What follows belongs to an exercise in optimizing a design on an open flow for small area, a short achievable clock period and few clock cycles; a production flow would make more cautious choices. Where RTL was checked, it was by simulation tests only, not by an equivalence proof against the original. Not every run is shown, and edits may drop behaviour that the tests do not exercise. The RTL of runs 3, 4 and 6 to 12 was laid out without a check of its function.

==> design/flow/design.v <==
`timescale 1ns/10ps
module  ATCONV(
	input		clk,
	input		reset,
	output	reg	busy,	
	input		ready,	
	output reg	[11:0]	iaddr,
	input signed [12:0]	idata,
	output	reg 	cwr,
	output  reg	[11:0]	caddr_wr,
	output  reg [12:0] 	cdata_wr,
	output	reg 	crd,
	output reg	[11:0] 	caddr_rd,
	input 	[12:0] 	cdata_rd,
	output reg 	csel
	);
reg [5:0] row,col;
reg [12:0] mutiqueue[8:0];
reg [11:0]  L0;
reg [4:0] 	count;
reg [3:0] state,nextState;
parameter S0=0, S1=1, S2=2 ,S3=3,S4=4,S5=5,S6=6,S7=7,S8=8,S9=9;
wire [12:0] w0=col-2+(row-2<<6);
wire [12:0] w1=col+(row-2<<6);
wire [12:0] w2=col+2+(row-2<<6);
wire [12:0] w3=col-2+(row<<6);
wire [12:0] w4=col+(row<<6);
wire [12:0] w5=col+2+(row<<6);
wire [12:0] w6=col-2+(row+2<<6);
wire [12:0] w7=col+(row+2<<6);
wire [12:0] w8=col+2+(row+2<<6);
wire [12:0] w9=col+2;
wire [12:0] w10=col-2;
wire [12:0] w11=(row<<7)+(col<<1);
wire [12:0] w12=w11+12'd64;
wire [12:0] w13,w14,w15;
assign w13=mutiqueue[0]>mutiqueue[1]?mutiqueue[0]:mutiqueue[1];
assign w14=mutiqueue[2]>mutiqueue[3]?mutiqueue[2]:mutiqueue[3];
assign w15=w13>w14?w13:w14;
always @(*) begin
    case(state)
        S0:begin
			if(~reset & ready)nextState<=S1;
            else nextState <= S0;
        end
        S1:begin
            nextState = S2;
        end
        S2:begin
			if(count==9) nextState = S3;
            else nextState = S2;
        end
		S3:begin
			nextState = S4;
        end
		S4:begin
			nextState = S5;
        end
		S5:begin
			if(&L0) nextState = S6;
		 	else	nextState = S1;
		end
		S6:begin
			nextState = S7;
        end
		S7:begin
            if(count==4) nextState = S8;
		 	else	nextState = S7;
        end
		S8:begin
			if(L0==1023) nextState = S9;
		 	else	nextState = S6;
		end
        default:begin
            nextState = S0;
        end
    endcase
end
always @(posedge clk or posedge reset) begin
    if(reset) state <= S0;
    else state <= nextState;
end
always @(posedge clk) begin
	case (state)
		S0:begin 
			busy<=0;
			iaddr<=0;
			crd<=0;caddr_rd<=0;
			cwr<=0;caddr_wr<=0;cdata_wr<=0;
			crd<=0;caddr_rd<=0;
			csel<=0;
			row<=0;col<=0;
			L0<=0;count<=0;
			if(~reset & ready)busy<=1 ;								
		end
		S1:begin
			case (row)
				0,1:begin
					case (col)
						0,1:begin
							mutiqueue[0]<=0;
							mutiqueue[2]<=w9;
							mutiqueue[3]<=w4-col;
							mutiqueue[5]<=w5;
							mutiqueue[6]<=w7-col;
							mutiqueue[8]<=w8;																
						end
						62,63:begin
							mutiqueue[0]<=w10;
							mutiqueue[2]<=63;
							mutiqueue[3]<=w3;
							mutiqueue[5]<=w4+{7'b0,(~col)};
							mutiqueue[6]<=w6;
							mutiqueue[8]<=w7+{7'b0,(~col)};
						end						
						default:begin
							mutiqueue[0]<=w10;
							mutiqueue[2]<=w9;
							mutiqueue[3]<=w3;
							mutiqueue[5]<=w5;
							mutiqueue[6]<=w6;
							mutiqueue[8]<=w8;
						end 
					endcase	
					mutiqueue[1]<=col;
					mutiqueue[7]<=w7;				
				end
				62,63:begin
					case (col)
						0,1:begin
							mutiqueue[0]<=w1-col;
							mutiqueue[2]<=w2;
							mutiqueue[3]<=w4-col;
							mutiqueue[5]<=w5;
							mutiqueue[6]<=4032;
							mutiqueue[8]<=4034+col;																
						end
						62,63:begin
							mutiqueue[0]<=w0;
							mutiqueue[2]<=w1+{7'b0,(~col)};
							mutiqueue[3]<=w3;
							mutiqueue[5]<=w4+{7'b0,(~col)};
							mutiqueue[6]<=4030+col;
							mutiqueue[8]<=4095;
						end						
						default:begin
							mutiqueue[0]<=w0;
							mutiqueue[2]<=w2;
							mutiqueue[3]<=w3;
							mutiqueue[5]<=w5;
							mutiqueue[6]<=4030+col;
							mutiqueue[8]<=4034+col;
						end 
					endcase	
					mutiqueue[1]<=w1;
					mutiqueue[7]<=col+4032;	
				end 
				default:begin
					case (col)
						0,1:begin
							mutiqueue[0]<=w1-col;
							mutiqueue[2]<=w2;
							mutiqueue[3]<=w4-col;
							mutiqueue[5]<=w5;
							mutiqueue[6]<=w7-col;
							mutiqueue[8]<=w8;																
						end
						62,63:begin
							mutiqueue[0]<=w0;
							mutiqueue[2]<=w1+{7'b0,(~col)};
							mutiqueue[3]<=w3;
							mutiqueue[5]<=w4+{7'b0,(~col)};
							mutiqueue[6]<=w6;
							mutiqueue[8]<=w7+{7'b0,(~col)};							
						end						
						default:begin
							mutiqueue[0]<=w0;
							mutiqueue[2]<=w2;
							mutiqueue[3]<=w3;
							mutiqueue[5]<=w5;
							mutiqueue[6]<=w6;
							mutiqueue[8]<=w8;							
						end 
					endcase	
					mutiqueue[1]<=w1;
					mutiqueue[7]<=w7;
				end 
			endcase	
			mutiqueue[4]<=w4;
		end
		S2:begin
			if (count<9) begin
				iaddr<=mutiqueue[count];
			end			
			count<=count+5'b1;
			if (count) begin
				mutiqueue[count-1]<=idata;
			end
		end
		S3:begin
			cdata_wr<=~(((mutiqueue[0][12:4])+(mutiqueue[2][12:4])+
					   (mutiqueue[6][12:4])+(mutiqueue[8][12:4]))+
					  ((mutiqueue[1][12:3])+(mutiqueue[7][12:3]))+
					  ((mutiqueue[3][12:2])+(mutiqueue[5][12:2]))+13'b1100)+
					    mutiqueue[4]+13'b1;
		end
		S4:begin
			if (cdata_wr[12]) begin
				cdata_wr<=0;
			end
			cwr<=1;csel<=0;caddr_wr<=L0;
		end
		S5:begin
			cwr<=0;
			L0<=L0+1;
			count<=0;
			if (col==63)begin
				col<=0;
				row<=row+13'b1;
			end 
			else begin
				col<=col+13'b1;
			end
		end
		S6:begin
			cwr<=0;
			mutiqueue[0]<=w11;
			mutiqueue[1]<=w11+1;
			mutiqueue[2]<=w12;
			mutiqueue[3]<=w12+1;
		end
		S7:begin
			crd<=1;
			csel<=0;
			caddr_rd<=mutiqueue[count];
			if (count) begin
				mutiqueue[count-1]<=cdata_rd;
			end
			count<=count+1;
		end
		S8:begin
			cwr<=1;
			crd<=0;
			csel<=1;
			caddr_wr<=L0;
			L0<=L0+1;
			count<=0;
			if(col==31)begin
				col<=0;
				row<=row+1;
			end 
			else begin
				col<=col+1;
			end				
			if (w15[3:0]) begin
				cdata_wr<= (w15&13'h1ff0)+13'b10000;
			end
			else cdata_wr<=w15&13'h1ff0;
		end
		S9:begin
			busy<=0;
		end
	endcase
end
endmodule
==> design/flow/run.sh <==
#!/bin/bash
# synth_recipe.tcl (not shown) runs the flow's synth.tcl, then flattens the netlist and writes it again
# the make line also repeats each setting of config.mk as NAME=value (left out here)
make -C /OpenROAD-flow-scripts/flow DESIGN_CONFIG=/design/flow/config.mk WORK_HOME=/design/flow/orfs CLKGATE_MAP_FILE= SYNTH_SCRIPT=/design/flow/synth_recipe.tcl finish
==> design/flow/config.mk <==
export PLATFORM = sky130hd
export DESIGN_NAME = ATCONV
export DESIGN_NICKNAME = ATCONV
export VERILOG_FILES = /design/flow/design.v
export SDC_FILE = /design/flow/constraint.sdc
export NUM_CORES = 4
export LEC_CHECK = 0
export CAP_MARGIN = 20
export CORE_MARGIN = 2
export CORE_UTILIZATION = 40
export SLEW_MARGIN = 20
==> design/flow/constraint.sdc <==
create_clock -name core_clock -period 6.5 [get_ports {clk}]
set_input_delay 1.3000 -clock core_clock [delete_from_list [all_inputs] [get_ports {clk}]]
set_output_delay 1.3000 -clock core_clock [all_outputs]
set_load 0.01 [all_outputs]
Fig. 1: run 1, clock network drawn from the DEF
The bar under the picture is 50 µm long.
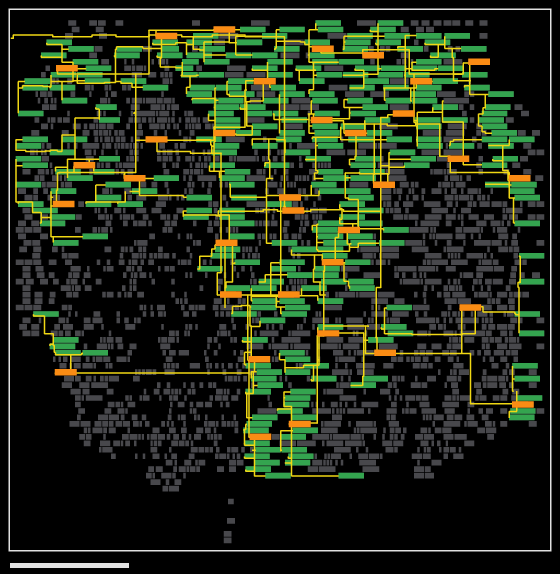
legend:
  green:
    item: flip-flops
    count: 291
  yellow:
    item: clock wires
    length: 3990 µm
  orange:
    item: cells driving clock nets
    count: 34
routed clock nets: 35

Fig. 2: run 1, metal layers overlaid
Only two layers are drawn.
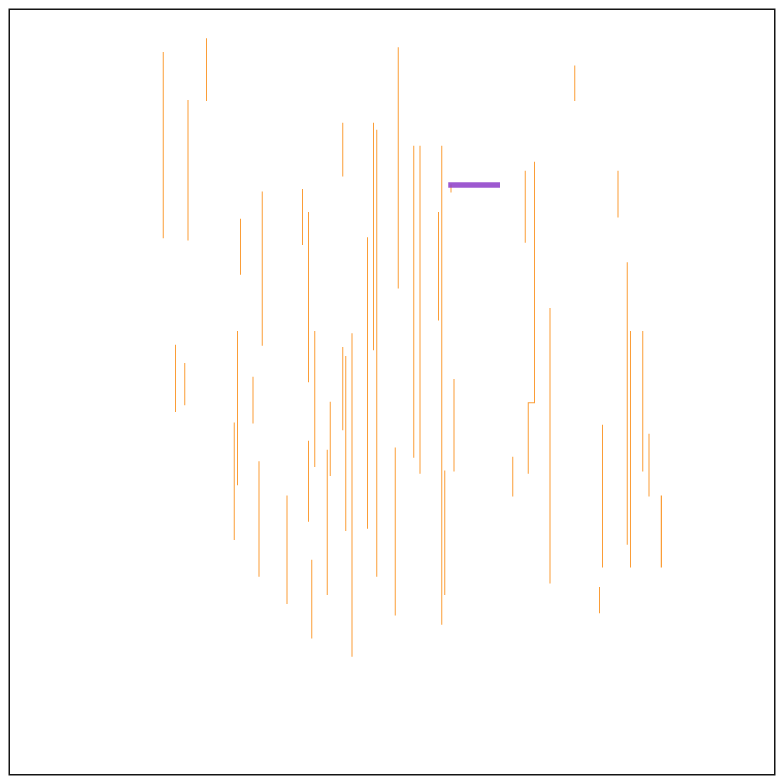
legend:
  orange:
    layer: met4
    wire_length: 2130 µm
  purple:
    layer: met5
    wire_length: 13.8 µm

Fig. 3: run 1, floorplan with the power grid
The bar under the picture is 50 µm long. Pins as bars on the die edge.
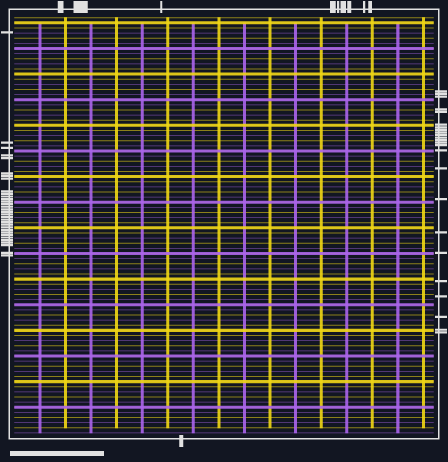
legend:
  yellow:
    net: VDD
  purple:
    net: VSS
met4 straps: 16
rows: 81
signal pins: 82

==> results.sh, run 1 <==
export IMPL_path_clk_slew_ns=0.06
export IMPL_grt_pass1_wl_um=95400
export IMPL_worstPathRequired_ns=6.76
export IMPL_synth_edf_count=283
export IMPL_io_pins=82
export IMPL_status="timing/DRC/antenna clean"
export IMPL_antenna_left=0
export IMPL_path_class="reg2reg"
export IMPL_maxSlewHeadroom_pct=31.6
export IMPL_synth_area_per_cell_um2=10.9
export IMPL_worstSetupEndpointType="flip-flop"
export IMPL_num_antenna_cells=0
export IMPL_ctsRootBufferMaster="clkbuf_16"
export IMPL_reg2reg_setup_slack_ns=0.51
export IMPL_antenna_found_initial=2
export IMPL_async_flop_share_pct=1.37
export IMPL_die_x_um=227
export IMPL_grt_util_all_layers_pct=25.1
export IMPL_fin_nets=2126
export IMPL_cts_setup_buffers=0
export IMPL_die_area_um2=51600
export IMPL_finalSetupTns_ns=0
export IMPL_post_route_drc_count=0
export IMPL_ff2ff_path_depth=21
export IMPL_routed_wl_um=63800
export IMPL_area_growth_pct=14.1
export IMPL_clockBufferDepth=3
export IMPL_path_max_fanout=6
export IMPL_drive_above_1_share_pct=10.6
export IMPL_rsz0062_at_grt="false"
export IMPL_place_area_um2=21600
export IMPL_vias=15000
export IMPL_timing_rr_end="cdata_wr[12]"
export IMPL_clk_latency_ns=0.54
export IMPL_nFillCells=4559
export IMPL_wire_per_inst_um=24.5
export IMPL_synth_top_cells_by_area="edfxtp_1 43%, ha_1 7.7%, mux4_2 6.8%"
export IMPL_synth_seq_cells=291
export IMPL_pre_cts_ws_ns=0.554
export IMPL_drtIter0Drc=1800
export IMPL_fmax_mhz=167
Testbench counts for the RTL of run 1, summed over its fixed seeds: cycles 1,032,240.
## run 1: worst max-delay path, cell delays in order, from the launching register on
cell	delay, ns
edfxtp_1	0.50
fa_1	0.61
fa_1	0.45
fa_1	0.51
inv_1	0.06
fa_1	0.58
inv_1	0.06
ha_1	0.28
a21o_1	0.18
a21oi_1	0.21
o21ai_0	0.12
a21oi_1	0.23
nor2b_1	0.07
o21a_1	0.18
nor2_1	0.11
xor2_1	0.17
ha_1	0.31
and4_1	0.19
a2111oi_2	0.48
o2bb2ai_1	0.19
xnor2_1	0.13
o22ai_1	0.09
## run 1: sequential cells by signal, indices dropped and copies added (netlist names), named ones only
signal     count
mutiqueue    201
cdata_wr      13
L0            12
caddr_rd      12
caddr_wr      12
iaddr         12
col            6
row            6
count          5
state          4
busy           1
crd            1
csel           1
cwr            1
## run 1: per-stage QoR
stage | cells | hold WS, ns
floorplan | 1829 | 0.526
global placement | 2542 | 0.593
detailed placement | 2542 | 0.600
CTS | 2602 | 0.609
global route | 2602 | 0.640
finish | 2602 | 0.609
## run 1: cells in the final DEF, fill, tap and decap left out, types with 10 or more instances in the layout
cell type        count
a31oi_1             15
clkbuf_16           35
nand2_1            145
buf_4               48
xnor2_1             63
nor2b_1             19
a21oi_1            104
o21ai_0            108
and3_1              28
inv_1              194
nor2_1             144
a21o_1              20
clkdlybuf4s50_1     81
nor3_1              26
edfxtp_1           283
ha_1               123
xor2_1              40
mux2i_1             28
mux4_2              60
and2_1              34
fa_1                60
o22ai_1             21
o221ai_1            10
o211ai_1            21
nand3_1             48
## run 1: routing by layer
| metal | GRT usage, % | wire, µm | vias up | share of wire [%] |
|---|---|---|---|---|
| met5 | 0 | 13 | - | 0.020 |
| met4 | 8.05 | 2130 | 2 | 3.3 |
| met3 | 3.72 | 5340 | 104 | 8.4 |
| met2 | 39.2 | 28600 | 733 | 45 |
| met1 | 36.0 | 27700 | 7451 | 43 |
| li1 | - | - | 6755 | - |
## run 1: cells by family (layout without fill, tap and decap cells)
group           after synthesis  in the layout  synth area share [%]
mux                          97             97                  8.72
xor+xnor                    103            103                  4.53
flops                       291            291                  43.6
compound gates              379            379                  12.0
buf+inv                     275            384                  5.35
fa+ha+maj                   183            183                  13.8
simple gates                501            501                  12.0
## run 1: worst min-delay path by stage
stage                   to  cells after the start
2_1_floorplan     state[3]                      1
3_3_place_gp   caddr_wr[8]                      1
3_5_place_dp      state[3]                      1
4_1_cts           state[3]                      1
5_1_grt           state[3]                      1
6_report          state[3]                      1
## run 1: final cells by class
type,instances,area share [%]
clock buffers,45,4.11
clock inverters,15,0.809
inverters,195,3.22
multi-input cells,1263,44.9
flip-flops and latches,291,38.2
well taps,664,3.65
repair buffers,129,5.15
## run 1: cell usage after synthesis, types with 15 or more instances
| cell | n |
|---|---|
| a21oi_1 | 104 |
| a31oi_1 | 15 |
| o211ai_1 | 21 |
| nand2_1 | 145 |
| mux2i_1 | 28 |
| and3_1 | 28 |
| inv_1 | 194 |
| nand3_1 | 48 |
| nor3_1 | 27 |
| ha_1 | 123 |
| a21o_1 | 20 |
| xor2_1 | 40 |
| and2_1 | 34 |
| mux4_2 | 60 |
| fa_1 | 60 |
| edfxtp_1 | 283 |
| xnor2_1 | 63 |
| nor2_1 | 147 |
| clkbuf_1 | 58 |
| o21ai_0 | 109 |
| o22ai_1 | 21 |
| nor2b_1 | 19 |
==> run 1 -> run 2 <==
==> design/flow/design.v (replaced) <==
`timescale 1ns/10ps
module  ATCONV(
	input		clk,
	input		reset,
	output	reg	busy,
	input		ready,
	output reg	[11:0]	iaddr,
	input signed [12:0]	idata,
	output	reg 	cwr,
	output  reg	[11:0]	caddr_wr,
	output  reg [12:0] 	cdata_wr,
	output	reg 	crd,
	output reg	[11:0] 	caddr_rd,
	input 	[12:0] 	cdata_rd,
	output reg 	csel
	);
reg [4:0] s;
reg [6:0] g;
reg [2:0] p;
always @(posedge clk or posedge reset) begin
	if (reset) begin
		busy <= 1'b0;
		s <= 5'd31; g <= 7'd67; p <= 3'd4;
	end else if (!busy) begin
		s <= 5'd31; g <= 7'd67; p <= 3'd4;
		if (ready) busy <= 1'b1;
	end else begin
		if (s == 5'd16 && g == 7'd1 && p == 3'd2) busy <= 1'b0;
		if (p == 3'd5) begin
			p <= 3'd0;
			if (g == 7'd67) begin g <= 7'd0; s <= s + 5'd1; end
			else g <= g + 7'd1;
		end else p <= p + 3'd1;
	end
end
wire        pr    = p[2];                  
wire        wrapr = pr & (g == 7'd67);     
wire [4:0]  sr    = s + {4'd0, wrapr};
wire [2:0]  j     = pr ? {2'b0, p[0]} : p + 3'd2;
wire [6:0]  rowp  = {1'b0, sr[3:1], 3'b0} + {6'b0, sr[0]} + {3'b0, j, 1'b0};
wire [6:0]  colp  = wrapr ? 7'd0 : (pr ? g + 7'd1 : g);
wire [5:0]  rowc  = (rowp < 7'd2) ? 6'd0 : (rowp > 7'd65 ? 6'd63 : rowp[5:0] - 6'd2);
wire [5:0]  colc  = (colp < 7'd2) ? 6'd0 : (colp > 7'd65 ? 6'd63 : colp[5:0] - 6'd2);
always @(posedge clk) iaddr <= {rowc, colc};
reg [11:0] D  [0:12];
reg [11:2] Dh [13:25];
reg [10:0] E;
reg [12:0] Q;
integer k;
always @(posedge clk) begin
	D[0] <= idata[11:0];
	for (k = 1; k <= 12; k = k + 1) D[k] <= D[k-1];
	Dh[13] <= D[12][11:2];
	for (k = 14; k <= 25; k = k + 1) Dh[k] <= Dh[k-1];
	E <= {3'b0, idata[11:4]} + {1'b0, D[0][11:2]} + {3'b0, D[1][11:4]};
	Q <= {1'b0, D[12]} - {4'b0, D[11][11:3]} - {4'b0, Dh[13][11:3]}
	   - {5'b0, Dh[23][11:4]} - {3'b0, Dh[24][11:2]} - {5'b0, Dh[25][11:4]} - 13'd12;
end
wire [12:0] V    = Q - {2'b0, E};
wire [12:0] relu = V[12] ? 13'd0 : V;
wire        gA   = (g >= 7'd5);
wire [4:0]  lsA  = gA ? s : s - 5'd1;
wire [6:0]  lgA  = gA ? g - 7'd5 : g + 7'd63;
wire        gW   = (g >= 7'd6);
wire [4:0]  lsW  = gW ? s : s - 5'd1;
wire [6:0]  lgW  = gW ? g - 7'd6 : g + 7'd62;
wire        validW = ~lsW[4] & ~lgW[6];
wire        firstW = ~lsW[0];
reg [11:0] accA, accB, heldA;
wire [2:0] pc = (p == 3'd0) ? 3'd5 : p - 3'd1;    
wire [11:0] rd = cdata_rd[11:0];
always @(posedge clk) begin
	case (pc)
		3'd1: heldA <= rd;
		3'd2: accA <= rd;
		3'd3: if (rd > accA) accA <= rd;
		3'd4: accB <= rd;
		3'd5: if (rd > accB) accB <= rd;
		default: ;
	endcase
end
function [12:0] rnd16(input [11:0] m);
	rnd16 = {{1'b0, m[11:4]} + {8'b0, |m[3:0]}, 4'b0};
endfunction
wire [11:0] mA = (heldA > accA) ? heldA : accA;
wire [11:0] mB = (rd > accB) ? rd : accB;
wire [12:0] VA = firstW ? {1'b0, accA} : rnd16(mA);
wire [12:0] VB = firstW ? {1'b0, accB} : rnd16(mB);
always @(posedge clk) begin
	crd <= 1'b1;
	if (!busy) begin
		cwr <= 1'b0;
	end else if (p == 3'd0) begin
		cwr <= validW; csel <= 1'b1;
		caddr_wr <= {2'b0, lsW[3:1], lgW[0], 1'b0, lgW[5:1]};
		caddr_rd <= {2'b0, lsW[3:1], lgW[0], 1'b1, lgW[5:1]};
		cdata_wr <= VA;
	end else if (p == 3'd1) begin
		cwr <= validW; csel <= 1'b1;
		caddr_wr <= {2'b0, lsW[3:1], lgW[0], 1'b1, lgW[5:1]};
		caddr_rd <= {2'b0, lsA[3:1], lgA[0], 1'b0, lgA[5:1]};
		cdata_wr <= VB;
	end else begin
		cwr <= ~s[4] & (g >= 7'd4); csel <= 1'b0;
		caddr_wr <= {s[3:1], p[1:0] - 2'd2, s[0], g[5:0] - 6'd4};
		caddr_rd <= {lsA[3:1], lgA[0], p[2], lsA[0], lgA[5:1], p[0]};
		cdata_wr <= relu;
	end
end
endmodule
Fig. 4: run 2, floorplan with the power grid
The bar under the picture is 50 µm long. Pins as bars on the die edge.
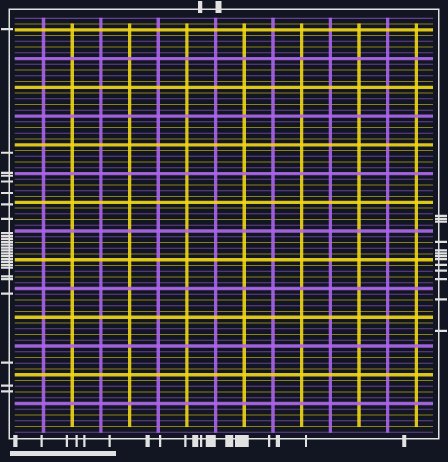
legend:
  yellow:
    net: VDD
  purple:
    net: VSS
met5 straps: 14
met4 straps: 14
rows: 72
signal pins: 82

Fig. 5: run 2, clock tree after CTS
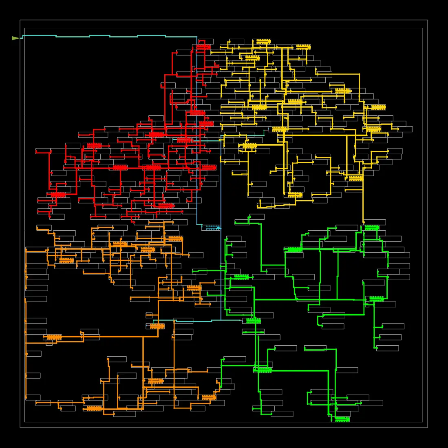
CTS Sinks: 411
Seq Cell Count: 411
CTS Buf Count: 41
Clock Tree Root: clkbuf_16
CTS H-tree lvls: 2

Fig. 6: run 2, clock network drawn from the DEF
The bar under the picture is 50 µm long.
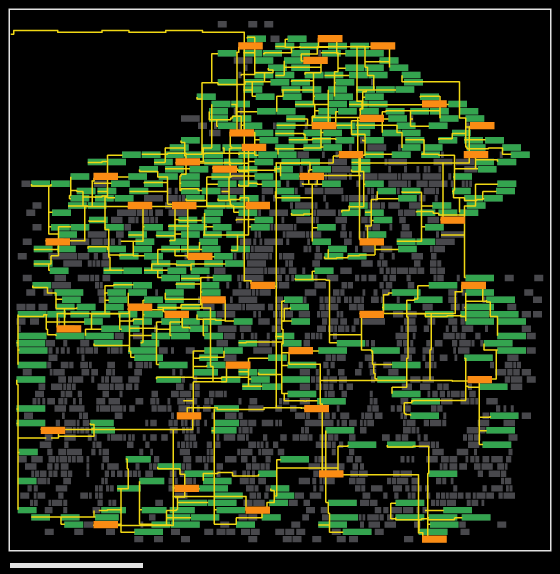
legend:
  green:
    item: flip-flops
    count: 411
  orange:
    item: cells driving clock nets
    count: 41
  yellow:
    item: clock wires
    length: 4860 µm
flops lie: spread over the die
routed clock nets: 42

==> run 2 against run 1 <==
- critical path type is now in2reg
- maximum frequency up 19%
- cell count down 23%
- hold slack worse by 0.29 ns
==> results.sh, run 2 <==
export IMPL_synth_most_common_cell="dfxtp_1"
export IMPL_maxSlewHeadroom_pct=44.6
export IMPL_fmax_mhz=198
export IMPL_synth_area_per_cell_um2=11.6
export IMPL_clk_latency_ns=0.55
export IMPL_worstSetupEndpointType="flip-flop"
export IMPL_largest_register_ffs=156
export IMPL_drive_above_1_share_pct=8.32
export IMPL_reg2reg_setup_slack_ns=2.11
export IMPL_die_x_um=203
export IMPL_area_growth_pct=17.7
export IMPL_top_regs="D x156, Dh x128"
export IMPL_grt_util_all_layers_pct=15.5
export IMPL_timing_rr_end="Q[11]"
export IMPL_post_route_drc_count=0
export IMPL_status="timing/DRC/antenna clean"
export IMPL_routed_wl_um=31300
export IMPL_grt_pass1_wl_um=51000
export IMPL_fin_cells=2009
export IMPL_num_antenna_cells=0
export IMPL_worstPathRequired_ns=6.76
export IMPL_vias=9850
export IMPL_clockBufferDepth=3
Testbench counts for the RTL of run 2, summed over its fixed seeds: cycles 104,656.
## run 2: cell count changes after synthesis, moves of 21 or more
cell	previous run	this run
edfxtp_1	283	74
dfxtp_1	4	321
xnor2_1	63	32
o21ai_0	109	45
mux4_2	60	0
clkbuf_1	58	27
nor2_1	147	59
nand2_1	145	73
inv_1	194	153
a21oi_1	104	72
o22ai_1	21	0
and2_1	34	5
## run 2: per-layer routing
metal	wire [µm]	global-route usage, %	vias up
met5	0	0	-
met3	1950	3.24	61
met2	13700	23.7	248
li1	-	-	4852
met4	754	5.29	0
met1	14800	21.9	4689
## run 2: worst min-delay path by stage
stage                           end  slack [ns]  depth (start not counted)
after floorplan            D[10][0]        0.31                          0
after global placement    Dh[22][7]        0.31                          0
after detailed placement    D[1][0]        0.31                          0
after CTS                   D[6][0]        0.32                          0
after global routing        D[9][5]        0.32                          0
final                       D[6][0]        0.32                          0
## run 2: cells by family after synthesis
kind of cell	count (synthesis)	synth area share [%]
other cells	1	0.0238
mux	25	1.69
fa+ha+maj	150	14.0
compound gates	248	10.2
flops	411	57.5
buf+inv	194	4.79
xor+xnor	58	3.22
simple gates	270	8.52
## run 2: cell type report
cell class                 instances  area, µm²
sequential                       411       9060
inverter                         156        586
clock inverter                    15        141
multi-input combinational        752       5970
fill                            3550      20200
clock buffer                      61       1240
timing repair buffer              96        916
tap                              518        648
## run 2: metrics by stage
stage / setup slack, ns / area [µm²]
floorplan: 2.06 / 15800
global placement: 0.914 / 17200
detailed placement: 0.839 / 17200
CTS: 1.39 / 18600
global route: 1.11 / 18600
finish: 1.45 / 18600
## run 2: worst max-delay path, cell delays in order
cell             delay (ns)
clkdlybuf4s50_1        0.47
ha_1                   0.36
a21oi_1                0.15
o21ai_0                0.18
a221oi_1               0.74
a21oi_2                0.36
o21ai_0                0.42
ha_1                   0.48
nand2_1                0.15
xnor2_1                0.17
mux2_2                 0.27
o21ai_0                0.15
o211ai_1               0.12
==> run 2 -> run 3 <==
==> design/flow/design.v (replaced) <==
`timescale 1ns/10ps
module  ATCONV(
	input		clk,
	input		reset,
	output	reg	busy,
	input		ready,
	output reg	[11:0]	iaddr,
	input signed [12:0]	idata,
	output	reg 	cwr,
	output  reg	[11:0]	caddr_wr,
	output  reg [12:0] 	cdata_wr,
	output	reg 	crd,
	output reg	[11:0] 	caddr_rd,
	input 	[12:0] 	cdata_rd,
	output reg 	csel
	);
reg [4:0] s;
reg       par;
reg [5:0] q;
reg [2:0] p;
always @(posedge clk or posedge reset) begin
	if (reset) begin
		busy <= 1'b0;
		s <= 5'd31; par <= 1'b1; q <= 6'd33; p <= 3'd4;
	end else if (!busy) begin
		s <= 5'd31; par <= 1'b1; q <= 6'd33; p <= 3'd4;
		if (ready) busy <= 1'b1;
	end else begin
		if (s == 5'd16 && q == 6'd32 && p == 3'd2) busy <= 1'b0;
		if (p == 3'd5) begin
			p <= 3'd0;
			if (q == 6'd33) begin
				q <= 6'd0; par <= ~par;
				if (par) s <= s + 5'd1;
			end else q <= q + 6'd1;
		end else p <= p + 3'd1;
	end
end
wire        pr   = p[2];
wire        endq = (q == 6'd33);
wire        wrs  = pr & endq & par;            
wire [4:0]  sr   = s + {4'd0, wrs};
wire [2:0]  j    = pr ? {2'b0, p[0]} : p + 3'd2;
wire [6:0]  rowp = {1'b0, sr[3:1], 3'b0} + {6'b0, sr[0]} + {3'b0, j, 1'b0};
wire [6:0]  colp = !pr ? {q, par} : (endq ? {6'd0, ~par} : {q + 6'd1, par});
wire [5:0]  rowc = (rowp < 7'd2) ? 6'd0 : (rowp > 7'd65 ? 6'd63 : rowp[5:0] - 6'd2);
wire [5:0]  colc = (colp < 7'd2) ? 6'd0 : (colp > 7'd65 ? 6'd63 : colp[5:0] - 6'd2);
always @(posedge clk) iaddr <= {rowc, colc};
reg [11:0] D  [0:6];
reg [11:2] Dh [7:13];
reg [10:0] E, Eb;
reg [12:0] Ga;
integer k;
always @(posedge clk) begin
	D[0] <= idata[11:0];
	for (k = 1; k <= 6; k = k + 1) D[k] <= D[k-1];
	Dh[7] <= D[6][11:2];
	for (k = 8; k <= 13; k = k + 1) Dh[k] <= Dh[k-1];
	E <= {3'b0, idata[11:4]} + {1'b0, D[0][11:2]} + {3'b0, D[1][11:4]};
	Ga <= {1'b0, D[6]} - {4'b0, D[5][11:3]} - {4'b0, Dh[7][11:3]} - 13'd12;
	Eb <= {3'b0, Dh[11][11:4]} + {1'b0, Dh[12][11:2]} + {3'b0, Dh[13][11:4]};
end
wire [12:0] V    = Ga - {2'b0, E} - {2'b0, Eb};
wire [12:0] relu = V[12] ? 13'd0 : V;
wire        actA = par ? (q >= 6'd2) : (q <= 6'd31);
wire [4:0]  lsA  = par ? s : s - 5'd1;
wire [5:0]  lgA  = par ? q - 6'd2 : q + 6'd32;
wire        actW = par ? (q >= 6'd3) : (q <= 6'd32);
wire [4:0]  lsW  = par ? s : s - 5'd1;
wire [5:0]  lgW  = par ? q - 6'd3 : q + 6'd31;
wire        validW = actW & ~lsW[4];
wire        firstW = ~lsW[0];
reg [11:0] accA, accB;
reg [12:0] heldA;
wire [2:0] pc = (p == 3'd0) ? 3'd5 : p - 3'd1;    
wire [11:0] rd = cdata_rd[11:0];
always @(posedge clk) begin
	case (pc)
		3'd1: heldA <= cdata_rd;
		3'd2: accA <= rd;
		3'd3: if (rd > accA) accA <= rd;
		3'd4: accB <= rd;
		3'd5: if (rd > accB) accB <= rd;
		default: ;
	endcase
end
function [12:0] rnd16(input [11:0] m);
	rnd16 = {{1'b0, m[11:4]} + {8'b0, |m[3:0]}, 4'b0};
endfunction
wire [12:0] rA = rnd16(accA);
wire [12:0] rB = rnd16(accB);
wire [12:0] VA = (!firstW && heldA > rA) ? heldA : rA;
wire [12:0] VB = (!firstW && cdata_rd > rB) ? cdata_rd : rB;
always @(posedge clk) begin
	crd <= 1'b1;
	if (p == 3'd0) begin
		cwr <= busy & validW; csel <= 1'b1;
		caddr_wr <= {2'b0, lsW[3:1], lgW[0], 1'b0, lgW[5:1]};
		caddr_rd <= {2'b0, lsW[3:1], lgW[0], 1'b1, lgW[5:1]};
		cdata_wr <= VA;
	end else if (p == 3'd1) begin
		cwr <= busy & validW; csel <= 1'b1;
		caddr_wr <= {2'b0, lsW[3:1], lgW[0], 1'b1, lgW[5:1]};
		caddr_rd <= {2'b0, lsA[3:1], lgA[0], 1'b0, lgA[5:1]};
		cdata_wr <= VB;
	end else begin
		cwr <= busy & ~s[4] & (q >= 6'd2); csel <= 1'b0;
		caddr_wr <= {s[3:1], p[1:0] - 2'd2, s[0], q[4:0] - 5'd2, par};
		caddr_rd <= {lsA[3:1], lgA[0], p[2], lsA[0], lgA[5:1], p[0]};
		cdata_wr <= relu;
	end
end
endmodule
Fig. 7: run 3, clock tree after CTS
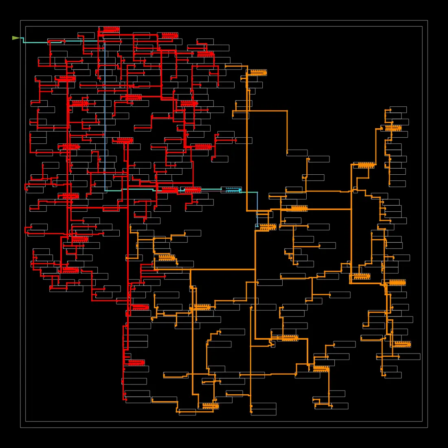
Seq Cell Count: 291
CTS H-tree lvls: 1
CTS Sinks: 291
CTS Buf Count: 31

Fig. 8: run 3, floorplan with the power grid
The bar under the picture is 50 µm long. Pins as bars on the die edge.
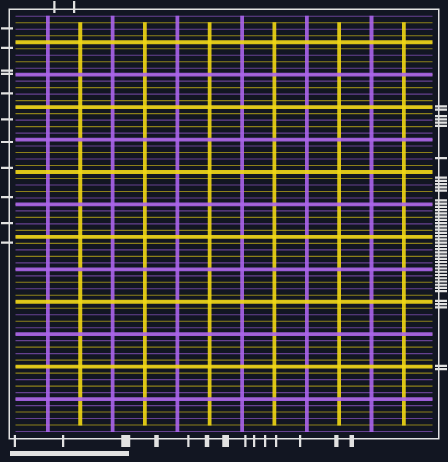
legend:
  purple:
    net: VSS
  yellow:
    net: VDD
met5 straps: 12
met4 straps: 12
met1 rails: 65
signal pins: 82
rows: 64

Fig. 9: run 3, metal layers overlaid
Only two layers are drawn.
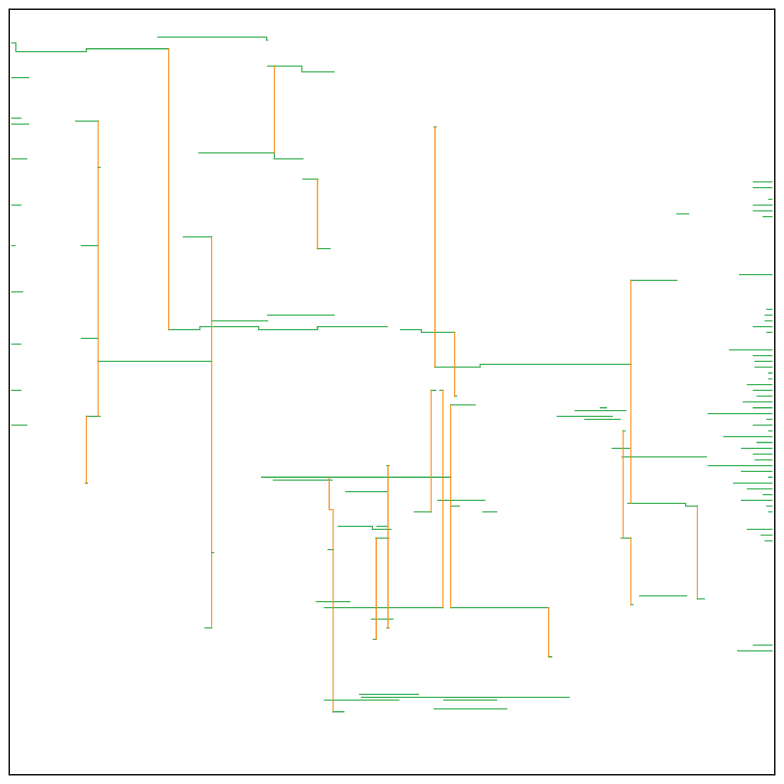
legend:
  green:
    layer: met3
    wire_length: 940 µm
  orange:
    layer: met4
    wire_length: 722 µm

==> run 3 against run 2 <==
- die area is 21% lower
- global-route usage is 0.97 points lower
- hold slack worse by 0.0014 ns
- wire length is 25% lower
- critical path depth is 1 higher
- maximum frequency is 24% higher
- critical path type is now reg2reg
- largest cell class unchanged
==> results.sh, run 3 <==
export IMPL_finalSetupTns_ns=0
export IMPL_timing_rr_end="cdata_wr[5]"
export IMPL_clockBufferDepth=3
export IMPL_num_antenna_cells=0
export IMPL_synth_common_cells="238 x dfxtp_1, 121 x inv_1, 111 x ha_1"
export IMPL_rsz0062_at_grt="false"
export IMPL_status="timing/DRC/antenna clean"
export IMPL_drtIter0Drc=370
export IMPL_drive_above_1_share_pct=6.36
export IMPL_yosys_area_share_simple_pct=9.09
export IMPL_post_route_drc_count=0
export IMPL_hold_depth=0
export IMPL_synth_most_common_cell="dfxtp_1"
export IMPL_synth_compound_area_share_pct=10.8
export IMPL_path_max_fanout=7
export IMPL_wire_per_inst_um=14.5
export IMPL_grt_util_all_layers_pct=14.5
export IMPL_ctsRootBufferMaster="clkbuf_16"
export IMPL_die_area_um2=32200
export IMPL_routed_wl_um=23500
export IMPL_cts_setup_buffers=0
export IMPL_reg2reg_setup_slack_ns=2.43
export IMPL_synth_seq_cells=291
export IMPL_path_class="reg2reg"
export IMPL_place_inst=1564
export IMPL_path_clk_slew_ns=0.06
export IMPL_antenna_found_initial=0
export IMPL_grt_pass1_wl_um=38800
export IMPL_async_flop_share_pct=5.50
export IMPL_synth_top_family_by_area="adder cells"
export IMPL_area_growth_pct=18.8
export IMPL_fin_nets=1380
export IMPL_regMostFlops="D"
export IMPL_synth_top_cells_by_area="dfxtp_1 39%, ha_1 11%, edfxtp_1 9.0%"
export IMPL_worstHoldEndpoint="Dh[12][2]"
export IMPL_maxSlewHeadroom_pct=35.7
export IMPL_fin_cells=1622
export IMPL_fmax_mhz=246
export IMPL_worstSetupEndpointType="flip-flop"
export IMPL_antenna_left=0
export IMPL_worstPathRequired_ns=6.94
export IMPL_synth_adder_area_share_pct=17.6
[run 3: area by class of cell]
| cell class | count | area, µm² |
|---|---|---|
| fillers | 2771 | 15800 |
| flip-flops and latches | 291 | 6290 |
| inverters | 124 | 465 |
| multi-input cells | 672 | 5450 |
| clock buffers | 42 | 891 |
| well taps | 396 | 495 |
| repair buffers | 81 | 806 |
| clock inverters | 16 | 234 |
[run 3: stage by stage]
| step | area [µm²] | hold slack [ns] | util [%] | setup WS, ns |
|---|---|---|---|---|
| after CTS | 14600 | 0.318 | 48.1 | 2.42 |
| final | 14600 | 0.316 | 48.1 | 2.43 |
| after detailed placement | 13500 | 0.312 | 44.4 | 2.29 |
| after global routing | 14600 | 0.331 | 48.1 | 2.07 |
| after floorplan | 12300 | 0.310 | - | 1.73 |
| after global placement | 13500 | 0.310 | 44.4 | 2.31 |
[run 3: cell families (layout without fill, tap and decap cells)]
family | Yosys count | in the layout
simple gates | 220 | 220
mux | 17 | 17
xor+xnor | 72 | 72
flops | 291 | 291
other cells | 1 | 1
fa+ha+maj | 150 | 150
buf+inv | 151 | 263
compound gates | 212 | 212
[run 3: worst max path at each step]
stage / depth (start not counted) / startpoint / endpoint
3_5_place_dp: 8 / cdata_rd[10] / accB[0]
5_1_grt: 14 / accA[2] / cdata_wr[4]
4_1_cts: 14 / accA[2] / cdata_wr[5]
2_1_floorplan: 6 / cdata_rd[11] / accB[0]
3_3_place_gp: 8 / cdata_rd[8] / accB[0]
6_report: 14 / accA[2] / cdata_wr[5]
[run 3: metal layers]
layer / share of wire [%] / global-route usage [%] / vias up
li1: - / - / 3979
met2: 46 / 24.0 / 153
met3: 4.0 / 2.51 / 48
met1: 47 / 19.4 / 3663
met5: 0 / 0 / -
met4: 3.1 / 4.68 / 0
[run 3: critical path, stage by stage (launching register included)]
cell and delay [ns]:
edfxtp_1 0.38, or4_1 0.54, ha_1 0.24, ha_1 0.22, nand3_1 0.13, nor3_1 0.09
xnor2_1 0.16, ha_1 0.34, o21ai_0 0.10, a21oi_1 0.14, o21ai_0 0.12, a211oi_1 0.75
mux2_2 0.41, a22oi_1 0.19, o21ai_0 0.13
==> run 3 -> run 4 <==
--- a/design/flow/config.mk
+++ b/design/flow/config.mk
@@ -8,4 +8,5 @@
 export CAP_MARGIN = 20
 export CORE_MARGIN = 2
 export CORE_UTILIZATION = 40
+export SETUP_SLACK_MARGIN = 3.0
 export SLEW_MARGIN = 20
Fig. 10: run 4, floorplan with the power grid
The bar under the picture is 50 µm long. Pins as bars on the die edge.
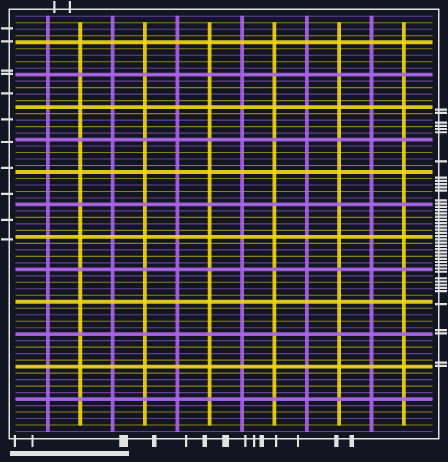
legend:
  purple:
    net: VSS
  yellow:
    net: VDD
met1 rails: 65
rows: 64
signal pins: 82

Fig. 11: run 4, met4 routing
Cells faint in the background.
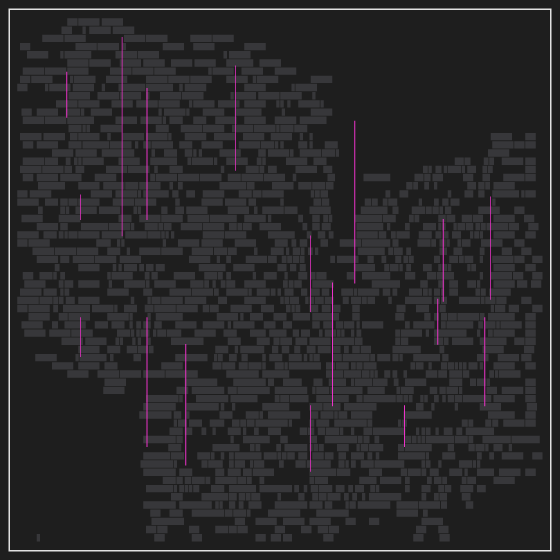
share of all routed wire: 2.2%
nets with wire on the layer: 7
wire length on this layer: 524 µm

Fig. 12: run 4, metal layers overlaid
Only two layers are drawn.
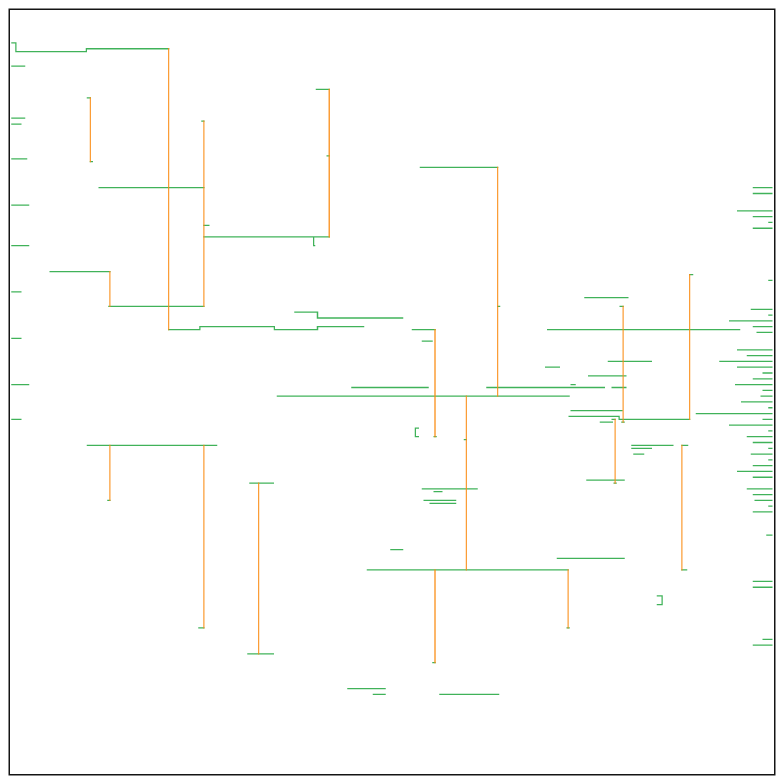
legend:
  orange:
    layer: met4
    wire_length: 524 µm
  green:
    layer: met3
    wire_length: 918 µm

==> run 4 against run 3 <==
- global-route usage decreased by 0.21 points
- highest routed layer unchanged
- still clean
- critical path type unchanged
- critical endpoint is now cdata_wr[8]
- non-clock buffer count is 19 higher
==> results.sh, run 4 <==
export IMPL_grt_pass1_wl_um=38300
export IMPL_post_route_drc_count=0
export IMPL_synth_edf_count=37
export IMPL_synth_area_per_cell_um2=11.1
export IMPL_synth_most_common_cell="dfxtp_1"
export IMPL_rsz0062_at_grt="false"
export IMPL_io_pins=82
export IMPL_path_clk_slew_ns=0.06
export IMPL_clockBufferDepth=3
export IMPL_drtIter0Drc=385
export IMPL_drive_above_1_share_pct=11.0
export IMPL_top_regs="D x84, Dh x68"
export IMPL_finalSetupTns_ns=0
export IMPL_fmax_mhz=291
export IMPL_wire_per_inst_um=14.6
export IMPL_fin_cells=1638
export IMPL_async_flop_share_pct=5.50
export IMPL_area_growth_pct=22.1
export IMPL_status="timing/DRC/antenna clean"
export IMPL_clk_latency_ns=0.56
export IMPL_final_common_cell="dfxtp_1"
export IMPL_ctsRootBufferMaster="clkbuf_16"
export IMPL_synth_top_cells_by_area="dfxtp_1 39%, ha_1 11%, edfxtp_1 9.0%"
export IMPL_regMostFlops="D"
export IMPL_layout_common_cells="238 x dfxtp_1, 118 x inv_1, 105 x ha_1"
export IMPL_grt_util_all_layers_pct=14.3
export IMPL_largest_register_ffs=84
export IMPL_worstSetupEndpointType="flip-flop"
export IMPL_crit_slowest_cell="or4_4"
export IMPL_holdWs_ns=0.309
export IMPL_synth_seq_cells=291
export IMPL_antenna_found_initial=0
export IMPL_synth_common_cells="238 x dfxtp_1, 121 x inv_1, 111 x ha_1"
export IMPL_path_class="reg2reg"
[run 4: cell counts after synthesis]
Identical to the previous run, type by type.
[run 4: through the flow]
stage | setup WS [ns] | area [µm²] | util [%]
2_1_floorplan | 3.11 | 12300 | -
3_3_place_gp | 1.97 | 13500 | 44.4
3_5_place_dp | 1.96 | 13500 | 44.4
4_1_cts | 3.01 | 14800 | 48.5
5_1_grt | 2.92 | 15000 | 49.4
6_report | 3.06 | 15000 | 49.4
[run 4: what timing repair did]
item | in CTS | in global routing
resized for setup | 23 | 53
hold endpoints to repair | 0 | 0
setup endpoints to repair | 25 | 43
pin swaps | 8 | 19
gates cloned | 0 | 1
buffers inserted | 13 | 6
[run 4: cell families (layout without fill, tap and decap cells)]
logic type	count (synthesis)	count (layout)	synth area share (%)
fa+ha+maj	150	150	17.6
simple gates	220	220	9.09
other cells	1	1	0.0305
mux	17	17	1.42
xor+xnor	72	72	5.23
flops	291	291	51.1
compound gates	212	212	10.8
buf+inv	151	279	4.76
[run 4: final timing paths]
check | start | end | cells after the start
max in group asynchronous | reset | q[1] | 2
worst max register to register | accA[1] | cdata_wr[8] | 15
worst min-delay path | Dh[10][9] | Dh[11][9] | 0
min in group asynchronous | reset | q[4] | 2
worst max-delay path | accA[1] | cdata_wr[8] | 15
worst min register to register | Dh[10][9] | Dh[11][9] | 0
[run 4: layout make-up]
class | instances | area, µm²
fillers | 2719 | 15400
well taps | 396 | 495
repair buffers | 100 | 1000
repair inverters | 1 | 5.00
inverters | 124 | 473
multi-input cells | 672 | 5770
flip-flops and latches | 291 | 6290
clock buffers | 42 | 868
clock inverters | 12 | 135
[run 4: routing by layer]
metal	vias to the layer above	GRT usage (%)	part of all wire [%]
li1	4022	-	-
met1	3772	19.2	47
met2	155	24.0	47
met3	40	2.19	3.8
met4	0	4.29	2.2
met5	-	0	0
==> run 4 -> run 5 <==
--- a/design/flow/design.v
+++ b/design/flow/design.v
@@ -48,8 +48,8 @@
 always @(posedge clk) iaddr <= {rowc, colc};
 reg [11:0] D  [0:6];
 reg [11:2] Dh [7:13];
-reg [10:0] E, Eb;
-reg [12:0] Ga;
+reg [10:0] E;
+reg [12:0] Q;
 integer k;
 always @(posedge clk) begin
 	D[0] <= idata[11:0];
@@ -57,10 +57,10 @@
 	Dh[7] <= D[6][11:2];
 	for (k = 8; k <= 13; k = k + 1) Dh[k] <= Dh[k-1];
 	E <= {3'b0, idata[11:4]} + {1'b0, D[0][11:2]} + {3'b0, D[1][11:4]};
-	Ga <= {1'b0, D[6]} - {4'b0, D[5][11:3]} - {4'b0, Dh[7][11:3]} - 13'd12;
-	Eb <= {3'b0, Dh[11][11:4]} + {1'b0, Dh[12][11:2]} + {3'b0, Dh[13][11:4]};
+	Q <= {1'b0, D[6]} - {4'b0, D[5][11:3]} - {4'b0, Dh[7][11:3]}
+	   - {5'b0, Dh[11][11:4]} - {3'b0, Dh[12][11:2]} - {5'b0, Dh[13][11:4]} - 13'd12;
 end
-wire [12:0] V    = Ga - {2'b0, E} - {2'b0, Eb};
+wire [12:0] V    = Q - {2'b0, E};
 wire [12:0] relu = V[12] ? 13'd0 : V;
 wire        actA = par ? (q >= 6'd2) : (q <= 6'd31);
 wire [4:0]  lsA  = par ? s : s - 5'd1;
@@ -70,13 +70,12 @@
 wire [5:0]  lgW  = par ? q - 6'd3 : q + 6'd31;
 wire        validW = actW & ~lsW[4];
 wire        firstW = ~lsW[0];
-reg [11:0] accA, accB;
-reg [12:0] heldA;
+reg [11:0] accA, accB, heldA;
 wire [2:0] pc = (p == 3'd0) ? 3'd5 : p - 3'd1;    
 wire [11:0] rd = cdata_rd[11:0];
 always @(posedge clk) begin
 	case (pc)
-		3'd1: heldA <= cdata_rd;
+		3'd1: heldA <= rd;
 		3'd2: accA <= rd;
 		3'd3: if (rd > accA) accA <= rd;
 		3'd4: accB <= rd;
@@ -87,10 +86,10 @@
 function [12:0] rnd16(input [11:0] m);
 	rnd16 = {{1'b0, m[11:4]} + {8'b0, |m[3:0]}, 4'b0};
 endfunction
-wire [12:0] rA = rnd16(accA);
-wire [12:0] rB = rnd16(accB);
-wire [12:0] VA = (!firstW && heldA > rA) ? heldA : rA;
-wire [12:0] VB = (!firstW && cdata_rd > rB) ? cdata_rd : rB;
+wire [11:0] mA = (heldA > accA) ? heldA : accA;
+wire [11:0] mB = (rd > accB) ? rd : accB;
+wire [12:0] VA = firstW ? {1'b0, accA} : rnd16(mA);
+wire [12:0] VB = firstW ? {1'b0, accB} : rnd16(mB);
 always @(posedge clk) begin
 	crd <= 1'b1;
 	if (p == 3'd0) begin
--- a/design/flow/config.mk
+++ b/design/flow/config.mk
@@ -8,5 +8,4 @@
 export CAP_MARGIN = 20
 export CORE_MARGIN = 2
 export CORE_UTILIZATION = 40
-export SETUP_SLACK_MARGIN = 3.0
 export SLEW_MARGIN = 20
Fig. 13: run 5, met4 routing
Cells faint in the background.
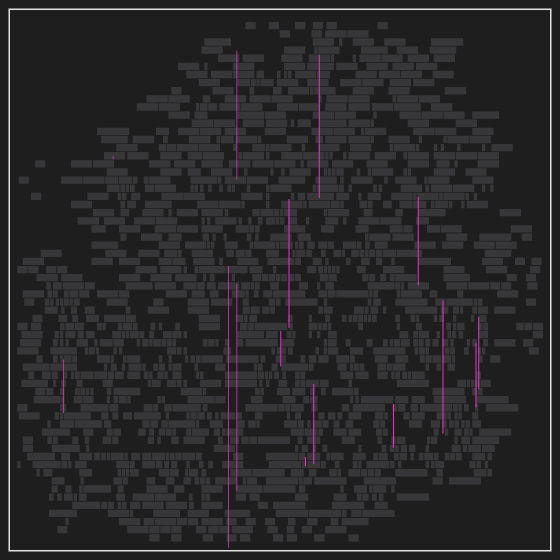
longest straight run: 93.8 µm
main direction: vertical

Fig. 14: run 5, metal layers overlaid
Only two layers are drawn.
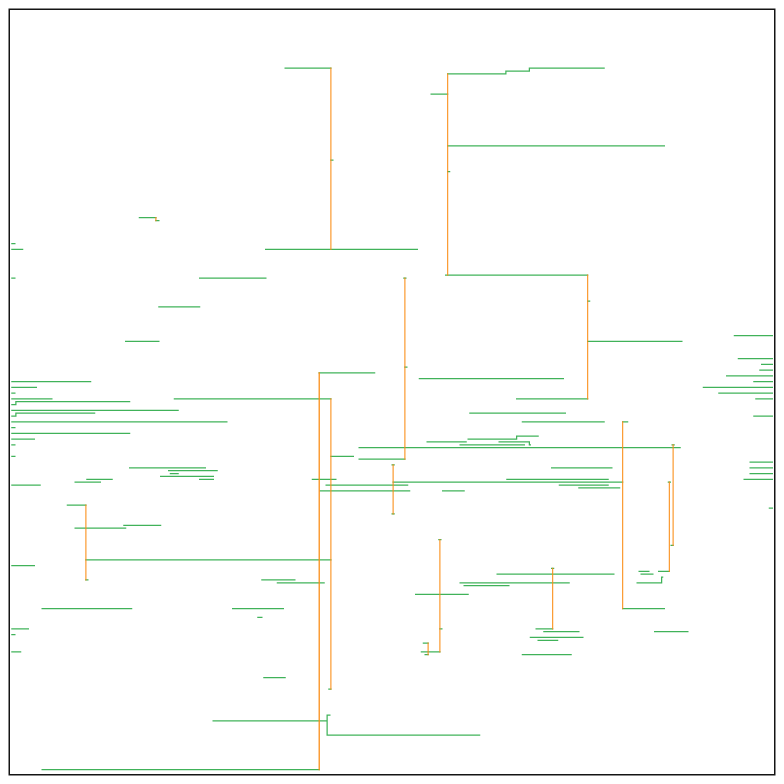
legend:
  orange:
    layer: met4
    wire_length: 488 µm
  green:
    layer: met3
    wire_length: 1510 µm

Fig. 15: run 5, clock network drawn from the DEF
The bar under the picture is 50 µm long.
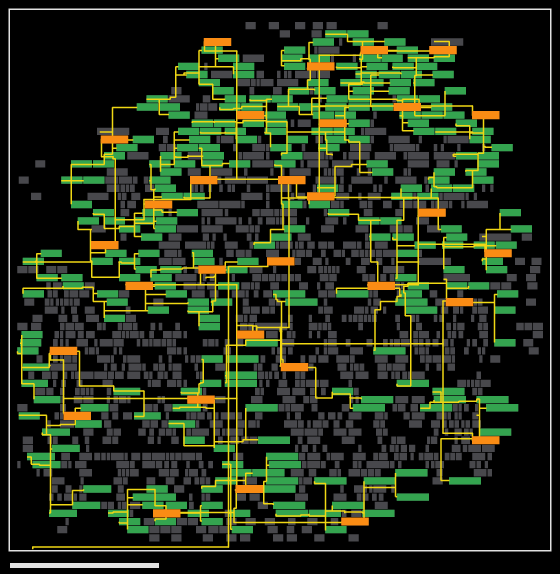
legend:
  yellow:
    item: clock wires
    length: 3430 µm
  green:
    item: flip-flops
    count: 279
  orange:
    item: cells driving clock nets
    count: 30
flops lie: spread over the die

==> run 5 against run 4 <==
- still clean on timing, DRC and antenna
- hold slack improved by 0.015 ns
- global-route usage increased by 1.6 points
==> results.sh, run 5 <==
export IMPL_highest_layer="met4"
export IMPL_synth_common_cells="227 x dfxtp_1, 142 x inv_1, 100 x ha_1"
export IMPL_top_regs="D x84, Dh x68"
export IMPL_final_common_cell="dfxtp_1"
export IMPL_drive_above_1_share_pct=6.85
export IMPL_synth_top_cells_by_area="dfxtp_1 36%, ha_1 10%, edfxtp_1 8.7%"
export IMPL_endpoint="cdata_wr[11]"
export IMPL_multiInputGateArea_um2=5740
export IMPL_ctsRootBufferMaster="clkbuf_16"
export IMPL_critPathLaunch="cdata_rd[10]"
export IMPL_cts_setup_buffers=0
export IMPL_htreeDepth=1
export IMPL_path_class="in2reg"
export IMPL_synth_edf_count=36
export IMPL_fmax_mhz=225
export IMPL_path_max_fanout=10
export IMPL_wire_per_inst_um=15.0
export IMPL_area_growth_pct=18.0
export IMPL_antenna_found_initial=0
export IMPL_nFillCells=2824
export IMPL_io_pins=82
export IMPL_routed_wl_met3_um=1510
export IMPL_layout_common_cells="227 x dfxtp_1, 142 x inv_1, 100 x ha_1"
export IMPL_reg2reg_setup_slack_ns=2.06
export IMPL_synth_most_common_cell="dfxtp_1"
export IMPL_m1WireLength_um=12300
export IMPL_clockBufferDepth=3
export IMPL_numCtsBuffers=30
export IMPL_grt_pass1_wl_um=42600
export IMPL_rsz0062_at_grt="false"
export IMPL_num_antenna_cells=0
export IMPL_holdWs_ns=0.324
export IMPL_die_x_um=181
export IMPL_register_area_um2=6040
export IMPL_clk_latency_ns=0.57
export IMPL_ff2ff_path_depth=16
export IMPL_status="timing/DRC/antenna clean"
export IMPL_die_area_um2=32700
export IMPL_routed_wl_um=25700
export IMPL_synth_area_per_cell_um2=10.3
Testbench counts for the RTL of run 5, summed over its fixed seeds: cycles 107,632.
==> run 5: critical path, stage by stage <==
cell	delay, ns
clkdlybuf4s50_1	0.41
buf_4	0.18
ha_1	0.33
a21oi_1	0.15
nand2_1	0.06
a221o_1	0.36
o22a_1	0.26
o21ai_0	0.37
ha_1	0.45
nand3_1	0.18
nor4_1	0.26
xnor2_1	0.15
o21ai_0	0.11
a221o_1	0.34
==> run 5: logic make-up after synthesis <==
kind of cell,after synthesis,share of synthesized area (%)
AND/OR/NAND/NOR,296,11.6
flip-flops,279,48.3
AO/OA/AOI/OAI,229,11.4
buffers and inverters,184,5.80
adder cells (fa/ha/maj),145,17.2
XOR/XNOR,65,4.56
multiplexers,12,1.00
other,1,0.0300
==> run 5: worst min-delay path by stage <==
stage                    from        end  cells after the start
global placement    Dh[10][4]  Dh[11][4]                      0
detailed placement    D[2][0]    D[3][0]                      0
floorplan             D[0][0]    D[1][0]                      0
finish              Dh[10][4]  Dh[11][4]                      0
global route        Dh[10][4]  Dh[11][4]                      0
CTS                  Dh[9][6]  Dh[10][6]                      0
==> run 5: cell type report <==
type,count,area share [%]
clock buffers,40,5.84
clock inverters,12,1.29
well taps,396,3.36
inverters,145,3.71
repair buffers,90,5.91
multi-input cells,748,38.9
flip-flops and latches,279,41.0
==> run 5: through the flow <==
| step | setup slack (ns) | cell area (µm²) | utilization (%) |
|---|---|---|---|
| floorplan | 2.17 | 12500 | - |
| global placement | 1.59 | 13700 | 44.6 |
| detailed placement | 1.52 | 13700 | 44.6 |
| CTS | 1.99 | 14700 | 48.0 |
| global route | 1.76 | 14700 | 48.1 |
| finish | 2.05 | 14700 | 48.1 |
==> run 5: per-layer routing <==
layer	up-vias	track usage (%)
met1	4053	22.6
met2	183	24.6
li1	4270	-
met3	43	3.18
met4	0	4.42
met5	-	0
## Run 6: files that changed since run 5, shown whole
==> design/flow/design.v <==
`timescale 1ns/10ps
module  ATCONV(
	input		clk,
	input		reset,
	output	reg	busy,
	input		ready,
	output reg	[11:0]	iaddr,
	input signed [12:0]	idata,
	output	reg 	cwr,
	output  reg	[11:0]	caddr_wr,
	output  reg [12:0] 	cdata_wr,
	output	reg 	crd,
	output reg	[11:0] 	caddr_rd,
	input 	[12:0] 	cdata_rd,
	output reg 	csel
	);
reg       run;
reg [4:0] s;
reg       par;
reg [5:0] q;
reg [2:0] p;
always @(posedge clk or posedge reset) begin
	if (reset) begin
		busy <= 1'b0; run <= 1'b0;
		s <= 5'd31; par <= 1'b1; q <= 6'd33; p <= 3'd4;
	end else if (!run) begin
		s <= 5'd31; par <= 1'b1; q <= 6'd33; p <= 3'd4;
		if (ready) begin busy <= 1'b1; run <= 1'b1; end
	end else begin
		if (s[4] && !s[0] && q == 6'd32 && p == 3'd2) begin busy <= 1'b0; run <= 1'b0; end
		if (p == 3'd5) begin
			p <= 3'd0;
			if (q == 6'd33) begin
				q <= 6'd0; par <= ~par;
				if (par) s <= s + 5'd1;
			end else q <= q + 6'd1;
		end else p <= p + 3'd1;
	end
end
wire        pr   = p[2];
wire        q0   = (q == 6'd0);
wire        q32  = (q == 6'd32);
wire        q33  = (q == 6'd33);
wire [3:0]  sr   = s[3:0] + {3'd0, pr & q33 & par};
wire [2:0]  S    = sr[3:1];
reg  [5:0]  rowc;
always @(*) begin
	case (p)
		3'd4:    rowc = (S == 3'd0) ? 6'd0 : {S - 3'd1, 2'd3, sr[0]};   
		3'd5:    rowc = {S, 2'd0, sr[0]};                              
		3'd0:    rowc = {S, 2'd1, sr[0]};
		3'd1:    rowc = {S, 2'd2, sr[0]};
		3'd2:    rowc = {S, 2'd3, sr[0]};
		default: rowc = (S == 3'd7) ? 6'd63 : {S + 3'd1, 2'd0, sr[0]};   
	endcase
end
wire [5:0]  colc = pr ? (q33 ? 6'd0  : (q32 ? 6'd63 : {q[4:0], par}))
                      : (q0  ? 6'd0  : (q33 ? 6'd63 : {q[4:0] - 5'd1, par}));
always @(posedge clk) iaddr <= {rowc, colc};
reg [11:0] D  [0:6];
reg [11:2] Dh [7:13];
reg [10:0] Eb;
reg [12:0] Ga;
integer k;
always @(posedge clk) begin
	D[0] <= idata[11:0];
	for (k = 1; k <= 6; k = k + 1) D[k] <= D[k-1];
	Dh[7] <= D[6][11:2];
	for (k = 8; k <= 13; k = k + 1) Dh[k] <= Dh[k-1];
	Ga <= {1'b0, D[6]} - {4'b0, D[5][11:3]} - {4'b0, Dh[7][11:3]}
	    - {3'b0, D[0][11:2]} - {5'b0, D[1][11:4]} - 13'd12;
	Eb <= {3'b0, Dh[11][11:4]} + {1'b0, Dh[12][11:2]} + {3'b0, Dh[13][11:4]};
end
wire [12:0] V    = Ga - {2'b0, Eb} - {5'b0, D[0][11:4]};
wire [12:0] relu = V[12] ? 13'd0 : V;
wire [3:0]  sm1  = s[3:0] - 4'd1;
wire [3:0]  lsA  = par ? s[3:0] : sm1;
wire        hA   = q[0];
wire [4:0]  CA   = par ? q[5:1] - 5'd1 : {1'b1, q[4:1]};
wire [3:0]  lsW  = par ? s[3:0] : sm1;
wire        hW   = ~q[0];
wire [5:0]  qW   = par ? q - 6'd3 : q + 6'd31;
wire [4:0]  CW   = qW[5:1];
wire        actW = par ? (q >= 6'd3) : (q <= 6'd32);
wire        validW = actW & (par ? ~s[4] : (s[4:0] != 5'd0 && s[4:0] != 5'd31));
wire        firstW = ~lsW[0];
reg [12:0] accA, accB, heldA;
wire [2:0]  pc  = (p == 3'd0) ? 3'd5 : p - 3'd1;    
wire [11:0] rd  = cdata_rd[11:0];
wire [12:0] rdr = {{1'b0, rd[11:4]} + {8'b0, |rd[3:0]}, 4'b0};
always @(posedge clk) begin
	case (pc)
		3'd1: heldA <= cdata_rd;
		3'd2: accA <= rdr;
		3'd3: if ({1'b0, rd} > accA) accA <= rdr;
		3'd4: accB <= rdr;
		3'd5: if ({1'b0, rd} > accB) accB <= rdr;
		default: ;
	endcase
end
wire [12:0] VA = (!firstW && heldA > accA) ? heldA : accA;
wire [12:0] VB = (!firstW && cdata_rd > accB) ? cdata_rd : accB;
always @(posedge clk) begin
	crd <= 1'b1;
	if (p == 3'd0) begin
		cwr <= run & validW; csel <= 1'b1;
		caddr_wr <= {2'b0, lsW[3:1], hW, 1'b0, CW};
		caddr_rd <= {2'b0, lsW[3:1], hW, 1'b1, CW};
		cdata_wr <= VA;
	end else if (p == 3'd1) begin
		cwr <= run & validW; csel <= 1'b1;
		caddr_wr <= {2'b0, lsW[3:1], hW, 1'b1, CW};
		caddr_rd <= {2'b0, lsA[3:1], hA, 1'b0, CA};
		cdata_wr <= VB;
	end else begin
		cwr <= run & ~s[4] & (q >= 6'd2); csel <= 1'b0;
		caddr_wr <= {s[3:1], p[1:0] - 2'd2, s[0], q[4:0] - 5'd2, par};
		caddr_rd <= {lsA[3:1], hA, p[2], lsA[0], CA, p[0]};
		cdata_wr <= relu;
	end
end
endmodule
==> design/flow/config.mk <==
export PLATFORM = sky130hd
export DESIGN_NAME = ATCONV
export DESIGN_NICKNAME = ATCONV
export VERILOG_FILES = /design/flow/design.v
export SDC_FILE = /design/flow/constraint.sdc
export NUM_CORES = 4
export LEC_CHECK = 0
export ABC_CLOCK_PERIOD_IN_PS = 3000
export CAP_MARGIN = 20
export CORE_MARGIN = 2
export CORE_UTILIZATION = 40
export SETUP_SLACK_MARGIN = 3.5
export SLEW_MARGIN = 20
Fig. 16: run 6, clock network drawn from the DEF
The bar under the picture is 50 µm long.
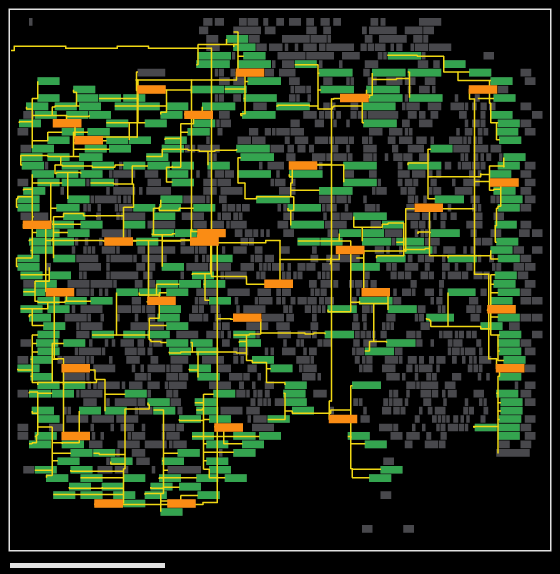
legend:
  green:
    item: flip-flops
    count: 275
  orange:
    item: cells driving clock nets
    count: 28
  yellow:
    item: clock wires
    length: 3150 µm
routed clock nets: 29
flops lie: spread over the die

Fig. 17: run 6, floorplan with the power grid
The bar under the picture is 50 µm long. Pins as bars on the die edge.
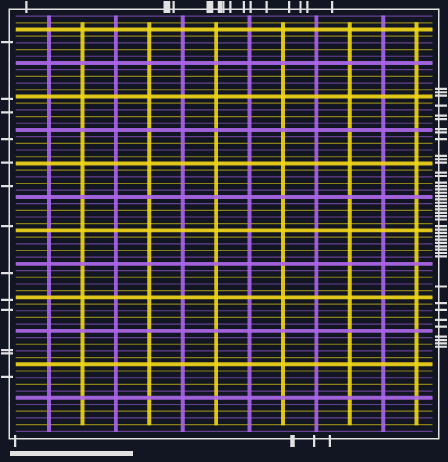
legend:
  purple:
    net: VSS
  yellow:
    net: VDD
signal pins: 82
rows: 62
met4 straps: 12
met1 rails: 63
met5 straps: 12

Fig. 18: run 6, clock tree after CTS
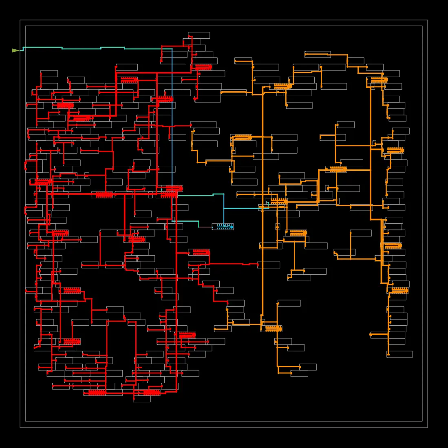
CTS Sinks: 275
CTS Buf Count: 28
Seq Cell Count: 275

==> run 6 against run 5 <==
- still clean on timing, DRC and antenna
- critical path type is now reg2reg
- synthesized area down 7.6%
- critical path depth is the same
- maximum frequency rose by 18%
==> results.sh, run 6 <==
export IMPL_crit_slowest_cell="fa_2"
export IMPL_layout_common_cells="221 x dfxtp_1, 138 x inv_1, 80 x ha_1"
export IMPL_critPathLaunch="D[5][5]"
export IMPL_die_x_um=174
export IMPL_synth_area_per_cell_um2=10.9
export IMPL_clockBufferDepth=3
export IMPL_synth_common_cells="227 x dfxtp_1, 147 x inv_1, 93 x ha_1"
export IMPL_post_route_drc_count=0
export IMPL_top_regs="D x84, Dh x68"
export IMPL_die_area_um2=30200
export IMPL_routed_wl_um=23600
export IMPL_register_area_um2=5930
export IMPL_antenna_left=0
export IMPL_worstHoldEndpoint="D[2][3]"
export IMPL_reg2reg_setup_slack_ns=2.71
export IMPL_path_buf_inv=3
export IMPL_async_flop_share_pct=6.18
export IMPL_ctsRootBufferMaster="clkbuf_16"
export IMPL_path_max_fanout=2
export IMPL_fin_area_um2=14100
export IMPL_largest_register_ffs=84
export IMPL_antenna_found_initial=0
export IMPL_status="timing/DRC/antenna clean"
export IMPL_multiInputGateArea_um2=5230
export IMPL_worstPathRequired_ns=6.94
export IMPL_nFillCells=2665
export IMPL_clk_latency_ns=0.56
export IMPL_drive_above_1_share_pct=13.9
## run 6: changes by cell type after synthesis, sizes merged, moves of 8 or more
cell | before | now
a21oi | 77 | 47
a221o | 5 | 14
buf | 19 | 11
nand2 | 97 | 78
nand3 | 30 | 12
nor3 | 28 | 14
o21ai | 59 | 49
xnor2 | 38 | 29
## run 6: through the flow
| stage | setup slack [ns] |
|---|---|
| detailed placement | 2.11 |
| global route | 2.55 |
| global placement | 2.16 |
| floorplan | 2.89 |
| CTS | 2.70 |
| finish | 2.71 |
## run 6: logic make-up after synthesis
logic type / share of synthesized area (%)
AO/OA/AOI/OAI: 10.0
XOR/XNOR: 3.78
adder cells (fa/ha/maj): 17.7
buffers and inverters: 6.01
flip-flops: 51.2
multiplexers: 2.18
other: 0.0325
AND/OR/NAND/NOR: 9.02
## run 6: how the worst max path moves through the flow
stage | to | depth (start not counted)
finish | Ga[12] | 14
global route | Ga[12] | 14
CTS | Ga[12] | 14
detailed placement | cdata_wr[4] | 8
global placement | cdata_wr[4] | 8
floorplan | Ga[11] | 14
## run 6: worst reg2reg max path, stage by stage (launching register included)
cell and delay [ns]:
dfxtp_2 0.33, inv_2 0.04, fa_1 0.54, inv_2 0.04, fa_2 0.56, inv_2 0.04
fa_2 0.43, ha_4 0.18, fa_2 0.33, a21o_1 0.20, a21oi_2 0.14, nor2b_1 0.06
o21a_1 0.18, o41a_1 0.38, a31oi_2 0.23
## run 6: final cells by class
type / count / area share, %
Sequential cell: 275 / 41.9
Multi-Input combinational cell: 607 / 36.9
Timing Repair Buffer: 102 / 7.05
Clock buffer: 37 / 5.80
Inverter: 148 / 3.94
Tap cell: 384 / 3.40
Clock inverter: 13 / 0.990
## run 6: routing by layer
| layer | vias up | track usage (%) | wire (µm) |
|---|---|---|---|
| met5 | - | 0 | 0 |
| met4 | 0 | 5.81 | 837 |
| met3 | 52 | 2.54 | 954 |
| met2 | 165 | 27.4 | 11400 |
| met1 | 3575 | 19.6 | 10400 |
| li1 | 3754 | - | - |
## run 6: what timing repair did
item,CTS,global route
pin swaps,12,11
setup buffers,15,4
gates resized for setup,65,35
endpoints found under the setup margin,45,42
gates cloned,1,0
==> run 6 -> run 7 <==
--- a/design/flow/config.mk
+++ b/design/flow/config.mk
@@ -5,7 +5,6 @@
 export SDC_FILE = /design/flow/constraint.sdc
 export NUM_CORES = 4
 export LEC_CHECK = 0
-export ABC_CLOCK_PERIOD_IN_PS = 3000
 export CAP_MARGIN = 20
 export CORE_MARGIN = 2
 export CORE_UTILIZATION = 40
Fig. 19: run 7, metal layers overlaid
Only two layers are drawn.
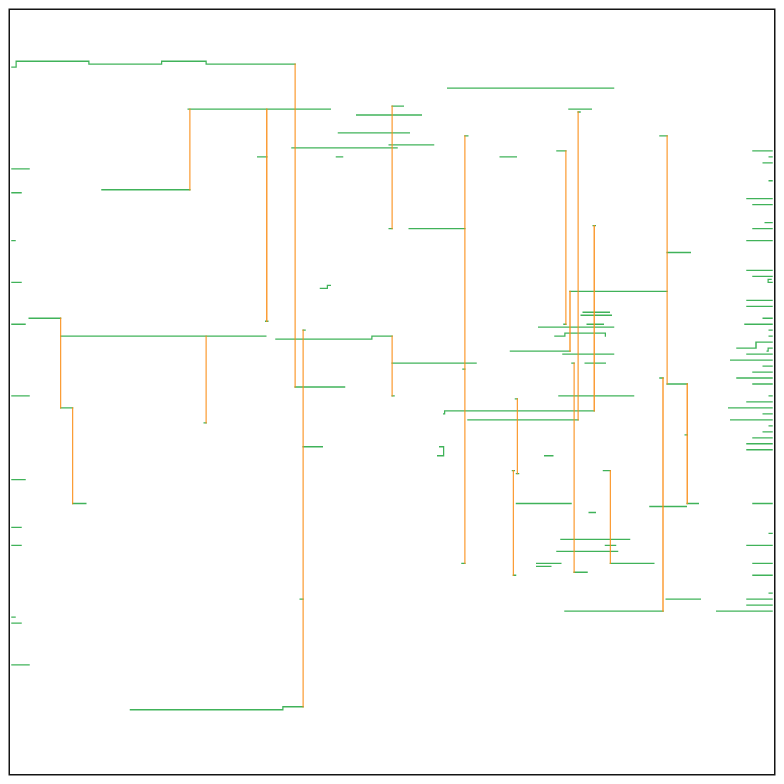
legend:
  orange:
    layer: met4
    wire_length: 838 µm
  green:
    layer: met3
    wire_length: 954 µm

Fig. 20: run 7, met4 routing
Cells faint in the background.
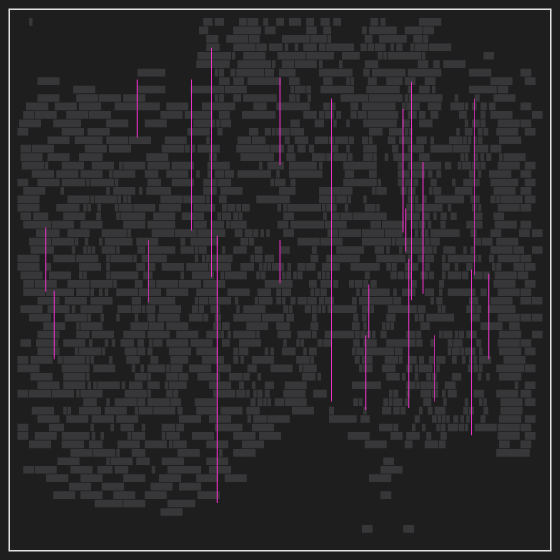
wire length on this layer: 838 µm
share of all routed wire: 3.6%

==> run 7 against run 6 <==
- final area is the same
- non-clock buffer count did not move
- maximum frequency is the same
- worst setup slack is the same
- synthesized cell count is the same
- via count did not move
- count of clock-buffer cells in the layout unchanged
- clock skew stayed put
- global-route usage is the same
- critical endpoint unchanged
- sequential cell count unchanged
- wire length is the same
- first-iteration DRC count is the same
==> results.sh, run 7 <==
export IMPL_async_flop_share_pct=6.18
export IMPL_holdWs_ns=0.323
export IMPL_status="timing/DRC/antenna clean"
export IMPL_fin_nets=1328
export IMPL_vias=7546
export IMPL_synth_top_cells_by_area="dfxtp_1 39%, ha_1 10%, edfxtp_1 8.1%"
export IMPL_clock_sinks=275
export IMPL_routed_wl_um=23600
export IMPL_register_area_um2=5930
export IMPL_drive_above_1_share_pct=13.9
export IMPL_htreeDepth=1
export IMPL_worstPathRequired_ns=6.94
export IMPL_finalSetupTns_ns=0
export IMPL_numCtsBuffers=28
export IMPL_drtIter0Drc=360
export IMPL_grt_util_all_layers_pct=15.7
export IMPL_worstSetupEndpointType="flip-flop"
export IMPL_synth_seq_cells=275
export IMPL_path_class="reg2reg"
export IMPL_ctsRootBufferMaster="clkbuf_16"
export IMPL_post_route_drc_count=0
export IMPL_top_regs="D x84, Dh x68"
-- run 7: cell counts after synthesis --
Identical to the previous run, type by type.
-- run 7: cell families (layout without fill, tap and decap cells) --
| kind of cell | count (synthesis) | in the layout | share of synthesized area, % |
|---|---|---|---|
| buf+inv | 177 | 300 | 6.01 |
| simple gates | 219 | 219 | 9.02 |
| mux | 24 | 24 | 2.18 |
| xor+xnor | 49 | 49 | 3.78 |
| compound gates | 177 | 177 | 10.0 |
| flops | 275 | 275 | 51.2 |
| other cells | 1 | 1 | 0.0325 |
| fa+ha+maj | 137 | 137 | 17.7 |
-- run 7: timing repair --
item                                    CTS  global route
endpoints found under the setup margin   45            42
hold endpoints to repair                  0             0
pin swaps                                12            11
resized for setup                        65            35
setup buffers                            15             4
gates cloned                              1             0
-- run 7: final cells by class --
| cell class | count | share of cell area, % |
|---|---|---|
| clock inverters | 13 | 0.990 |
| clock buffers | 37 | 5.80 |
| multi-input cells | 607 | 36.9 |
| repair buffers | 102 | 7.05 |
| flip-flops and latches | 275 | 41.9 |
| inverters | 148 | 3.94 |
| well taps | 384 | 3.40 |
-- run 7: stage by stage --
step                util (%)  cells  instance area, µm²  setup slack, ns
floorplan                  -   1059               11700             2.89
global placement        44.9   1496               12800             2.16
detailed placement      44.9   1496               12800             2.11
CTS                     49.1   1562               14000             2.70
global route            49.6   1566               14100             2.55
finish                  49.6   1566               14100             2.71
-- run 7: worst paths after layout --
check                           startpoint      end  slack, ns  cells past startpoint
min in group asynchronous            reset     q[3]       1.18                      2
worst min register to register     D[1][3]  D[2][3]       0.32                      0
max in group asynchronous            reset     q[1]       4.77                      2
worst min-delay path               D[1][3]  D[2][3]       0.32                      0
worst max-delay path               D[5][5]   Ga[12]       2.71                     14
worst max register to register     D[5][5]   Ga[12]       2.71                     14
-- run 7: worst max-delay path, stage by stage, from the launching register on --
cell and delay [ns]:
dfxtp_2 0.33, inv_2 0.04, fa_1 0.54, inv_2 0.04
fa_2 0.56, inv_2 0.04, fa_2 0.43, ha_4 0.18
fa_2 0.33, a21o_1 0.20, a21oi_2 0.14, nor2b_1 0.06
o21a_1 0.18, o41a_1 0.38, a31oi_2 0.23
-- run 7: per-layer routing --
| metal | track usage [%] | share of wire (%) | up-vias |
|---|---|---|---|
| met1 | 19.6 | 44 | 3575 |
| li1 | - | - | 3754 |
| met5 | 0 | 0 | - |
| met4 | 5.81 | 3.5 | 0 |
| met3 | 2.54 | 4.0 | 52 |
| met2 | 27.4 | 48 | 165 |
==> run 7 -> run 8 <==
--- a/design/flow/design.v
+++ b/design/flow/design.v
@@ -16,32 +16,39 @@
 	);
 reg       run;
 reg [4:0] s;
+reg [3:0] sn;              
 reg       par;
 reg [5:0] q;
 reg [2:0] p;
+reg       q0, q32, q33;    
+reg       wr;              
 always @(posedge clk or posedge reset) begin
 	if (reset) begin
 		busy <= 1'b0; run <= 1'b0;
-		s <= 5'd31; par <= 1'b1; q <= 6'd33; p <= 3'd4;
+		s <= 5'd31; sn <= 4'd0; par <= 1'b1; q <= 6'd33; p <= 3'd4;
+		q0 <= 1'b0; q32 <= 1'b0; q33 <= 1'b1; wr <= 1'b1;
 	end else if (!run) begin
-		s <= 5'd31; par <= 1'b1; q <= 6'd33; p <= 3'd4;
+		s <= 5'd31; sn <= 4'd0; par <= 1'b1; q <= 6'd33; p <= 3'd4;
+		q0 <= 1'b0; q32 <= 1'b0; q33 <= 1'b1; wr <= 1'b1;
 		if (ready) begin busy <= 1'b1; run <= 1'b1; end
 	end else begin
-		if (s[4] && !s[0] && q == 6'd32 && p == 3'd2) begin busy <= 1'b0; run <= 1'b0; end
+		if (s[4] && !s[0] && q32 && p == 3'd2) begin busy <= 1'b0; run <= 1'b0; end
+		wr <= par & q33 & (p == 3'd3 || p == 3'd4);
 		if (p == 3'd5) begin
 			p <= 3'd0;
-			if (q == 6'd33) begin
+			if (q33) begin
 				q <= 6'd0; par <= ~par;
-				if (par) s <= s + 5'd1;
-			end else q <= q + 6'd1;
+				q0 <= 1'b1; q32 <= 1'b0; q33 <= 1'b0;
+				if (par) begin s <= s + 5'd1; sn <= sn + 4'd1; end
+			end else begin
+				q <= q + 6'd1;
+				q0 <= 1'b0; q32 <= (q == 6'd31); q33 <= q32;
+			end
 		end else p <= p + 3'd1;
 	end
 end
 wire        pr   = p[2];
-wire        q0   = (q == 6'd0);
-wire        q32  = (q == 6'd32);
-wire        q33  = (q == 6'd33);
-wire [3:0]  sr   = s[3:0] + {3'd0, pr & q33 & par};
+wire [3:0]  sr   = wr ? sn : s[3:0];
 wire [2:0]  S    = sr[3:1];
 reg  [5:0]  rowc;
 always @(*) begin
@@ -57,21 +64,22 @@
 wire [5:0]  colc = pr ? (q33 ? 6'd0  : (q32 ? 6'd63 : {q[4:0], par}))
                       : (q0  ? 6'd0  : (q33 ? 6'd63 : {q[4:0] - 5'd1, par}));
 always @(posedge clk) iaddr <= {rowc, colc};
-reg [11:0] D  [0:6];
-reg [11:2] Dh [7:13];
+reg [11:0] D  [0:5];
+reg [11:2] Dh [6:11];
 reg [10:0] Eb;
-reg [12:0] Ga;
+reg [12:0] Ga, R6, X;
 integer k;
 always @(posedge clk) begin
 	D[0] <= idata[11:0];
-	for (k = 1; k <= 6; k = k + 1) D[k] <= D[k-1];
-	Dh[7] <= D[6][11:2];
-	for (k = 8; k <= 13; k = k + 1) Dh[k] <= Dh[k-1];
-	Ga <= {1'b0, D[6]} - {4'b0, D[5][11:3]} - {4'b0, Dh[7][11:3]}
-	    - {3'b0, D[0][11:2]} - {5'b0, D[1][11:4]} - 13'd12;
-	Eb <= {3'b0, Dh[11][11:4]} + {1'b0, Dh[12][11:2]} + {3'b0, Dh[13][11:4]};
+	for (k = 1; k <= 5; k = k + 1) D[k] <= D[k-1];
+	Dh[6] <= D[5][11:2];
+	for (k = 7; k <= 11; k = k + 1) Dh[k] <= Dh[k-1];
+	Ga <= {1'b0, D[4]} - {4'b0, D[3][11:3]} - {4'b0, D[5][11:3]} - 13'd12;
+	Eb <= {3'b0, Dh[9][11:4]} + {1'b0, Dh[10][11:2]} + {3'b0, Dh[11][11:4]};
+	R6 <= Ga - {2'b0, Eb};
+	X  <= R6 - {3'b0, D[0][11:2]} - {5'b0, D[1][11:4]};
 end
-wire [12:0] V    = Ga - {2'b0, Eb} - {5'b0, D[0][11:4]};
+wire [12:0] V    = X - {5'b0, D[0][11:4]};
 wire [12:0] relu = V[12] ? 13'd0 : V;
 wire [3:0]  sm1  = s[3:0] - 4'd1;
 wire [3:0]  lsA  = par ? s[3:0] : sm1;
Fig. 21: run 8, clock tree after CTS
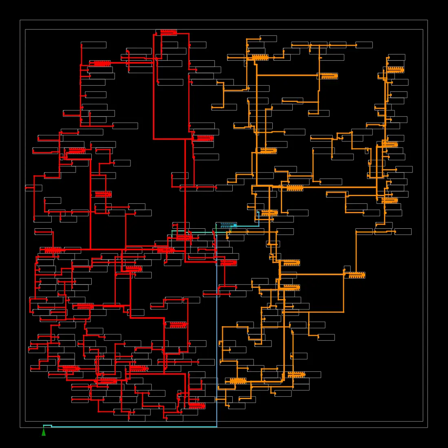
CTS Sinks: 285
CTS Buf Count: 30
Seq Cell Count: 285

Fig. 22: run 8, clock network drawn from the DEF
The bar under the picture is 50 µm long.
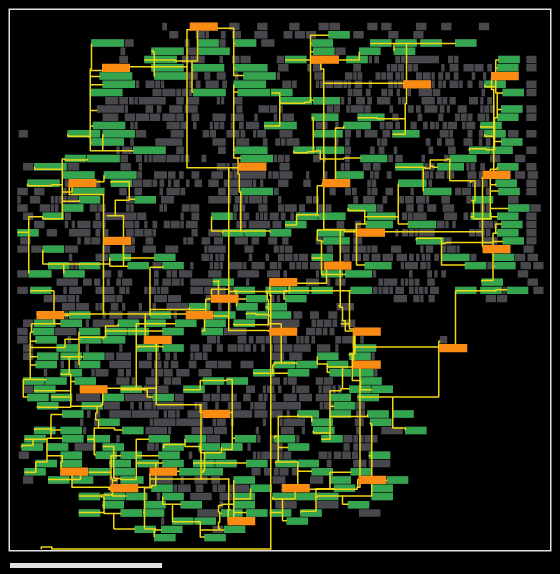
legend:
  yellow:
    item: clock wires
    length: 3440 µm
  orange:
    item: cells driving clock nets
    count: 30
  green:
    item: flip-flops
    count: 285
flops lie: spread over the die

Fig. 23: run 8, floorplan with the power grid
The bar under the picture is 50 µm long. Pins as bars on the die edge.
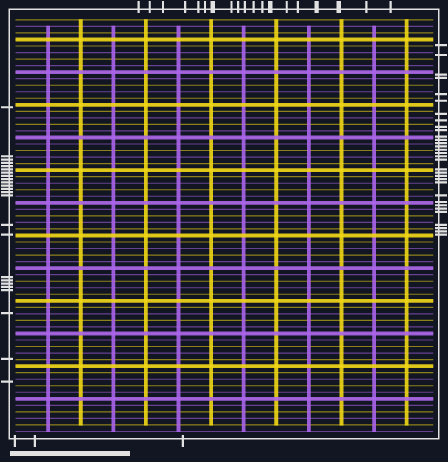
legend:
  purple:
    net: VSS
  yellow:
    net: VDD
rows: 63
met4 straps: 12
met1 rails: 64
signal pins: 82
met5 straps: 12

==> run 8 against run 7 <==
- still clean on timing, DRC and antenna
- sequential cell count rose by 10
- die area rose by 5.1%
- register-to-register slack improved by 0.84 ns
- worst setup slack improved by 0.84 ns
- via count rose by 6.3%
- wire length rose by 2.9%
- largest cell class unchanged
==> results.sh, run 8 <==
export IMPL_status="timing/DRC/antenna clean"
export IMPL_synth_most_common_cell="dfxtp_1"
export IMPL_nFillCells=2765
export IMPL_antenna_left=0
export IMPL_place_inst=1584
export IMPL_htreeDepth=1
export IMPL_reg2reg_setup_slack_ns=3.55
export IMPL_path_max_fanout=2
export IMPL_worstReg2RegStart="D[3][6]"
export IMPL_path_clk_slew_ns=0.06
export IMPL_worstPathRequired_ns=6.97
export IMPL_regMostFlops="D"
export IMPL_vias=8024
export IMPL_post_route_drc_count=0
export IMPL_die_area_um2=31800
export IMPL_top_regs="D x70, Dh x58"
export IMPL_timing_rr_end="Ga[11]"
export IMPL_die_x_um=178
export IMPL_drtIter0Drc=446
export IMPL_wire_per_inst_um=14.8
export IMPL_fin_cells=1643
export IMPL_final_common_cell="dfxtp_1"
export IMPL_area_growth_pct=20.0
export IMPL_num_antenna_cells=0
export IMPL_routed_wl_um=24300
export IMPL_synth_common_cells="229 x dfxtp_1, 113 x inv_1, 100 x ha_1"
export IMPL_final_hold_viol_count=0
export IMPL_hold_depth=0
export IMPL_gp_congestion=0.844
export IMPL_finalSetupTns_ns=0
export IMPL_drive_above_1_share_pct=10.1
export IMPL_synth_seq_cells=285
export IMPL_clockBufferDepth=3
export IMPL_layout_common_cells="225 x dfxtp_1, 111 x inv_1, 92 x ha_1"
export IMPL_async_flop_share_pct=8.77
export IMPL_antenna_found_initial=0
export IMPL_synth_area_per_cell_um2=10.6
export IMPL_synth_edf_count=31
export IMPL_path_class="reg2reg"
export IMPL_worstHoldEndpoint="D[3][5]"
export IMPL_grt_pass1_wl_um=40200
export IMPL_rsz0062_at_grt="true"
export IMPL_fmax_mhz=339
export IMPL_worstSetupEndpointType="flip-flop"
export IMPL_grt_util_all_layers_pct=15.7
export IMPL_synth_top_cells_by_area="dfxtp_1 38%, ha_1 10%, edfxtp_1 7.7%"
run 8: how the worst max path moves through the flow:
stage                      startpoint     endpoint  slack (ns)  cells after the start
after floorplan           cdata_rd[0]  cdata_wr[0]        3.53                      5
after global placement    cdata_rd[8]  cdata_wr[7]        2.54                      8
after detailed placement  cdata_rd[8]  cdata_wr[7]        2.54                      8
after CTS                     D[0][4]        X[11]        3.50                     10
after global routing          D[4][3]       Ga[11]        3.40                     12
final                         D[3][6]       Ga[11]        3.55                     11
run 8: layout make-up:
type | count | area [µm²] | share of cell area (%)
sequential | 285 | 6160 | 42.3
multi-input combinational | 714 | 5610 | 38.5
timing repair buffer | 91 | 887 | 6.09
clock buffer | 42 | 868 | 5.96
tap | 390 | 488 | 3.35
inverter | 113 | 428 | 2.94
clock inverter | 7 | 124 | 0.850
timing repair inverter | 1 | 5.00 | 0.0344
run 8: critical path, stage by stage, from the launching register on:
cell	delay [ns]
dfxtp_1	0.34
fa_1	0.54
inv_1	0.06
ha_4	0.24
ha_1	0.29
a21o_1	0.17
a21oi_2	0.19
o21ai_2	0.08
or4_4	0.43
a31o_4	0.25
a21oi_2	0.12
xor2_1	0.14
run 8: metrics by stage:
step | hold slack [ns] | setup slack [ns] | utilization [%] | area, µm²
detailed placement | 0.312 | 2.54 | 44.7 | 13300
global route | 0.327 | 3.40 | 48.9 | 14600
global placement | 0.310 | 2.54 | 44.7 | 13300
finish | 0.322 | 3.55 | 48.9 | 14600
CTS | 0.323 | 3.50 | 48.3 | 14400
floorplan | 0.310 | 3.53 | - | 12200
run 8: cell families (layout without fill, tap and decap cells):
| group | count (synthesis) | count (layout) | share of synthesized area, % |
|---|---|---|---|
| buffers and inverters | 149 | 254 | 4.70 |
| AOI/OAI and AO/OA | 229 | 229 | 12.1 |
| other | 1 | 1 | 0.0309 |
| xor gates and xnor gates | 67 | 67 | 4.83 |
| muxes | 20 | 20 | 1.68 |
| and+or+nand+nor | 268 | 268 | 10.8 |
| adders and majority gates | 129 | 129 | 15.1 |
| DFF | 285 | 285 | 50.7 |
run 8: metal layers:
layer / part of all wire [%] / routed length [µm] / GRT usage [%] / vias to the layer above
met5: 0 / 0 / 0 / -
met4: 2.2 / 537 / 4.00 / 0
met3: 4.8 / 1170 / 2.69 / 41
met2: 44 / 10600 / 24.9 / 161
met1: 49 / 11900 / 22.1 / 3724
li1: - / - / - / 4098
run 8: what timing repair did:
action / CTS / global route
resized for setup: 18 / 32
setup buffers: 4 / 4
pin swaps: 4 / 15
setup endpoints to repair: 41 / 38
cloned: 0 / 1
==> run 8 -> run 9 <==
--- a/design/flow/config.mk
+++ b/design/flow/config.mk
@@ -8,5 +8,5 @@
 export CAP_MARGIN = 20
 export CORE_MARGIN = 2
 export CORE_UTILIZATION = 40
-export SETUP_SLACK_MARGIN = 3.5
+export SETUP_SLACK_MARGIN = 4.0
 export SLEW_MARGIN = 20
Fig. 24: run 9, floorplan with the power grid
The bar under the picture is 50 µm long. Pins as bars on the die edge.
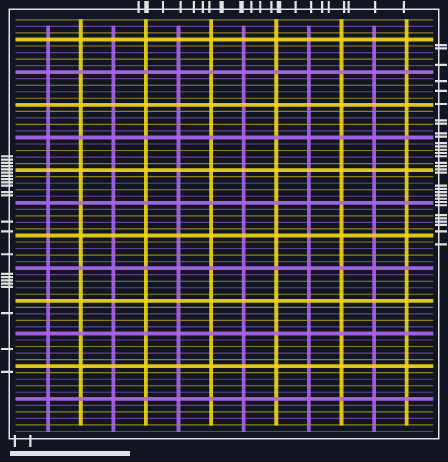
legend:
  purple:
    net: VSS
  yellow:
    net: VDD
signal pins: 82
met1 rails: 64
met5 straps: 12

Fig. 25: run 9, met4 routing
Cells faint in the background.
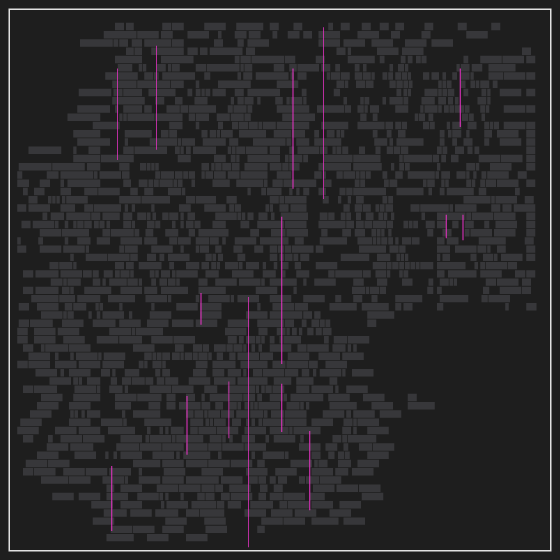
nets with wire on the layer: 9
main direction: vertical
wire length on this layer: 435 µm
longest straight run: 82.3 µm

Fig. 26: run 9, metal layers overlaid
Only two layers are drawn.
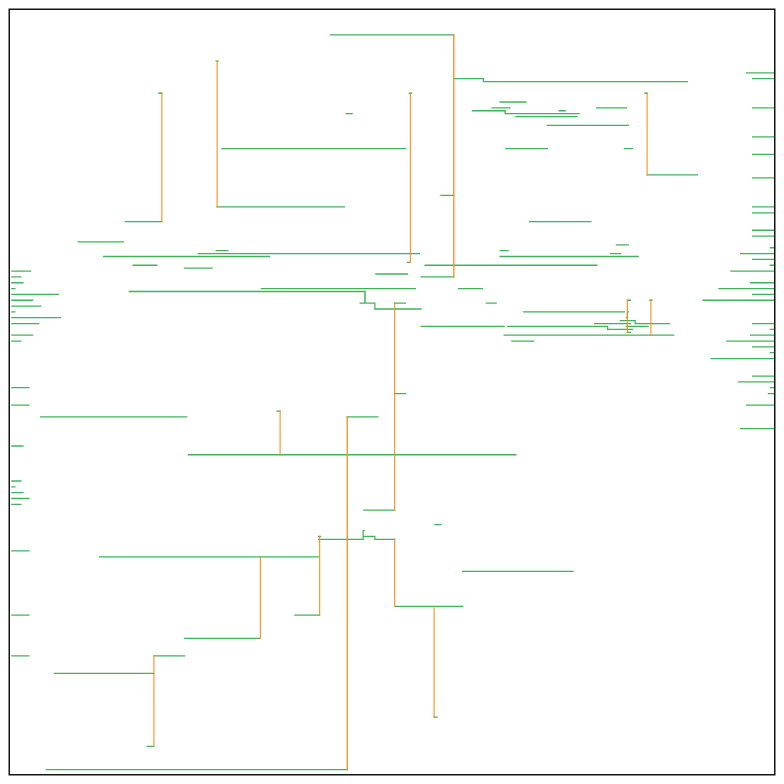
legend:
  green:
    layer: met3
    wire_length: 1400 µm
  orange:
    layer: met4
    wire_length: 435 µm

==> run 9 against run 8 <==
- global-route usage rose by 0.79 points
- cell count rose by 2.7%
- synthesized area did not move
- worst setup slack improved by 0.064 ns
- hold slack improved by 0.0019 ns
- critical endpoint is now Ga[12]
- largest cell class unchanged
- highest routed layer unchanged
==> results.sh, run 9 <==
export IMPL_status="timing/DRC/antenna clean"
export IMPL_cpPeakStageDelay_ns=0.54
export IMPL_path_clk_slew_ns=0.07
export IMPL_path_class="reg2reg"
export IMPL_fmax_mhz=347
export IMPL_largest_register_ffs=70
export IMPL_synthFlopType="dfxtp_1"
export IMPL_nFillCells=2682
export IMPL_maxSlewHeadroom_pct=39.3
export IMPL_top_regs="D x70, Dh x58"
export IMPL_gp_congestion=0.819
export IMPL_final_hold_viol_count=0
export IMPL_drive_above_1_share_pct=19.2
export IMPL_clockBufferDepth=3
export IMPL_async_flop_share_pct=8.77
export IMPL_antenna_found_initial=0
export IMPL_finalCriticalPeriod_ns=2.88
export IMPL_finalSetupTns_ns=0
export IMPL_area_growth_pct=26.7
export IMPL_worstSetupEndpointType="flip-flop"
export IMPL_layout_common_cells="216 x dfxtp_1, 106 x inv_1, 79 x ha_1"
export IMPL_synth_edf_count=31
export IMPL_worstPathRequired_ns=7.00
export IMPL_path_max_fanout=2
export IMPL_rsz0062_at_grt="true"
export IMPL_numCtsBuffers=29
export IMPL_wire_per_inst_um=15.1
export IMPL_place_area_um2=13500
export IMPL_num_antenna_cells=0
export IMPL_grt_util_all_layers_pct=16.4
export IMPL_crit_slowest_cell="fa_1"
export IMPL_synth_area_per_cell_um2=10.6
export IMPL_holdWs_ns=0.324
export IMPL_crit_family="adder cells"
export IMPL_die_area_um2=31800
export IMPL_fin_nets=1432
export IMPL_clock_sinks=285
export IMPL_synth_most_common_cell="dfxtp_1"
export IMPL_synth_top_cells_by_area="dfxtp_1 38%, ha_1 10%, edfxtp_1 7.7%"
export IMPL_post_route_drc_count=0
export IMPL_path_buf_inv=3
export IMPL_die_x_um=178
export IMPL_io_pins=82
export IMPL_fin_area_um2=15400
export IMPL_vias=8305
export IMPL_clk_latency_ns=0.56
export IMPL_routed_wl_um=25500
export IMPL_synth_seq_cells=285
export IMPL_drtIter0Drc=505
export IMPL_htreeDepth=1
export IMPL_antenna_left=0
export IMPL_ctsRootBufferMaster="clkbuf_16"
export IMPL_grt_pass1_wl_um=42000
export IMPL_final_common_cell="dfxtp_1"
export IMPL_cp_cell_sequence="inv_2 -> fa_1 -> inv_2 -> ha_4 -> buf_6 -> fa_2 -> a21o_1 -> a21oi_2 -> nor2b_1 -> o21a_1 -> o41ai_4 -> o21a_1"
export IMPL_synth_common_cells="229 x dfxtp_1, 113 x inv_1, 100 x ha_1"
==> run 9: cell counts after synthesis <==
Identical to the previous run, type by type.
==> run 9: path summary, 6_finish.rpt <==
kind | from | to | slack (ns) | depth (start not counted)
hold reg to reg | Dh[8][10] | Dh[9][10] | 0.32 | 0
hold / removal | Dh[8][10] | Dh[9][10] | 0.32 | 0
setup reg to reg | D[4][3] | Ga[12] | 3.62 | 12
setup / recovery | D[4][3] | Ga[12] | 3.62 | 12
min in group asynchronous | reset | sn[3] | 1.15 | 2
max in group asynchronous | reset | q[1] | 4.92 | 2
==> run 9: routing by layer <==
| layer | GRT usage, % | up-vias | wire length [µm] |
|---|---|---|---|
| li1 | - | 4187 | - |
| met1 | 23.5 | 3901 | 12200 |
| met2 | 26.1 | 183 | 11400 |
| met3 | 2.60 | 34 | 1400 |
| met4 | 3.96 | 0 | 435 |
| met5 | 0 | - | 0 |
==> run 9: kinds of logic (layout without fill, tap and decap cells) <==
family	count (synthesis)	count (layout)	synth area share [%]
mux	20	21	1.68
compound gates	229	229	12.1
flops	285	285	50.7
other cells	1	1	0.0309
fa+ha+maj	129	129	15.1
simple gates	268	268	10.8
xor+xnor	67	67	4.83
buf+inv	149	297	4.70
==> run 9: worst register-to-register path, delay by kind of cell (launching register included) <==
kind | cells | cell delay (ns)
compound gates | 5 | 1.07
flops | 1 | 0.34
buf+inv | 3 | 0.19
fa+ha+maj | 3 | 1.14
simple gates | 1 | 0.08
==> run 9: area by class of cell <==
type                    instances  area, µm²  area share (%)
clock buffers                  40        817            5.31
clock inverters                14        201            1.31
inverters                     113        434            2.82
multi-input cells             715       6080            39.6
flip-flops and latches        285       6180            40.2
well taps                     390        488            3.17
repair buffers                129       1170            7.61
repair inverters                1       5.00          0.0325
==> run 9: repair_timing <==
action                     CTS  global route
cloned                       2             1
setup endpoints to repair  122            71
gates resized for setup    165            71
pin swaps                   48            44
buffers inserted            34            12
==> run 9: stage by stage <==
step           worst slack [ns]  instances  utilization (%)
6_report                   3.62       1687             51.6
5_1_grt                    3.51       1687             51.6
4_1_cts                    3.54       1674             50.4
3_5_place_dp               2.53       1584             45.4
3_3_place_gp               2.55       1584             45.4
2_1_floorplan              3.64       1148                -
==> run 9 -> run 10 <==
--- a/design/flow/config.mk
+++ b/design/flow/config.mk
@@ -8,5 +8,6 @@
 export CAP_MARGIN = 20
 export CORE_MARGIN = 2
 export CORE_UTILIZATION = 40
-export SETUP_SLACK_MARGIN = 4.0
+export CTS_BUF_LIST = sky130_fd_sc_hd__clkbuf_4
+export SETUP_SLACK_MARGIN = 3.5
 export SLEW_MARGIN = 20
Fig. 27: run 10, clock network drawn from the DEF
The bar under the picture is 50 µm long.
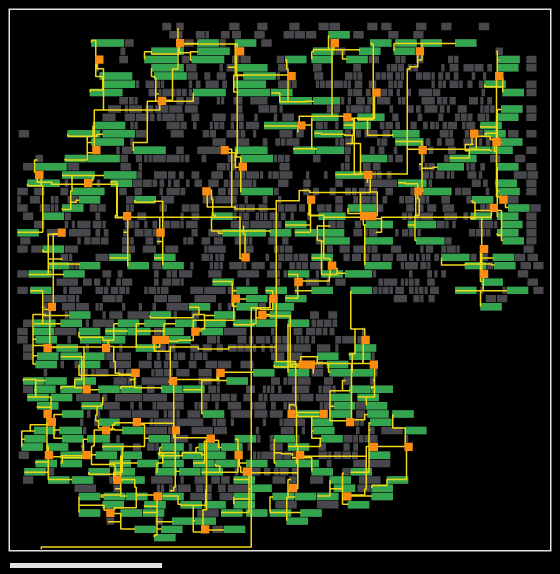
legend:
  yellow:
    item: clock wires
    length: 3750 µm
  green:
    item: flip-flops
    count: 285
  orange:
    item: cells driving clock nets
    count: 74
flops lie: spread over the die

Fig. 28: run 10, clock tree after CTS
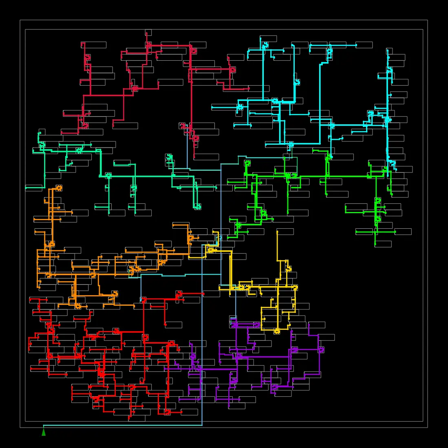
CTS H-tree lvls: 3
CTS Buf Count: 74
Clock Tree Root: clkbuf_4

Fig. 29: run 10, metal layers overlaid
Only two layers are drawn.
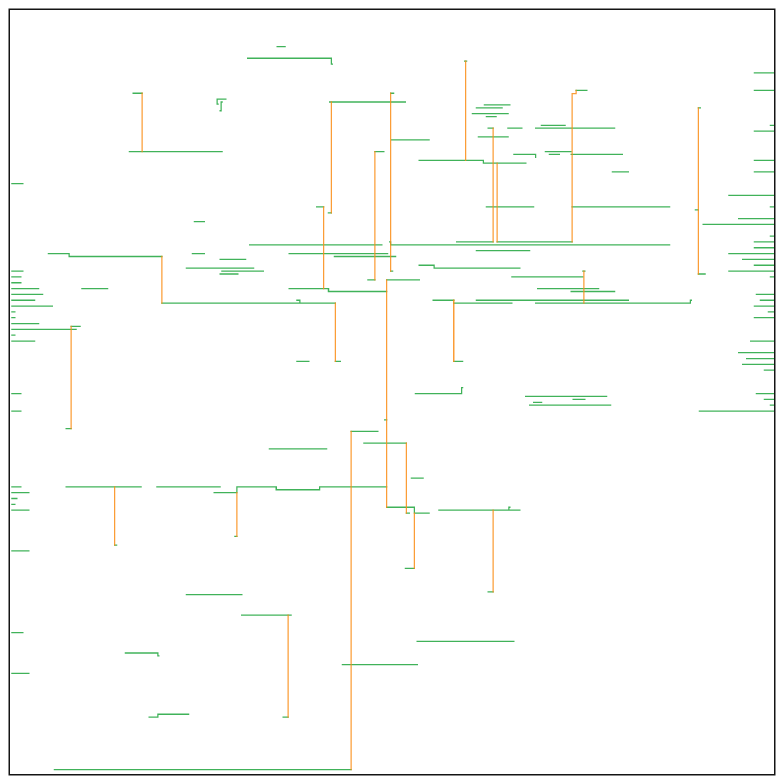
legend:
  green:
    layer: met3
    wire_length: 1330 µm
  orange:
    layer: met4
    wire_length: 571 µm

==> run 10 against run 9 <==
- cell count up 2.7%
- sequential share of layout area is 2.1 points higher
- register-to-register slack lost 0.14 ns
- global-route usage down 0.22 points
- critical path type unchanged
- still clean on timing, DRC and antenna
- first-iteration DRC count shrank 17%
- non-clock buffer count down 35
- largest cell class unchanged
- synthesized cell count unchanged
- maximum frequency decreased by 4.5%
==> results.sh, run 10 <==
export IMPL_path_max_fanout=2
export IMPL_clk_latency_ns=0.72
export IMPL_finalCriticalPeriod_ns=3.02
export IMPL_synth_xor_area_share_pct=4.83
export IMPL_layout_common_cells="222 x dfxtp_1, 108 x inv_1, 101 x clkbuf_4"
export IMPL_path_class="reg2reg"
export IMPL_grt_util_all_layers_pct=16.2
export IMPL_synth_most_common_cell="dfxtp_1"
export IMPL_status="timing/DRC/antenna clean"
export IMPL_nFillCells=2799
export IMPL_clockBufferDepth=3
export IMPL_synth_seq_cells=285
export IMPL_synthFlopType="dfxtp_1"
export IMPL_finalSetupTns_ns=0
export IMPL_fmax_mhz=331
export IMPL_syn_area_um2=12100
export IMPL_post_route_drc_count=0
export IMPL_yosys_area_share_simple_pct=10.8
export IMPL_regMostFlops="D"
export IMPL_worstSetupEndpointType="flip-flop"
export IMPL_postLayoutCoreUtil_pct=48.9
export IMPL_drtIter0Drc=418
export IMPL_synth_top_cells_by_area="dfxtp_1 38%, ha_1 10%, edfxtp_1 7.7%"
export IMPL_io_pins=82
export IMPL_synth_compound_area_share_pct=12.1
export IMPL_async_flop_share_pct=8.77
export IMPL_die_x_um=178
export IMPL_final_common_cell="dfxtp_1"
export IMPL_top_usage_layer="met2"
export IMPL_top_regs="D x70, Dh x58"
export IMPL_grtUsageMet1_pct=21.9
export IMPL_synth_edf_count=31
export IMPL_reg2reg_setup_slack_ns=3.48
export IMPL_antenna_found_initial=1
export IMPL_drive_above_1_share_pct=14.8
export IMPL_final_hold_viol_count=0
export IMPL_cts_tree="done"
export IMPL_wire_per_inst_um=14.3
export IMPL_fin_area_um2=14600
export IMPL_largest_register_ffs=70
export IMPL_vias=8382
export IMPL_worstPathRequired_ns=7.09
export IMPL_multiInputGateArea_um2=5600
export IMPL_grt_pass1_wl_um=41300
export IMPL_grt_use_met3_pct=3.88
export IMPL_place_area_um2=13300
export IMPL_antenna_left=0
export IMPL_gp_congestion=0.844
export IMPL_fin_nets=1441
export IMPL_holdWs_ns=0.308
export IMPL_maxSlewHeadroom_pct=28.1
export IMPL_synth_top_family_by_area="adder cells"
export IMPL_synth_common_cells="229 x dfxtp_1, 113 x inv_1, 100 x ha_1"
export IMPL_period_share_pct=46.4
export IMPL_synth_mux_area_fraction_pct=1.68
export IMPL_register_area_um2=6160
export IMPL_grt_met2_usage_pct=25.2
run 10: cell counts after synthesis:
Identical to the previous run, type by type.
run 10: what timing repair did:
action,CTS,global route
pin swaps,3,19
cloned,1,0
setup endpoints to repair,42,38
setup buffers,3,9
gates resized for setup,16,29
run 10: cells by family (layout without fill, tap and decap cells):
group | Yosys count | after routing
AO/OA/AOI/OAI | 229 | 229
XOR/XNOR | 67 | 67
adder cells (fa/ha/maj) | 129 | 129
buffers and inverters | 149 | 342
flip-flops | 285 | 285
multiplexers | 20 | 20
other | 1 | 2
AND/OR/NAND/NOR | 268 | 268
run 10: path summary, 6_finish.rpt:
check / cells after the start / from / end
hold / removal: 0 / D[2][11] / D[3][11]
min in group asynchronous: 2 / reset / q32
setup reg to reg: 11 / D[3][6] / Ga[11]
setup / recovery: 11 / D[3][6] / Ga[11]
max in group asynchronous: 2 / reset / p[1]
hold reg to reg: 0 / D[2][11] / D[3][11]
run 10: cell type report:
| cell class | instances | area share [%] |
|---|---|---|
| Timing Repair inverter | 1 | 0.0344 |
| Timing Repair Buffer | 94 | 6.38 |
| Clock buffer | 101 | 5.21 |
| Antenna cell | 1 | 0.0172 |
| Clock inverter | 33 | 1.31 |
| Tap cell | 390 | 3.35 |
| Multi-Input combinational cell | 714 | 38.4 |
| Sequential cell | 285 | 42.3 |
| Inverter | 113 | 2.94 |
run 10: routing by layer:
layer | up-vias | part of all wire [%]
met2 | 220 | 44
met4 | 0 | 2.3
met3 | 52 | 5.4
met1 | 3865 | 48
li1 | 4245 | -
met5 | - | 0
run 10: per-stage QoR:
| step | worst slack (ns) | cells |
|---|---|---|
| final | 3.48 | 1732 |
| after floorplan | 3.53 | 1148 |
| after global routing | 3.37 | 1732 |
| after detailed placement | 2.54 | 1584 |
| after CTS | 3.49 | 1722 |
| after global placement | 2.54 | 1584 |
run 10: worst max-delay path, stage by stage (launching register included):
cell and delay, ns:
dfxtp_2 0.33, fa_1 0.55, inv_2 0.05, ha_4 0.28, ha_4 0.19, a21o_1 0.22
a21oi_4 0.19, o21ai_2 0.08, or4_4 0.55, a31o_4 0.24, a21oi_2 0.12, xor2_1 0.14
==> run 10 -> run 11 <==
--- a/design/flow/config.mk
+++ b/design/flow/config.mk
@@ -8,6 +8,7 @@
 export CAP_MARGIN = 20
 export CORE_MARGIN = 2
 export CORE_UTILIZATION = 40
-export CTS_BUF_LIST = sky130_fd_sc_hd__clkbuf_4
+export CTS_BUF_LIST = sky130_fd_sc_hd__clkbuf_8
+export CTS_CLUSTER_SIZE = 40
 export SETUP_SLACK_MARGIN = 3.5
 export SLEW_MARGIN = 20
Fig. 30: run 11, metal layers overlaid
Only two layers are drawn.
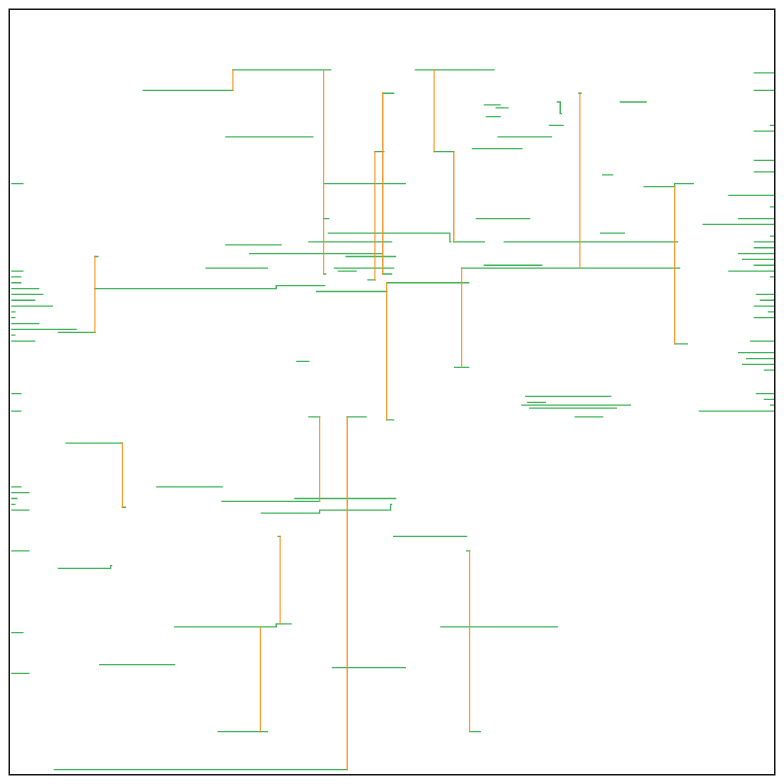
legend:
  green:
    layer: met3
    wire_length: 1210 µm
  orange:
    layer: met4
    wire_length: 519 µm

Fig. 31: run 11, met4 routing
Cells faint in the background.
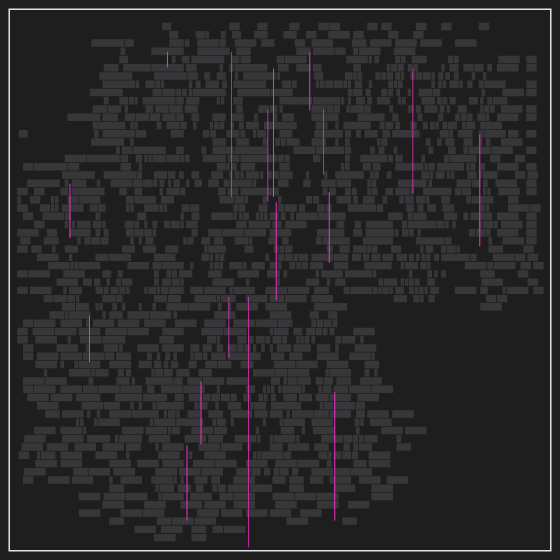
longest straight run: 82.3 µm
wire length on this layer: 519 µm
nets with wire on the layer: 8

Fig. 32: run 11, clock tree after CTS
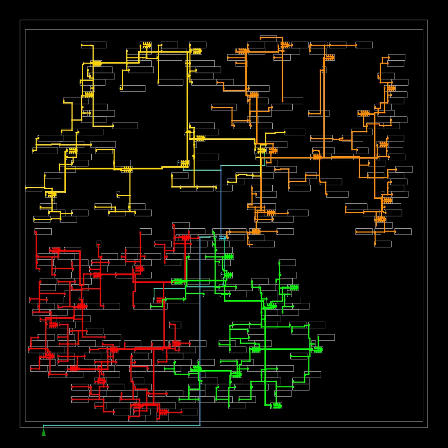
Clock Tree Root: clkbuf_8
CTS Buf Count: 48
CTS H-tree lvls: 2

==> run 11 against run 10 <==
- still clean
- die area did not move
- sequential share of layout area shrank 0.26 points
- critical path depth did not move
- highest routed layer unchanged
==> results.sh, run 11 <==
export IMPL_status="timing/DRC/antenna clean"
export IMPL_grt_pass1_wl_um=40500
export IMPL_synth_common_cells="229 x dfxtp_1, 113 x inv_1, 100 x ha_1"
export IMPL_regMostFlops="D"
export IMPL_register_area_um2=6160
export IMPL_synth_most_common_cell="dfxtp_1"
export IMPL_fin_nets=1410
export IMPL_clockBufferDepth=3
export IMPL_synth_seq_cells=285
export IMPL_layout_common_cells="226 x dfxtp_1, 119 x inv_1, 92 x ha_1"
export IMPL_area_growth_pct=20.6
export IMPL_path_clk_slew_ns=0.06
export IMPL_post_route_drc_count=0
export IMPL_multiInputGateArea_um2=5600
export IMPL_cts_tree="done"
export IMPL_synth_area_per_cell_um2=10.6
export IMPL_timing_rr_end="Ga[10]"
export IMPL_fmax_mhz=339
export IMPL_antenna_found_initial=0
export IMPL_pre_cts_ws_ns=2.54
export IMPL_rsz0062_at_grt="true"
export IMPL_clock_sinks=285
export IMPL_top_regs="D x70, Dh x58"
export IMPL_vias=8177
export IMPL_io_pins=82
export IMPL_cpPeakStageDelay_ns=0.49
export IMPL_cp_cell_sequence="ha_4 -> fa_1 -> inv_2 -> ha_4 -> fa_2 -> a21o_1 -> a21oi_2 -> nor2b_1 -> o21a_1 -> o41ai_4 -> xnor2_1"
export IMPL_worstSetupEndpointType="flip-flop"
export IMPL_period_share_pct=45.4
export IMPL_final_common_cell="dfxtp_1"
export IMPL_finalCriticalPeriod_ns=2.95
export IMPL_clk_latency_ns=0.56
export IMPL_wire_per_inst_um=14.4
export IMPL_worstReg2RegStart="D[3][5]"
export IMPL_async_flop_share_pct=8.77
export IMPL_ff2ff_path_depth=11
export IMPL_path_max_fanout=2
export IMPL_synthFlopType="dfxtp_1"
export IMPL_finalSetupTns_ns=0
export IMPL_synth_edf_count=31
run 11: worst max-delay path: cells and delay by family, from the launching register on:
family,cells,cell delay (ns)
buf+inv,1,0.04
compound gates,4,0.98
simple gates,1,0.06
fa+ha+maj,4,1.26
flops,1,0.34
xor+xnor,1,0.12
run 11: layer usage:
| layer | track usage, % | share of wire (%) |
|---|---|---|
| met5 | 0 | 0 |
| met4 | 5.08 | 2.1 |
| met3 | 3.09 | 5.0 |
| met2 | 24.8 | 44 |
| met1 | 22.0 | 49 |
run 11: final cells by class:
type	instances	share of cell area [%]
Clock buffer	64	6.02
Sequential cell	285	42.1
Timing Repair Buffer	89	6.18
Clock inverter	25	1.21
Inverter	113	2.92
Tap cell	390	3.33
Multi-Input combinational cell	714	38.2
Timing Repair inverter	1	0.0342
run 11: timing repair:
item	CTS	global route
gates cloned	0	1
setup endpoints to repair	41	31
pin swaps	3	17
gates resized for setup	18	29
buffers inserted	4	2
hold buffers	0	0
run 11: how the worst max path moves through the flow:
stage	from	end	slack [ns]	cells after the start
after floorplan	cdata_rd[0]	cdata_wr[0]	3.53	5
after global routing	D[3][5]	Ga[10]	3.41	11
after detailed placement	cdata_rd[8]	cdata_wr[7]	2.54	8
final	D[3][5]	Ga[10]	3.55	11
after CTS	p[2]	sn[3]	3.51	7
after global placement	cdata_rd[8]	cdata_wr[7]	2.54	8
run 11: kinds of logic (layout without fill, tap and decap cells):
group           count (synthesis)  count (layout)  synth area share [%]
other cells                     1               1                0.0309
simple gates                  268             268                  10.8
fa+ha+maj                     129             129                  15.1
buf+inv                       149             292                  4.70
xor+xnor                       67              67                  4.83
flops                         285             285                  50.7
mux                            20              20                  1.68
compound gates                229             229                  12.1
run 11: through the flow:
step / instances / utilization [%] / area (µm²) / hold WS, ns
global placement: 1584 / 44.7 / 13300 / 0.310
global route: 1681 / 49.1 / 14600 / 0.322
CTS: 1677 / 48.6 / 14500 / 0.312
floorplan: 1148 / - / 12200 / 0.310
finish: 1681 / 49.1 / 14600 / 0.304
detailed placement: 1584 / 44.7 / 13300 / 0.312
==> run 11 -> run 12 <==
--- a/design/flow/design.v
+++ b/design/flow/design.v
@@ -64,23 +64,23 @@
 wire [5:0]  colc = pr ? (q33 ? 6'd0  : (q32 ? 6'd63 : {q[4:0], par}))
                       : (q0  ? 6'd0  : (q33 ? 6'd63 : {q[4:0] - 5'd1, par}));
 always @(posedge clk) iaddr <= {rowc, colc};
-reg [11:0] D  [0:5];
-reg [11:2] Dh [6:11];
+reg [11:0] D  [0:4];
+reg [11:2] Dh [5:11];
 reg [10:0] Eb;
 reg [12:0] Ga, R6, X;
 integer k;
 always @(posedge clk) begin
 	D[0] <= idata[11:0];
-	for (k = 1; k <= 5; k = k + 1) D[k] <= D[k-1];
-	Dh[6] <= D[5][11:2];
-	for (k = 7; k <= 11; k = k + 1) Dh[k] <= Dh[k-1];
-	Ga <= {1'b0, D[4]} - {4'b0, D[3][11:3]} - {4'b0, D[5][11:3]} - 13'd12;
+	for (k = 1; k <= 4; k = k + 1) D[k] <= D[k-1];
+	Dh[5] <= D[4][11:2];
+	for (k = 6; k <= 11; k = k + 1) Dh[k] <= Dh[k-1];
+	Ga <= ~{1'b0, D[4]} + {4'b0, D[3][11:3]} + {4'b0, Dh[5][11:3]} + 13'd12;
 	Eb <= {3'b0, Dh[9][11:4]} + {1'b0, Dh[10][11:2]} + {3'b0, Dh[11][11:4]};
-	R6 <= Ga - {2'b0, Eb};
-	X  <= R6 - {3'b0, D[0][11:2]} - {5'b0, D[1][11:4]};
+	R6 <= Ga + {2'b0, Eb};
+	X  <= R6 + {3'b0, D[0][11:2]} + {5'b0, D[1][11:4]};
 end
-wire [12:0] V    = X - {5'b0, D[0][11:4]};
-wire [12:0] relu = V[12] ? 13'd0 : V;
+wire [12:0] W    = X + {5'b0, D[0][11:4]};
+wire [12:0] relu = {1'b0, W[12] ? ~W[11:0] : 12'd0};
 wire [3:0]  sm1  = s[3:0] - 4'd1;
 wire [3:0]  lsA  = par ? s[3:0] : sm1;
 wire        hA   = q[0];
--- a/design/flow/config.mk
+++ b/design/flow/config.mk
@@ -8,7 +8,5 @@
 export CAP_MARGIN = 20
 export CORE_MARGIN = 2
 export CORE_UTILIZATION = 40
-export CTS_BUF_LIST = sky130_fd_sc_hd__clkbuf_8
-export CTS_CLUSTER_SIZE = 40
 export SETUP_SLACK_MARGIN = 3.5
 export SLEW_MARGIN = 20
Fig. 33: run 12, metal layers overlaid
Only two layers are drawn.
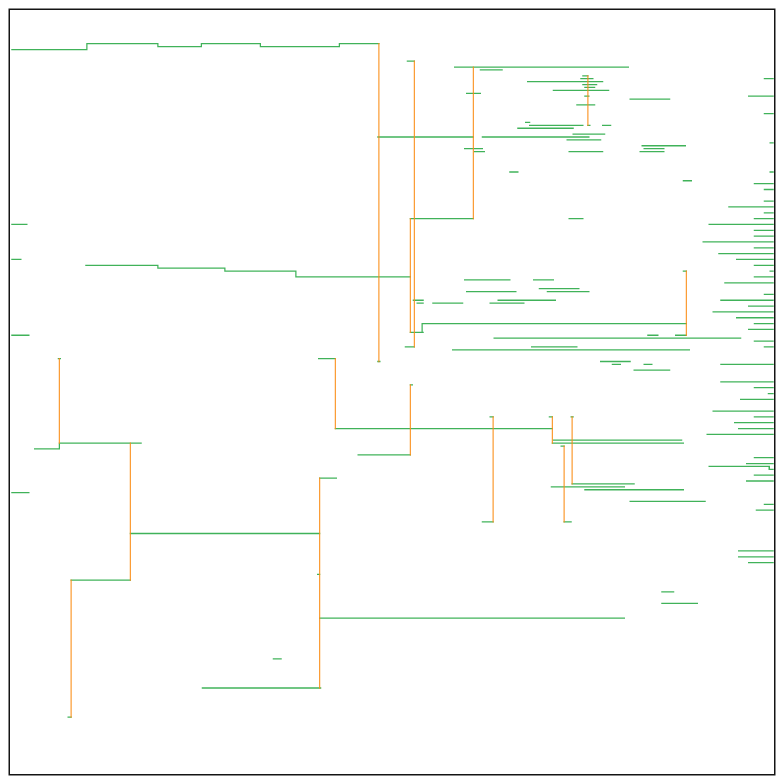
legend:
  orange:
    layer: met4
    wire_length: 458 µm
  green:
    layer: met3
    wire_length: 1470 µm

Fig. 34: run 12, floorplan with the power grid
The bar under the picture is 50 µm long. Pins as bars on the die edge.
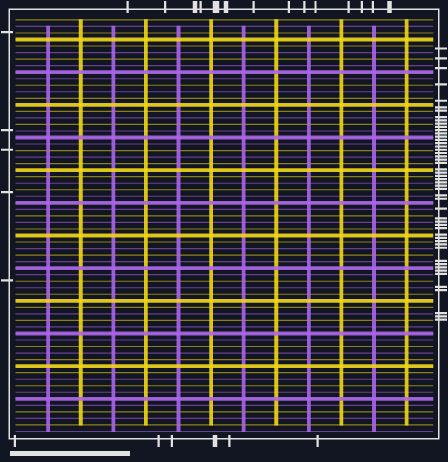
legend:
  yellow:
    net: VDD
  purple:
    net: VSS
signal pins: 82
rows: 63
met1 rails: 64

Fig. 35: run 12, clock tree after CTS
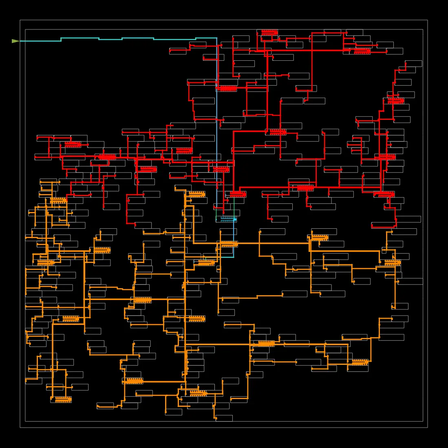
Clock Tree Root: clkbuf_16
CTS H-tree lvls: 1
CTS Buf Count: 31

==> run 12 against run 11 <==
- largest cell class unchanged
- maximum frequency is 0.39% higher
- critical path type is now in2reg
- clock skew is 0.0024 ns lower
- first-iteration DRC count is 14% lower
- die area hardly changed
- global-route usage is 0.41 points higher
- final area is 0.29% lower
- wire length is 4.7% higher
- via count is 0.26% higher
- register-to-register slack better by 0.05 ns
==> results.sh, run 12 <==
export IMPL_clockBufferDepth=3
export IMPL_period_share_pct=45.3
export IMPL_finalSetupTns_ns=0
export IMPL_path_class="in2reg"
export IMPL_die_area_um2=31800
export IMPL_path_buf_inv=1
export IMPL_async_flop_share_pct=8.77
export IMPL_postLayoutCoreUtil_pct=49.0
export IMPL_synth_top_family_by_area="adder cells"
export IMPL_crit_family="compound AO/OA/AOI/OAI gates"
export IMPL_synth_area_per_cell_um2=10.7
export IMPL_worstReg2RegStart="D[3][4]"
export IMPL_antenna_found_initial=0
export IMPL_rsz0062_at_grt="false"
export IMPL_syn_area_um2=12100
export IMPL_clock_sinks=285
export IMPL_drtIter0Drc=384
export IMPL_worstPathRequired_ns=6.97
export IMPL_place_area_um2=13300
export IMPL_area_growth_pct=20.3
export IMPL_antenna_left=0
export IMPL_fin_area_um2=14600
export IMPL_grt_util_all_layers_pct=16.2
export IMPL_worstHoldStart="D[3][0]"
export IMPL_wire_per_inst_um=15.5
export IMPL_synth_compound_area_share_pct=11.5
export IMPL_routed_wl_um=25400
export IMPL_synth_seq_cells=285
export IMPL_yosys_area_share_simple_pct=10.9
export IMPL_layout_common_cells="227 x dfxtp_1, 95 x inv_1, 94 x ha_1"
export IMPL_crit_slowest_cell="a221o_2"
export IMPL_vias=8198
export IMPL_path_clk_slew_ns=0.06
export IMPL_place_inst=1570
export IMPL_fin_nets=1378
export IMPL_cpPeakStageDelay_ns=0.37
export IMPL_worstHoldEndpoint="D[4][0]"
export IMPL_fmax_mhz=340
export IMPL_status="timing/DRC/antenna clean"
export IMPL_worstSetupEndpointType="flip-flop"
export IMPL_synthFlopType="dfxtp_1"
export IMPL_post_route_drc_count=0
export IMPL_hold_depth=0
export IMPL_drive_above_1_share_pct=10.0
export IMPL_fin_cells=1635
export IMPL_finalCriticalPeriod_ns=2.94
export IMPL_gp_congestion=0.843
-- run 12: cell count changes in the layout (fill, tap and decap cells not counted), sizes merged, moves of 7 or more --
| cell | previous run | this run |
|---|---|---|
| nor2 | 70 | 63 |
| o21a | 15 | 6 |
| a211oi | 2 | 13 |
| nand3 | 23 | 13 |
| clkbuf | 66 | 47 |
| inv | 123 | 96 |
| a21oi | 74 | 55 |
| o31a | 9 | 1 |
| clkinv | 11 | 4 |
| mux2 | 3 | 15 |
| nand2 | 78 | 93 |
-- run 12: stage by stage --
step           worst slack (ns)  hold slack, ns
3_3_place_gp               2.47           0.311
3_5_place_dp               2.45           0.312
2_1_floorplan              3.52           0.310
4_1_cts                    3.50           0.323
6_report                   3.56           0.321
5_1_grt                    3.44           0.329
-- run 12: worst max-delay path by stage --
stage                               to  depth (start not counted)
after floorplan            cdata_wr[4]                          8
after detailed placement       accA[7]                          8
after CTS                 cdata_wr[10]                          8
after global routing             Eb[9]                          9
final                     cdata_wr[10]                          8
after global placement         accA[7]                          8
-- run 12: timing repair --
item / in CTS / in global routing
endpoints found under the setup margin: 32 / 27
gates cloned: 1 / 0
pin swaps: 5 / 9
setup buffers: 1 / 6
hold buffers: 0 / 0
resized for setup: 27 / 21
-- run 12: final cells by class --
class	instances	area (µm²)	area share (%)
multi-input combinational	719	5590	38.3
inverter	95	357	2.44
clock inverter	11	141	0.968
timing repair buffer	89	841	5.76
clock buffer	46	1030	7.05
tap	390	488	3.34
sequential	285	6160	42.2
-- run 12: cell families (layout without fill, tap and decap cells) --
logic type,count (synthesis),count (layout)
muxes,28,28
DFF,285,285
and+or+nand+nor,277,277
AOI/OAI and AO/OA,215,216
buffers and inverters,134,241
xor gates and xnor gates,69,69
other,1,1
adders and majority gates,128,128
-- run 12: per-layer routing --
metal | wire length [µm] | GRT usage [%] | vias up
met2 | 11700 | 27.1 | 206
li1 | - | - | 4094
met4 | 458 | 4.00 | 0
met1 | 11800 | 21.8 | 3858
met3 | 1470 | 2.92 | 40
met5 | 0 | 0 | -

==> port drivers added, routing unchanged <==
In the flow no input, the clock included, has a driving cell. The finished layouts below were timed again as built, in two steps. Step 1 sets driving cells, clkbuf_16 on the clock port and buf_2 on the other inputs (assumed; they add their load-dependent delay and slew). Step 2, shift: input delay + t, output delay - t, t = (earliest + latest rising clock arrival at the registers) / 2. This alone moves slack from input paths to output paths. Three values: no drivers, after step 1, after step 2; two values: the first two.
run | t (ns) | slack for setup (ns) | worst setup path after step 2 | clock arrival spread, ns
run 1 | 0.591 | 0.512 / 0.512 / 0.512 | register to register | 0.015 / 0.015
run 2 | 0.589 | 1.447 / 1.471 / 0.882 | input to register | 0.019 / 0.019
run 3 | 0.609 | 2.427 / 2.427 / 2.214 | input to register | 0.020 / 0.019
run 4 | 0.600 | 3.058 / 3.058 / 2.488 | input to register | 0.022 / 0.022
run 5 | 0.611 | 2.046 / 2.056 / 1.459 | input to register | 0.012 / 0.011
run 6 | 0.589 | 2.711 / 2.711 / 2.711 | register to register | 0.039 / 0.039
run 7 | 0.589 | 2.711 / 2.711 / 2.711 | register to register | 0.039 / 0.039
run 8 | 0.595 | 3.554 / 3.554 / 3.022 | input to register | 0.032 / 0.032
run 9 | 0.599 | 3.618 / 3.618 / 3.282 | input to register | 0.012 / 0.012
run 10 | 0.723 | 3.482 / 3.482 / 2.869 | input to register | 0.079 / 0.079
run 11 | 0.595 | 3.547 / 3.547 / 2.991 | input to register | 0.037 / 0.038
run 12 | 0.596 | 3.559 / 3.587 / 2.991 | input to register | 0.029 / 0.030
After both steps setup and hold are still met in every run listed. For run 10, which loses most, drivers alone change the setup slack by 0.000 ns; drivers and shift together by -0.613 ns.
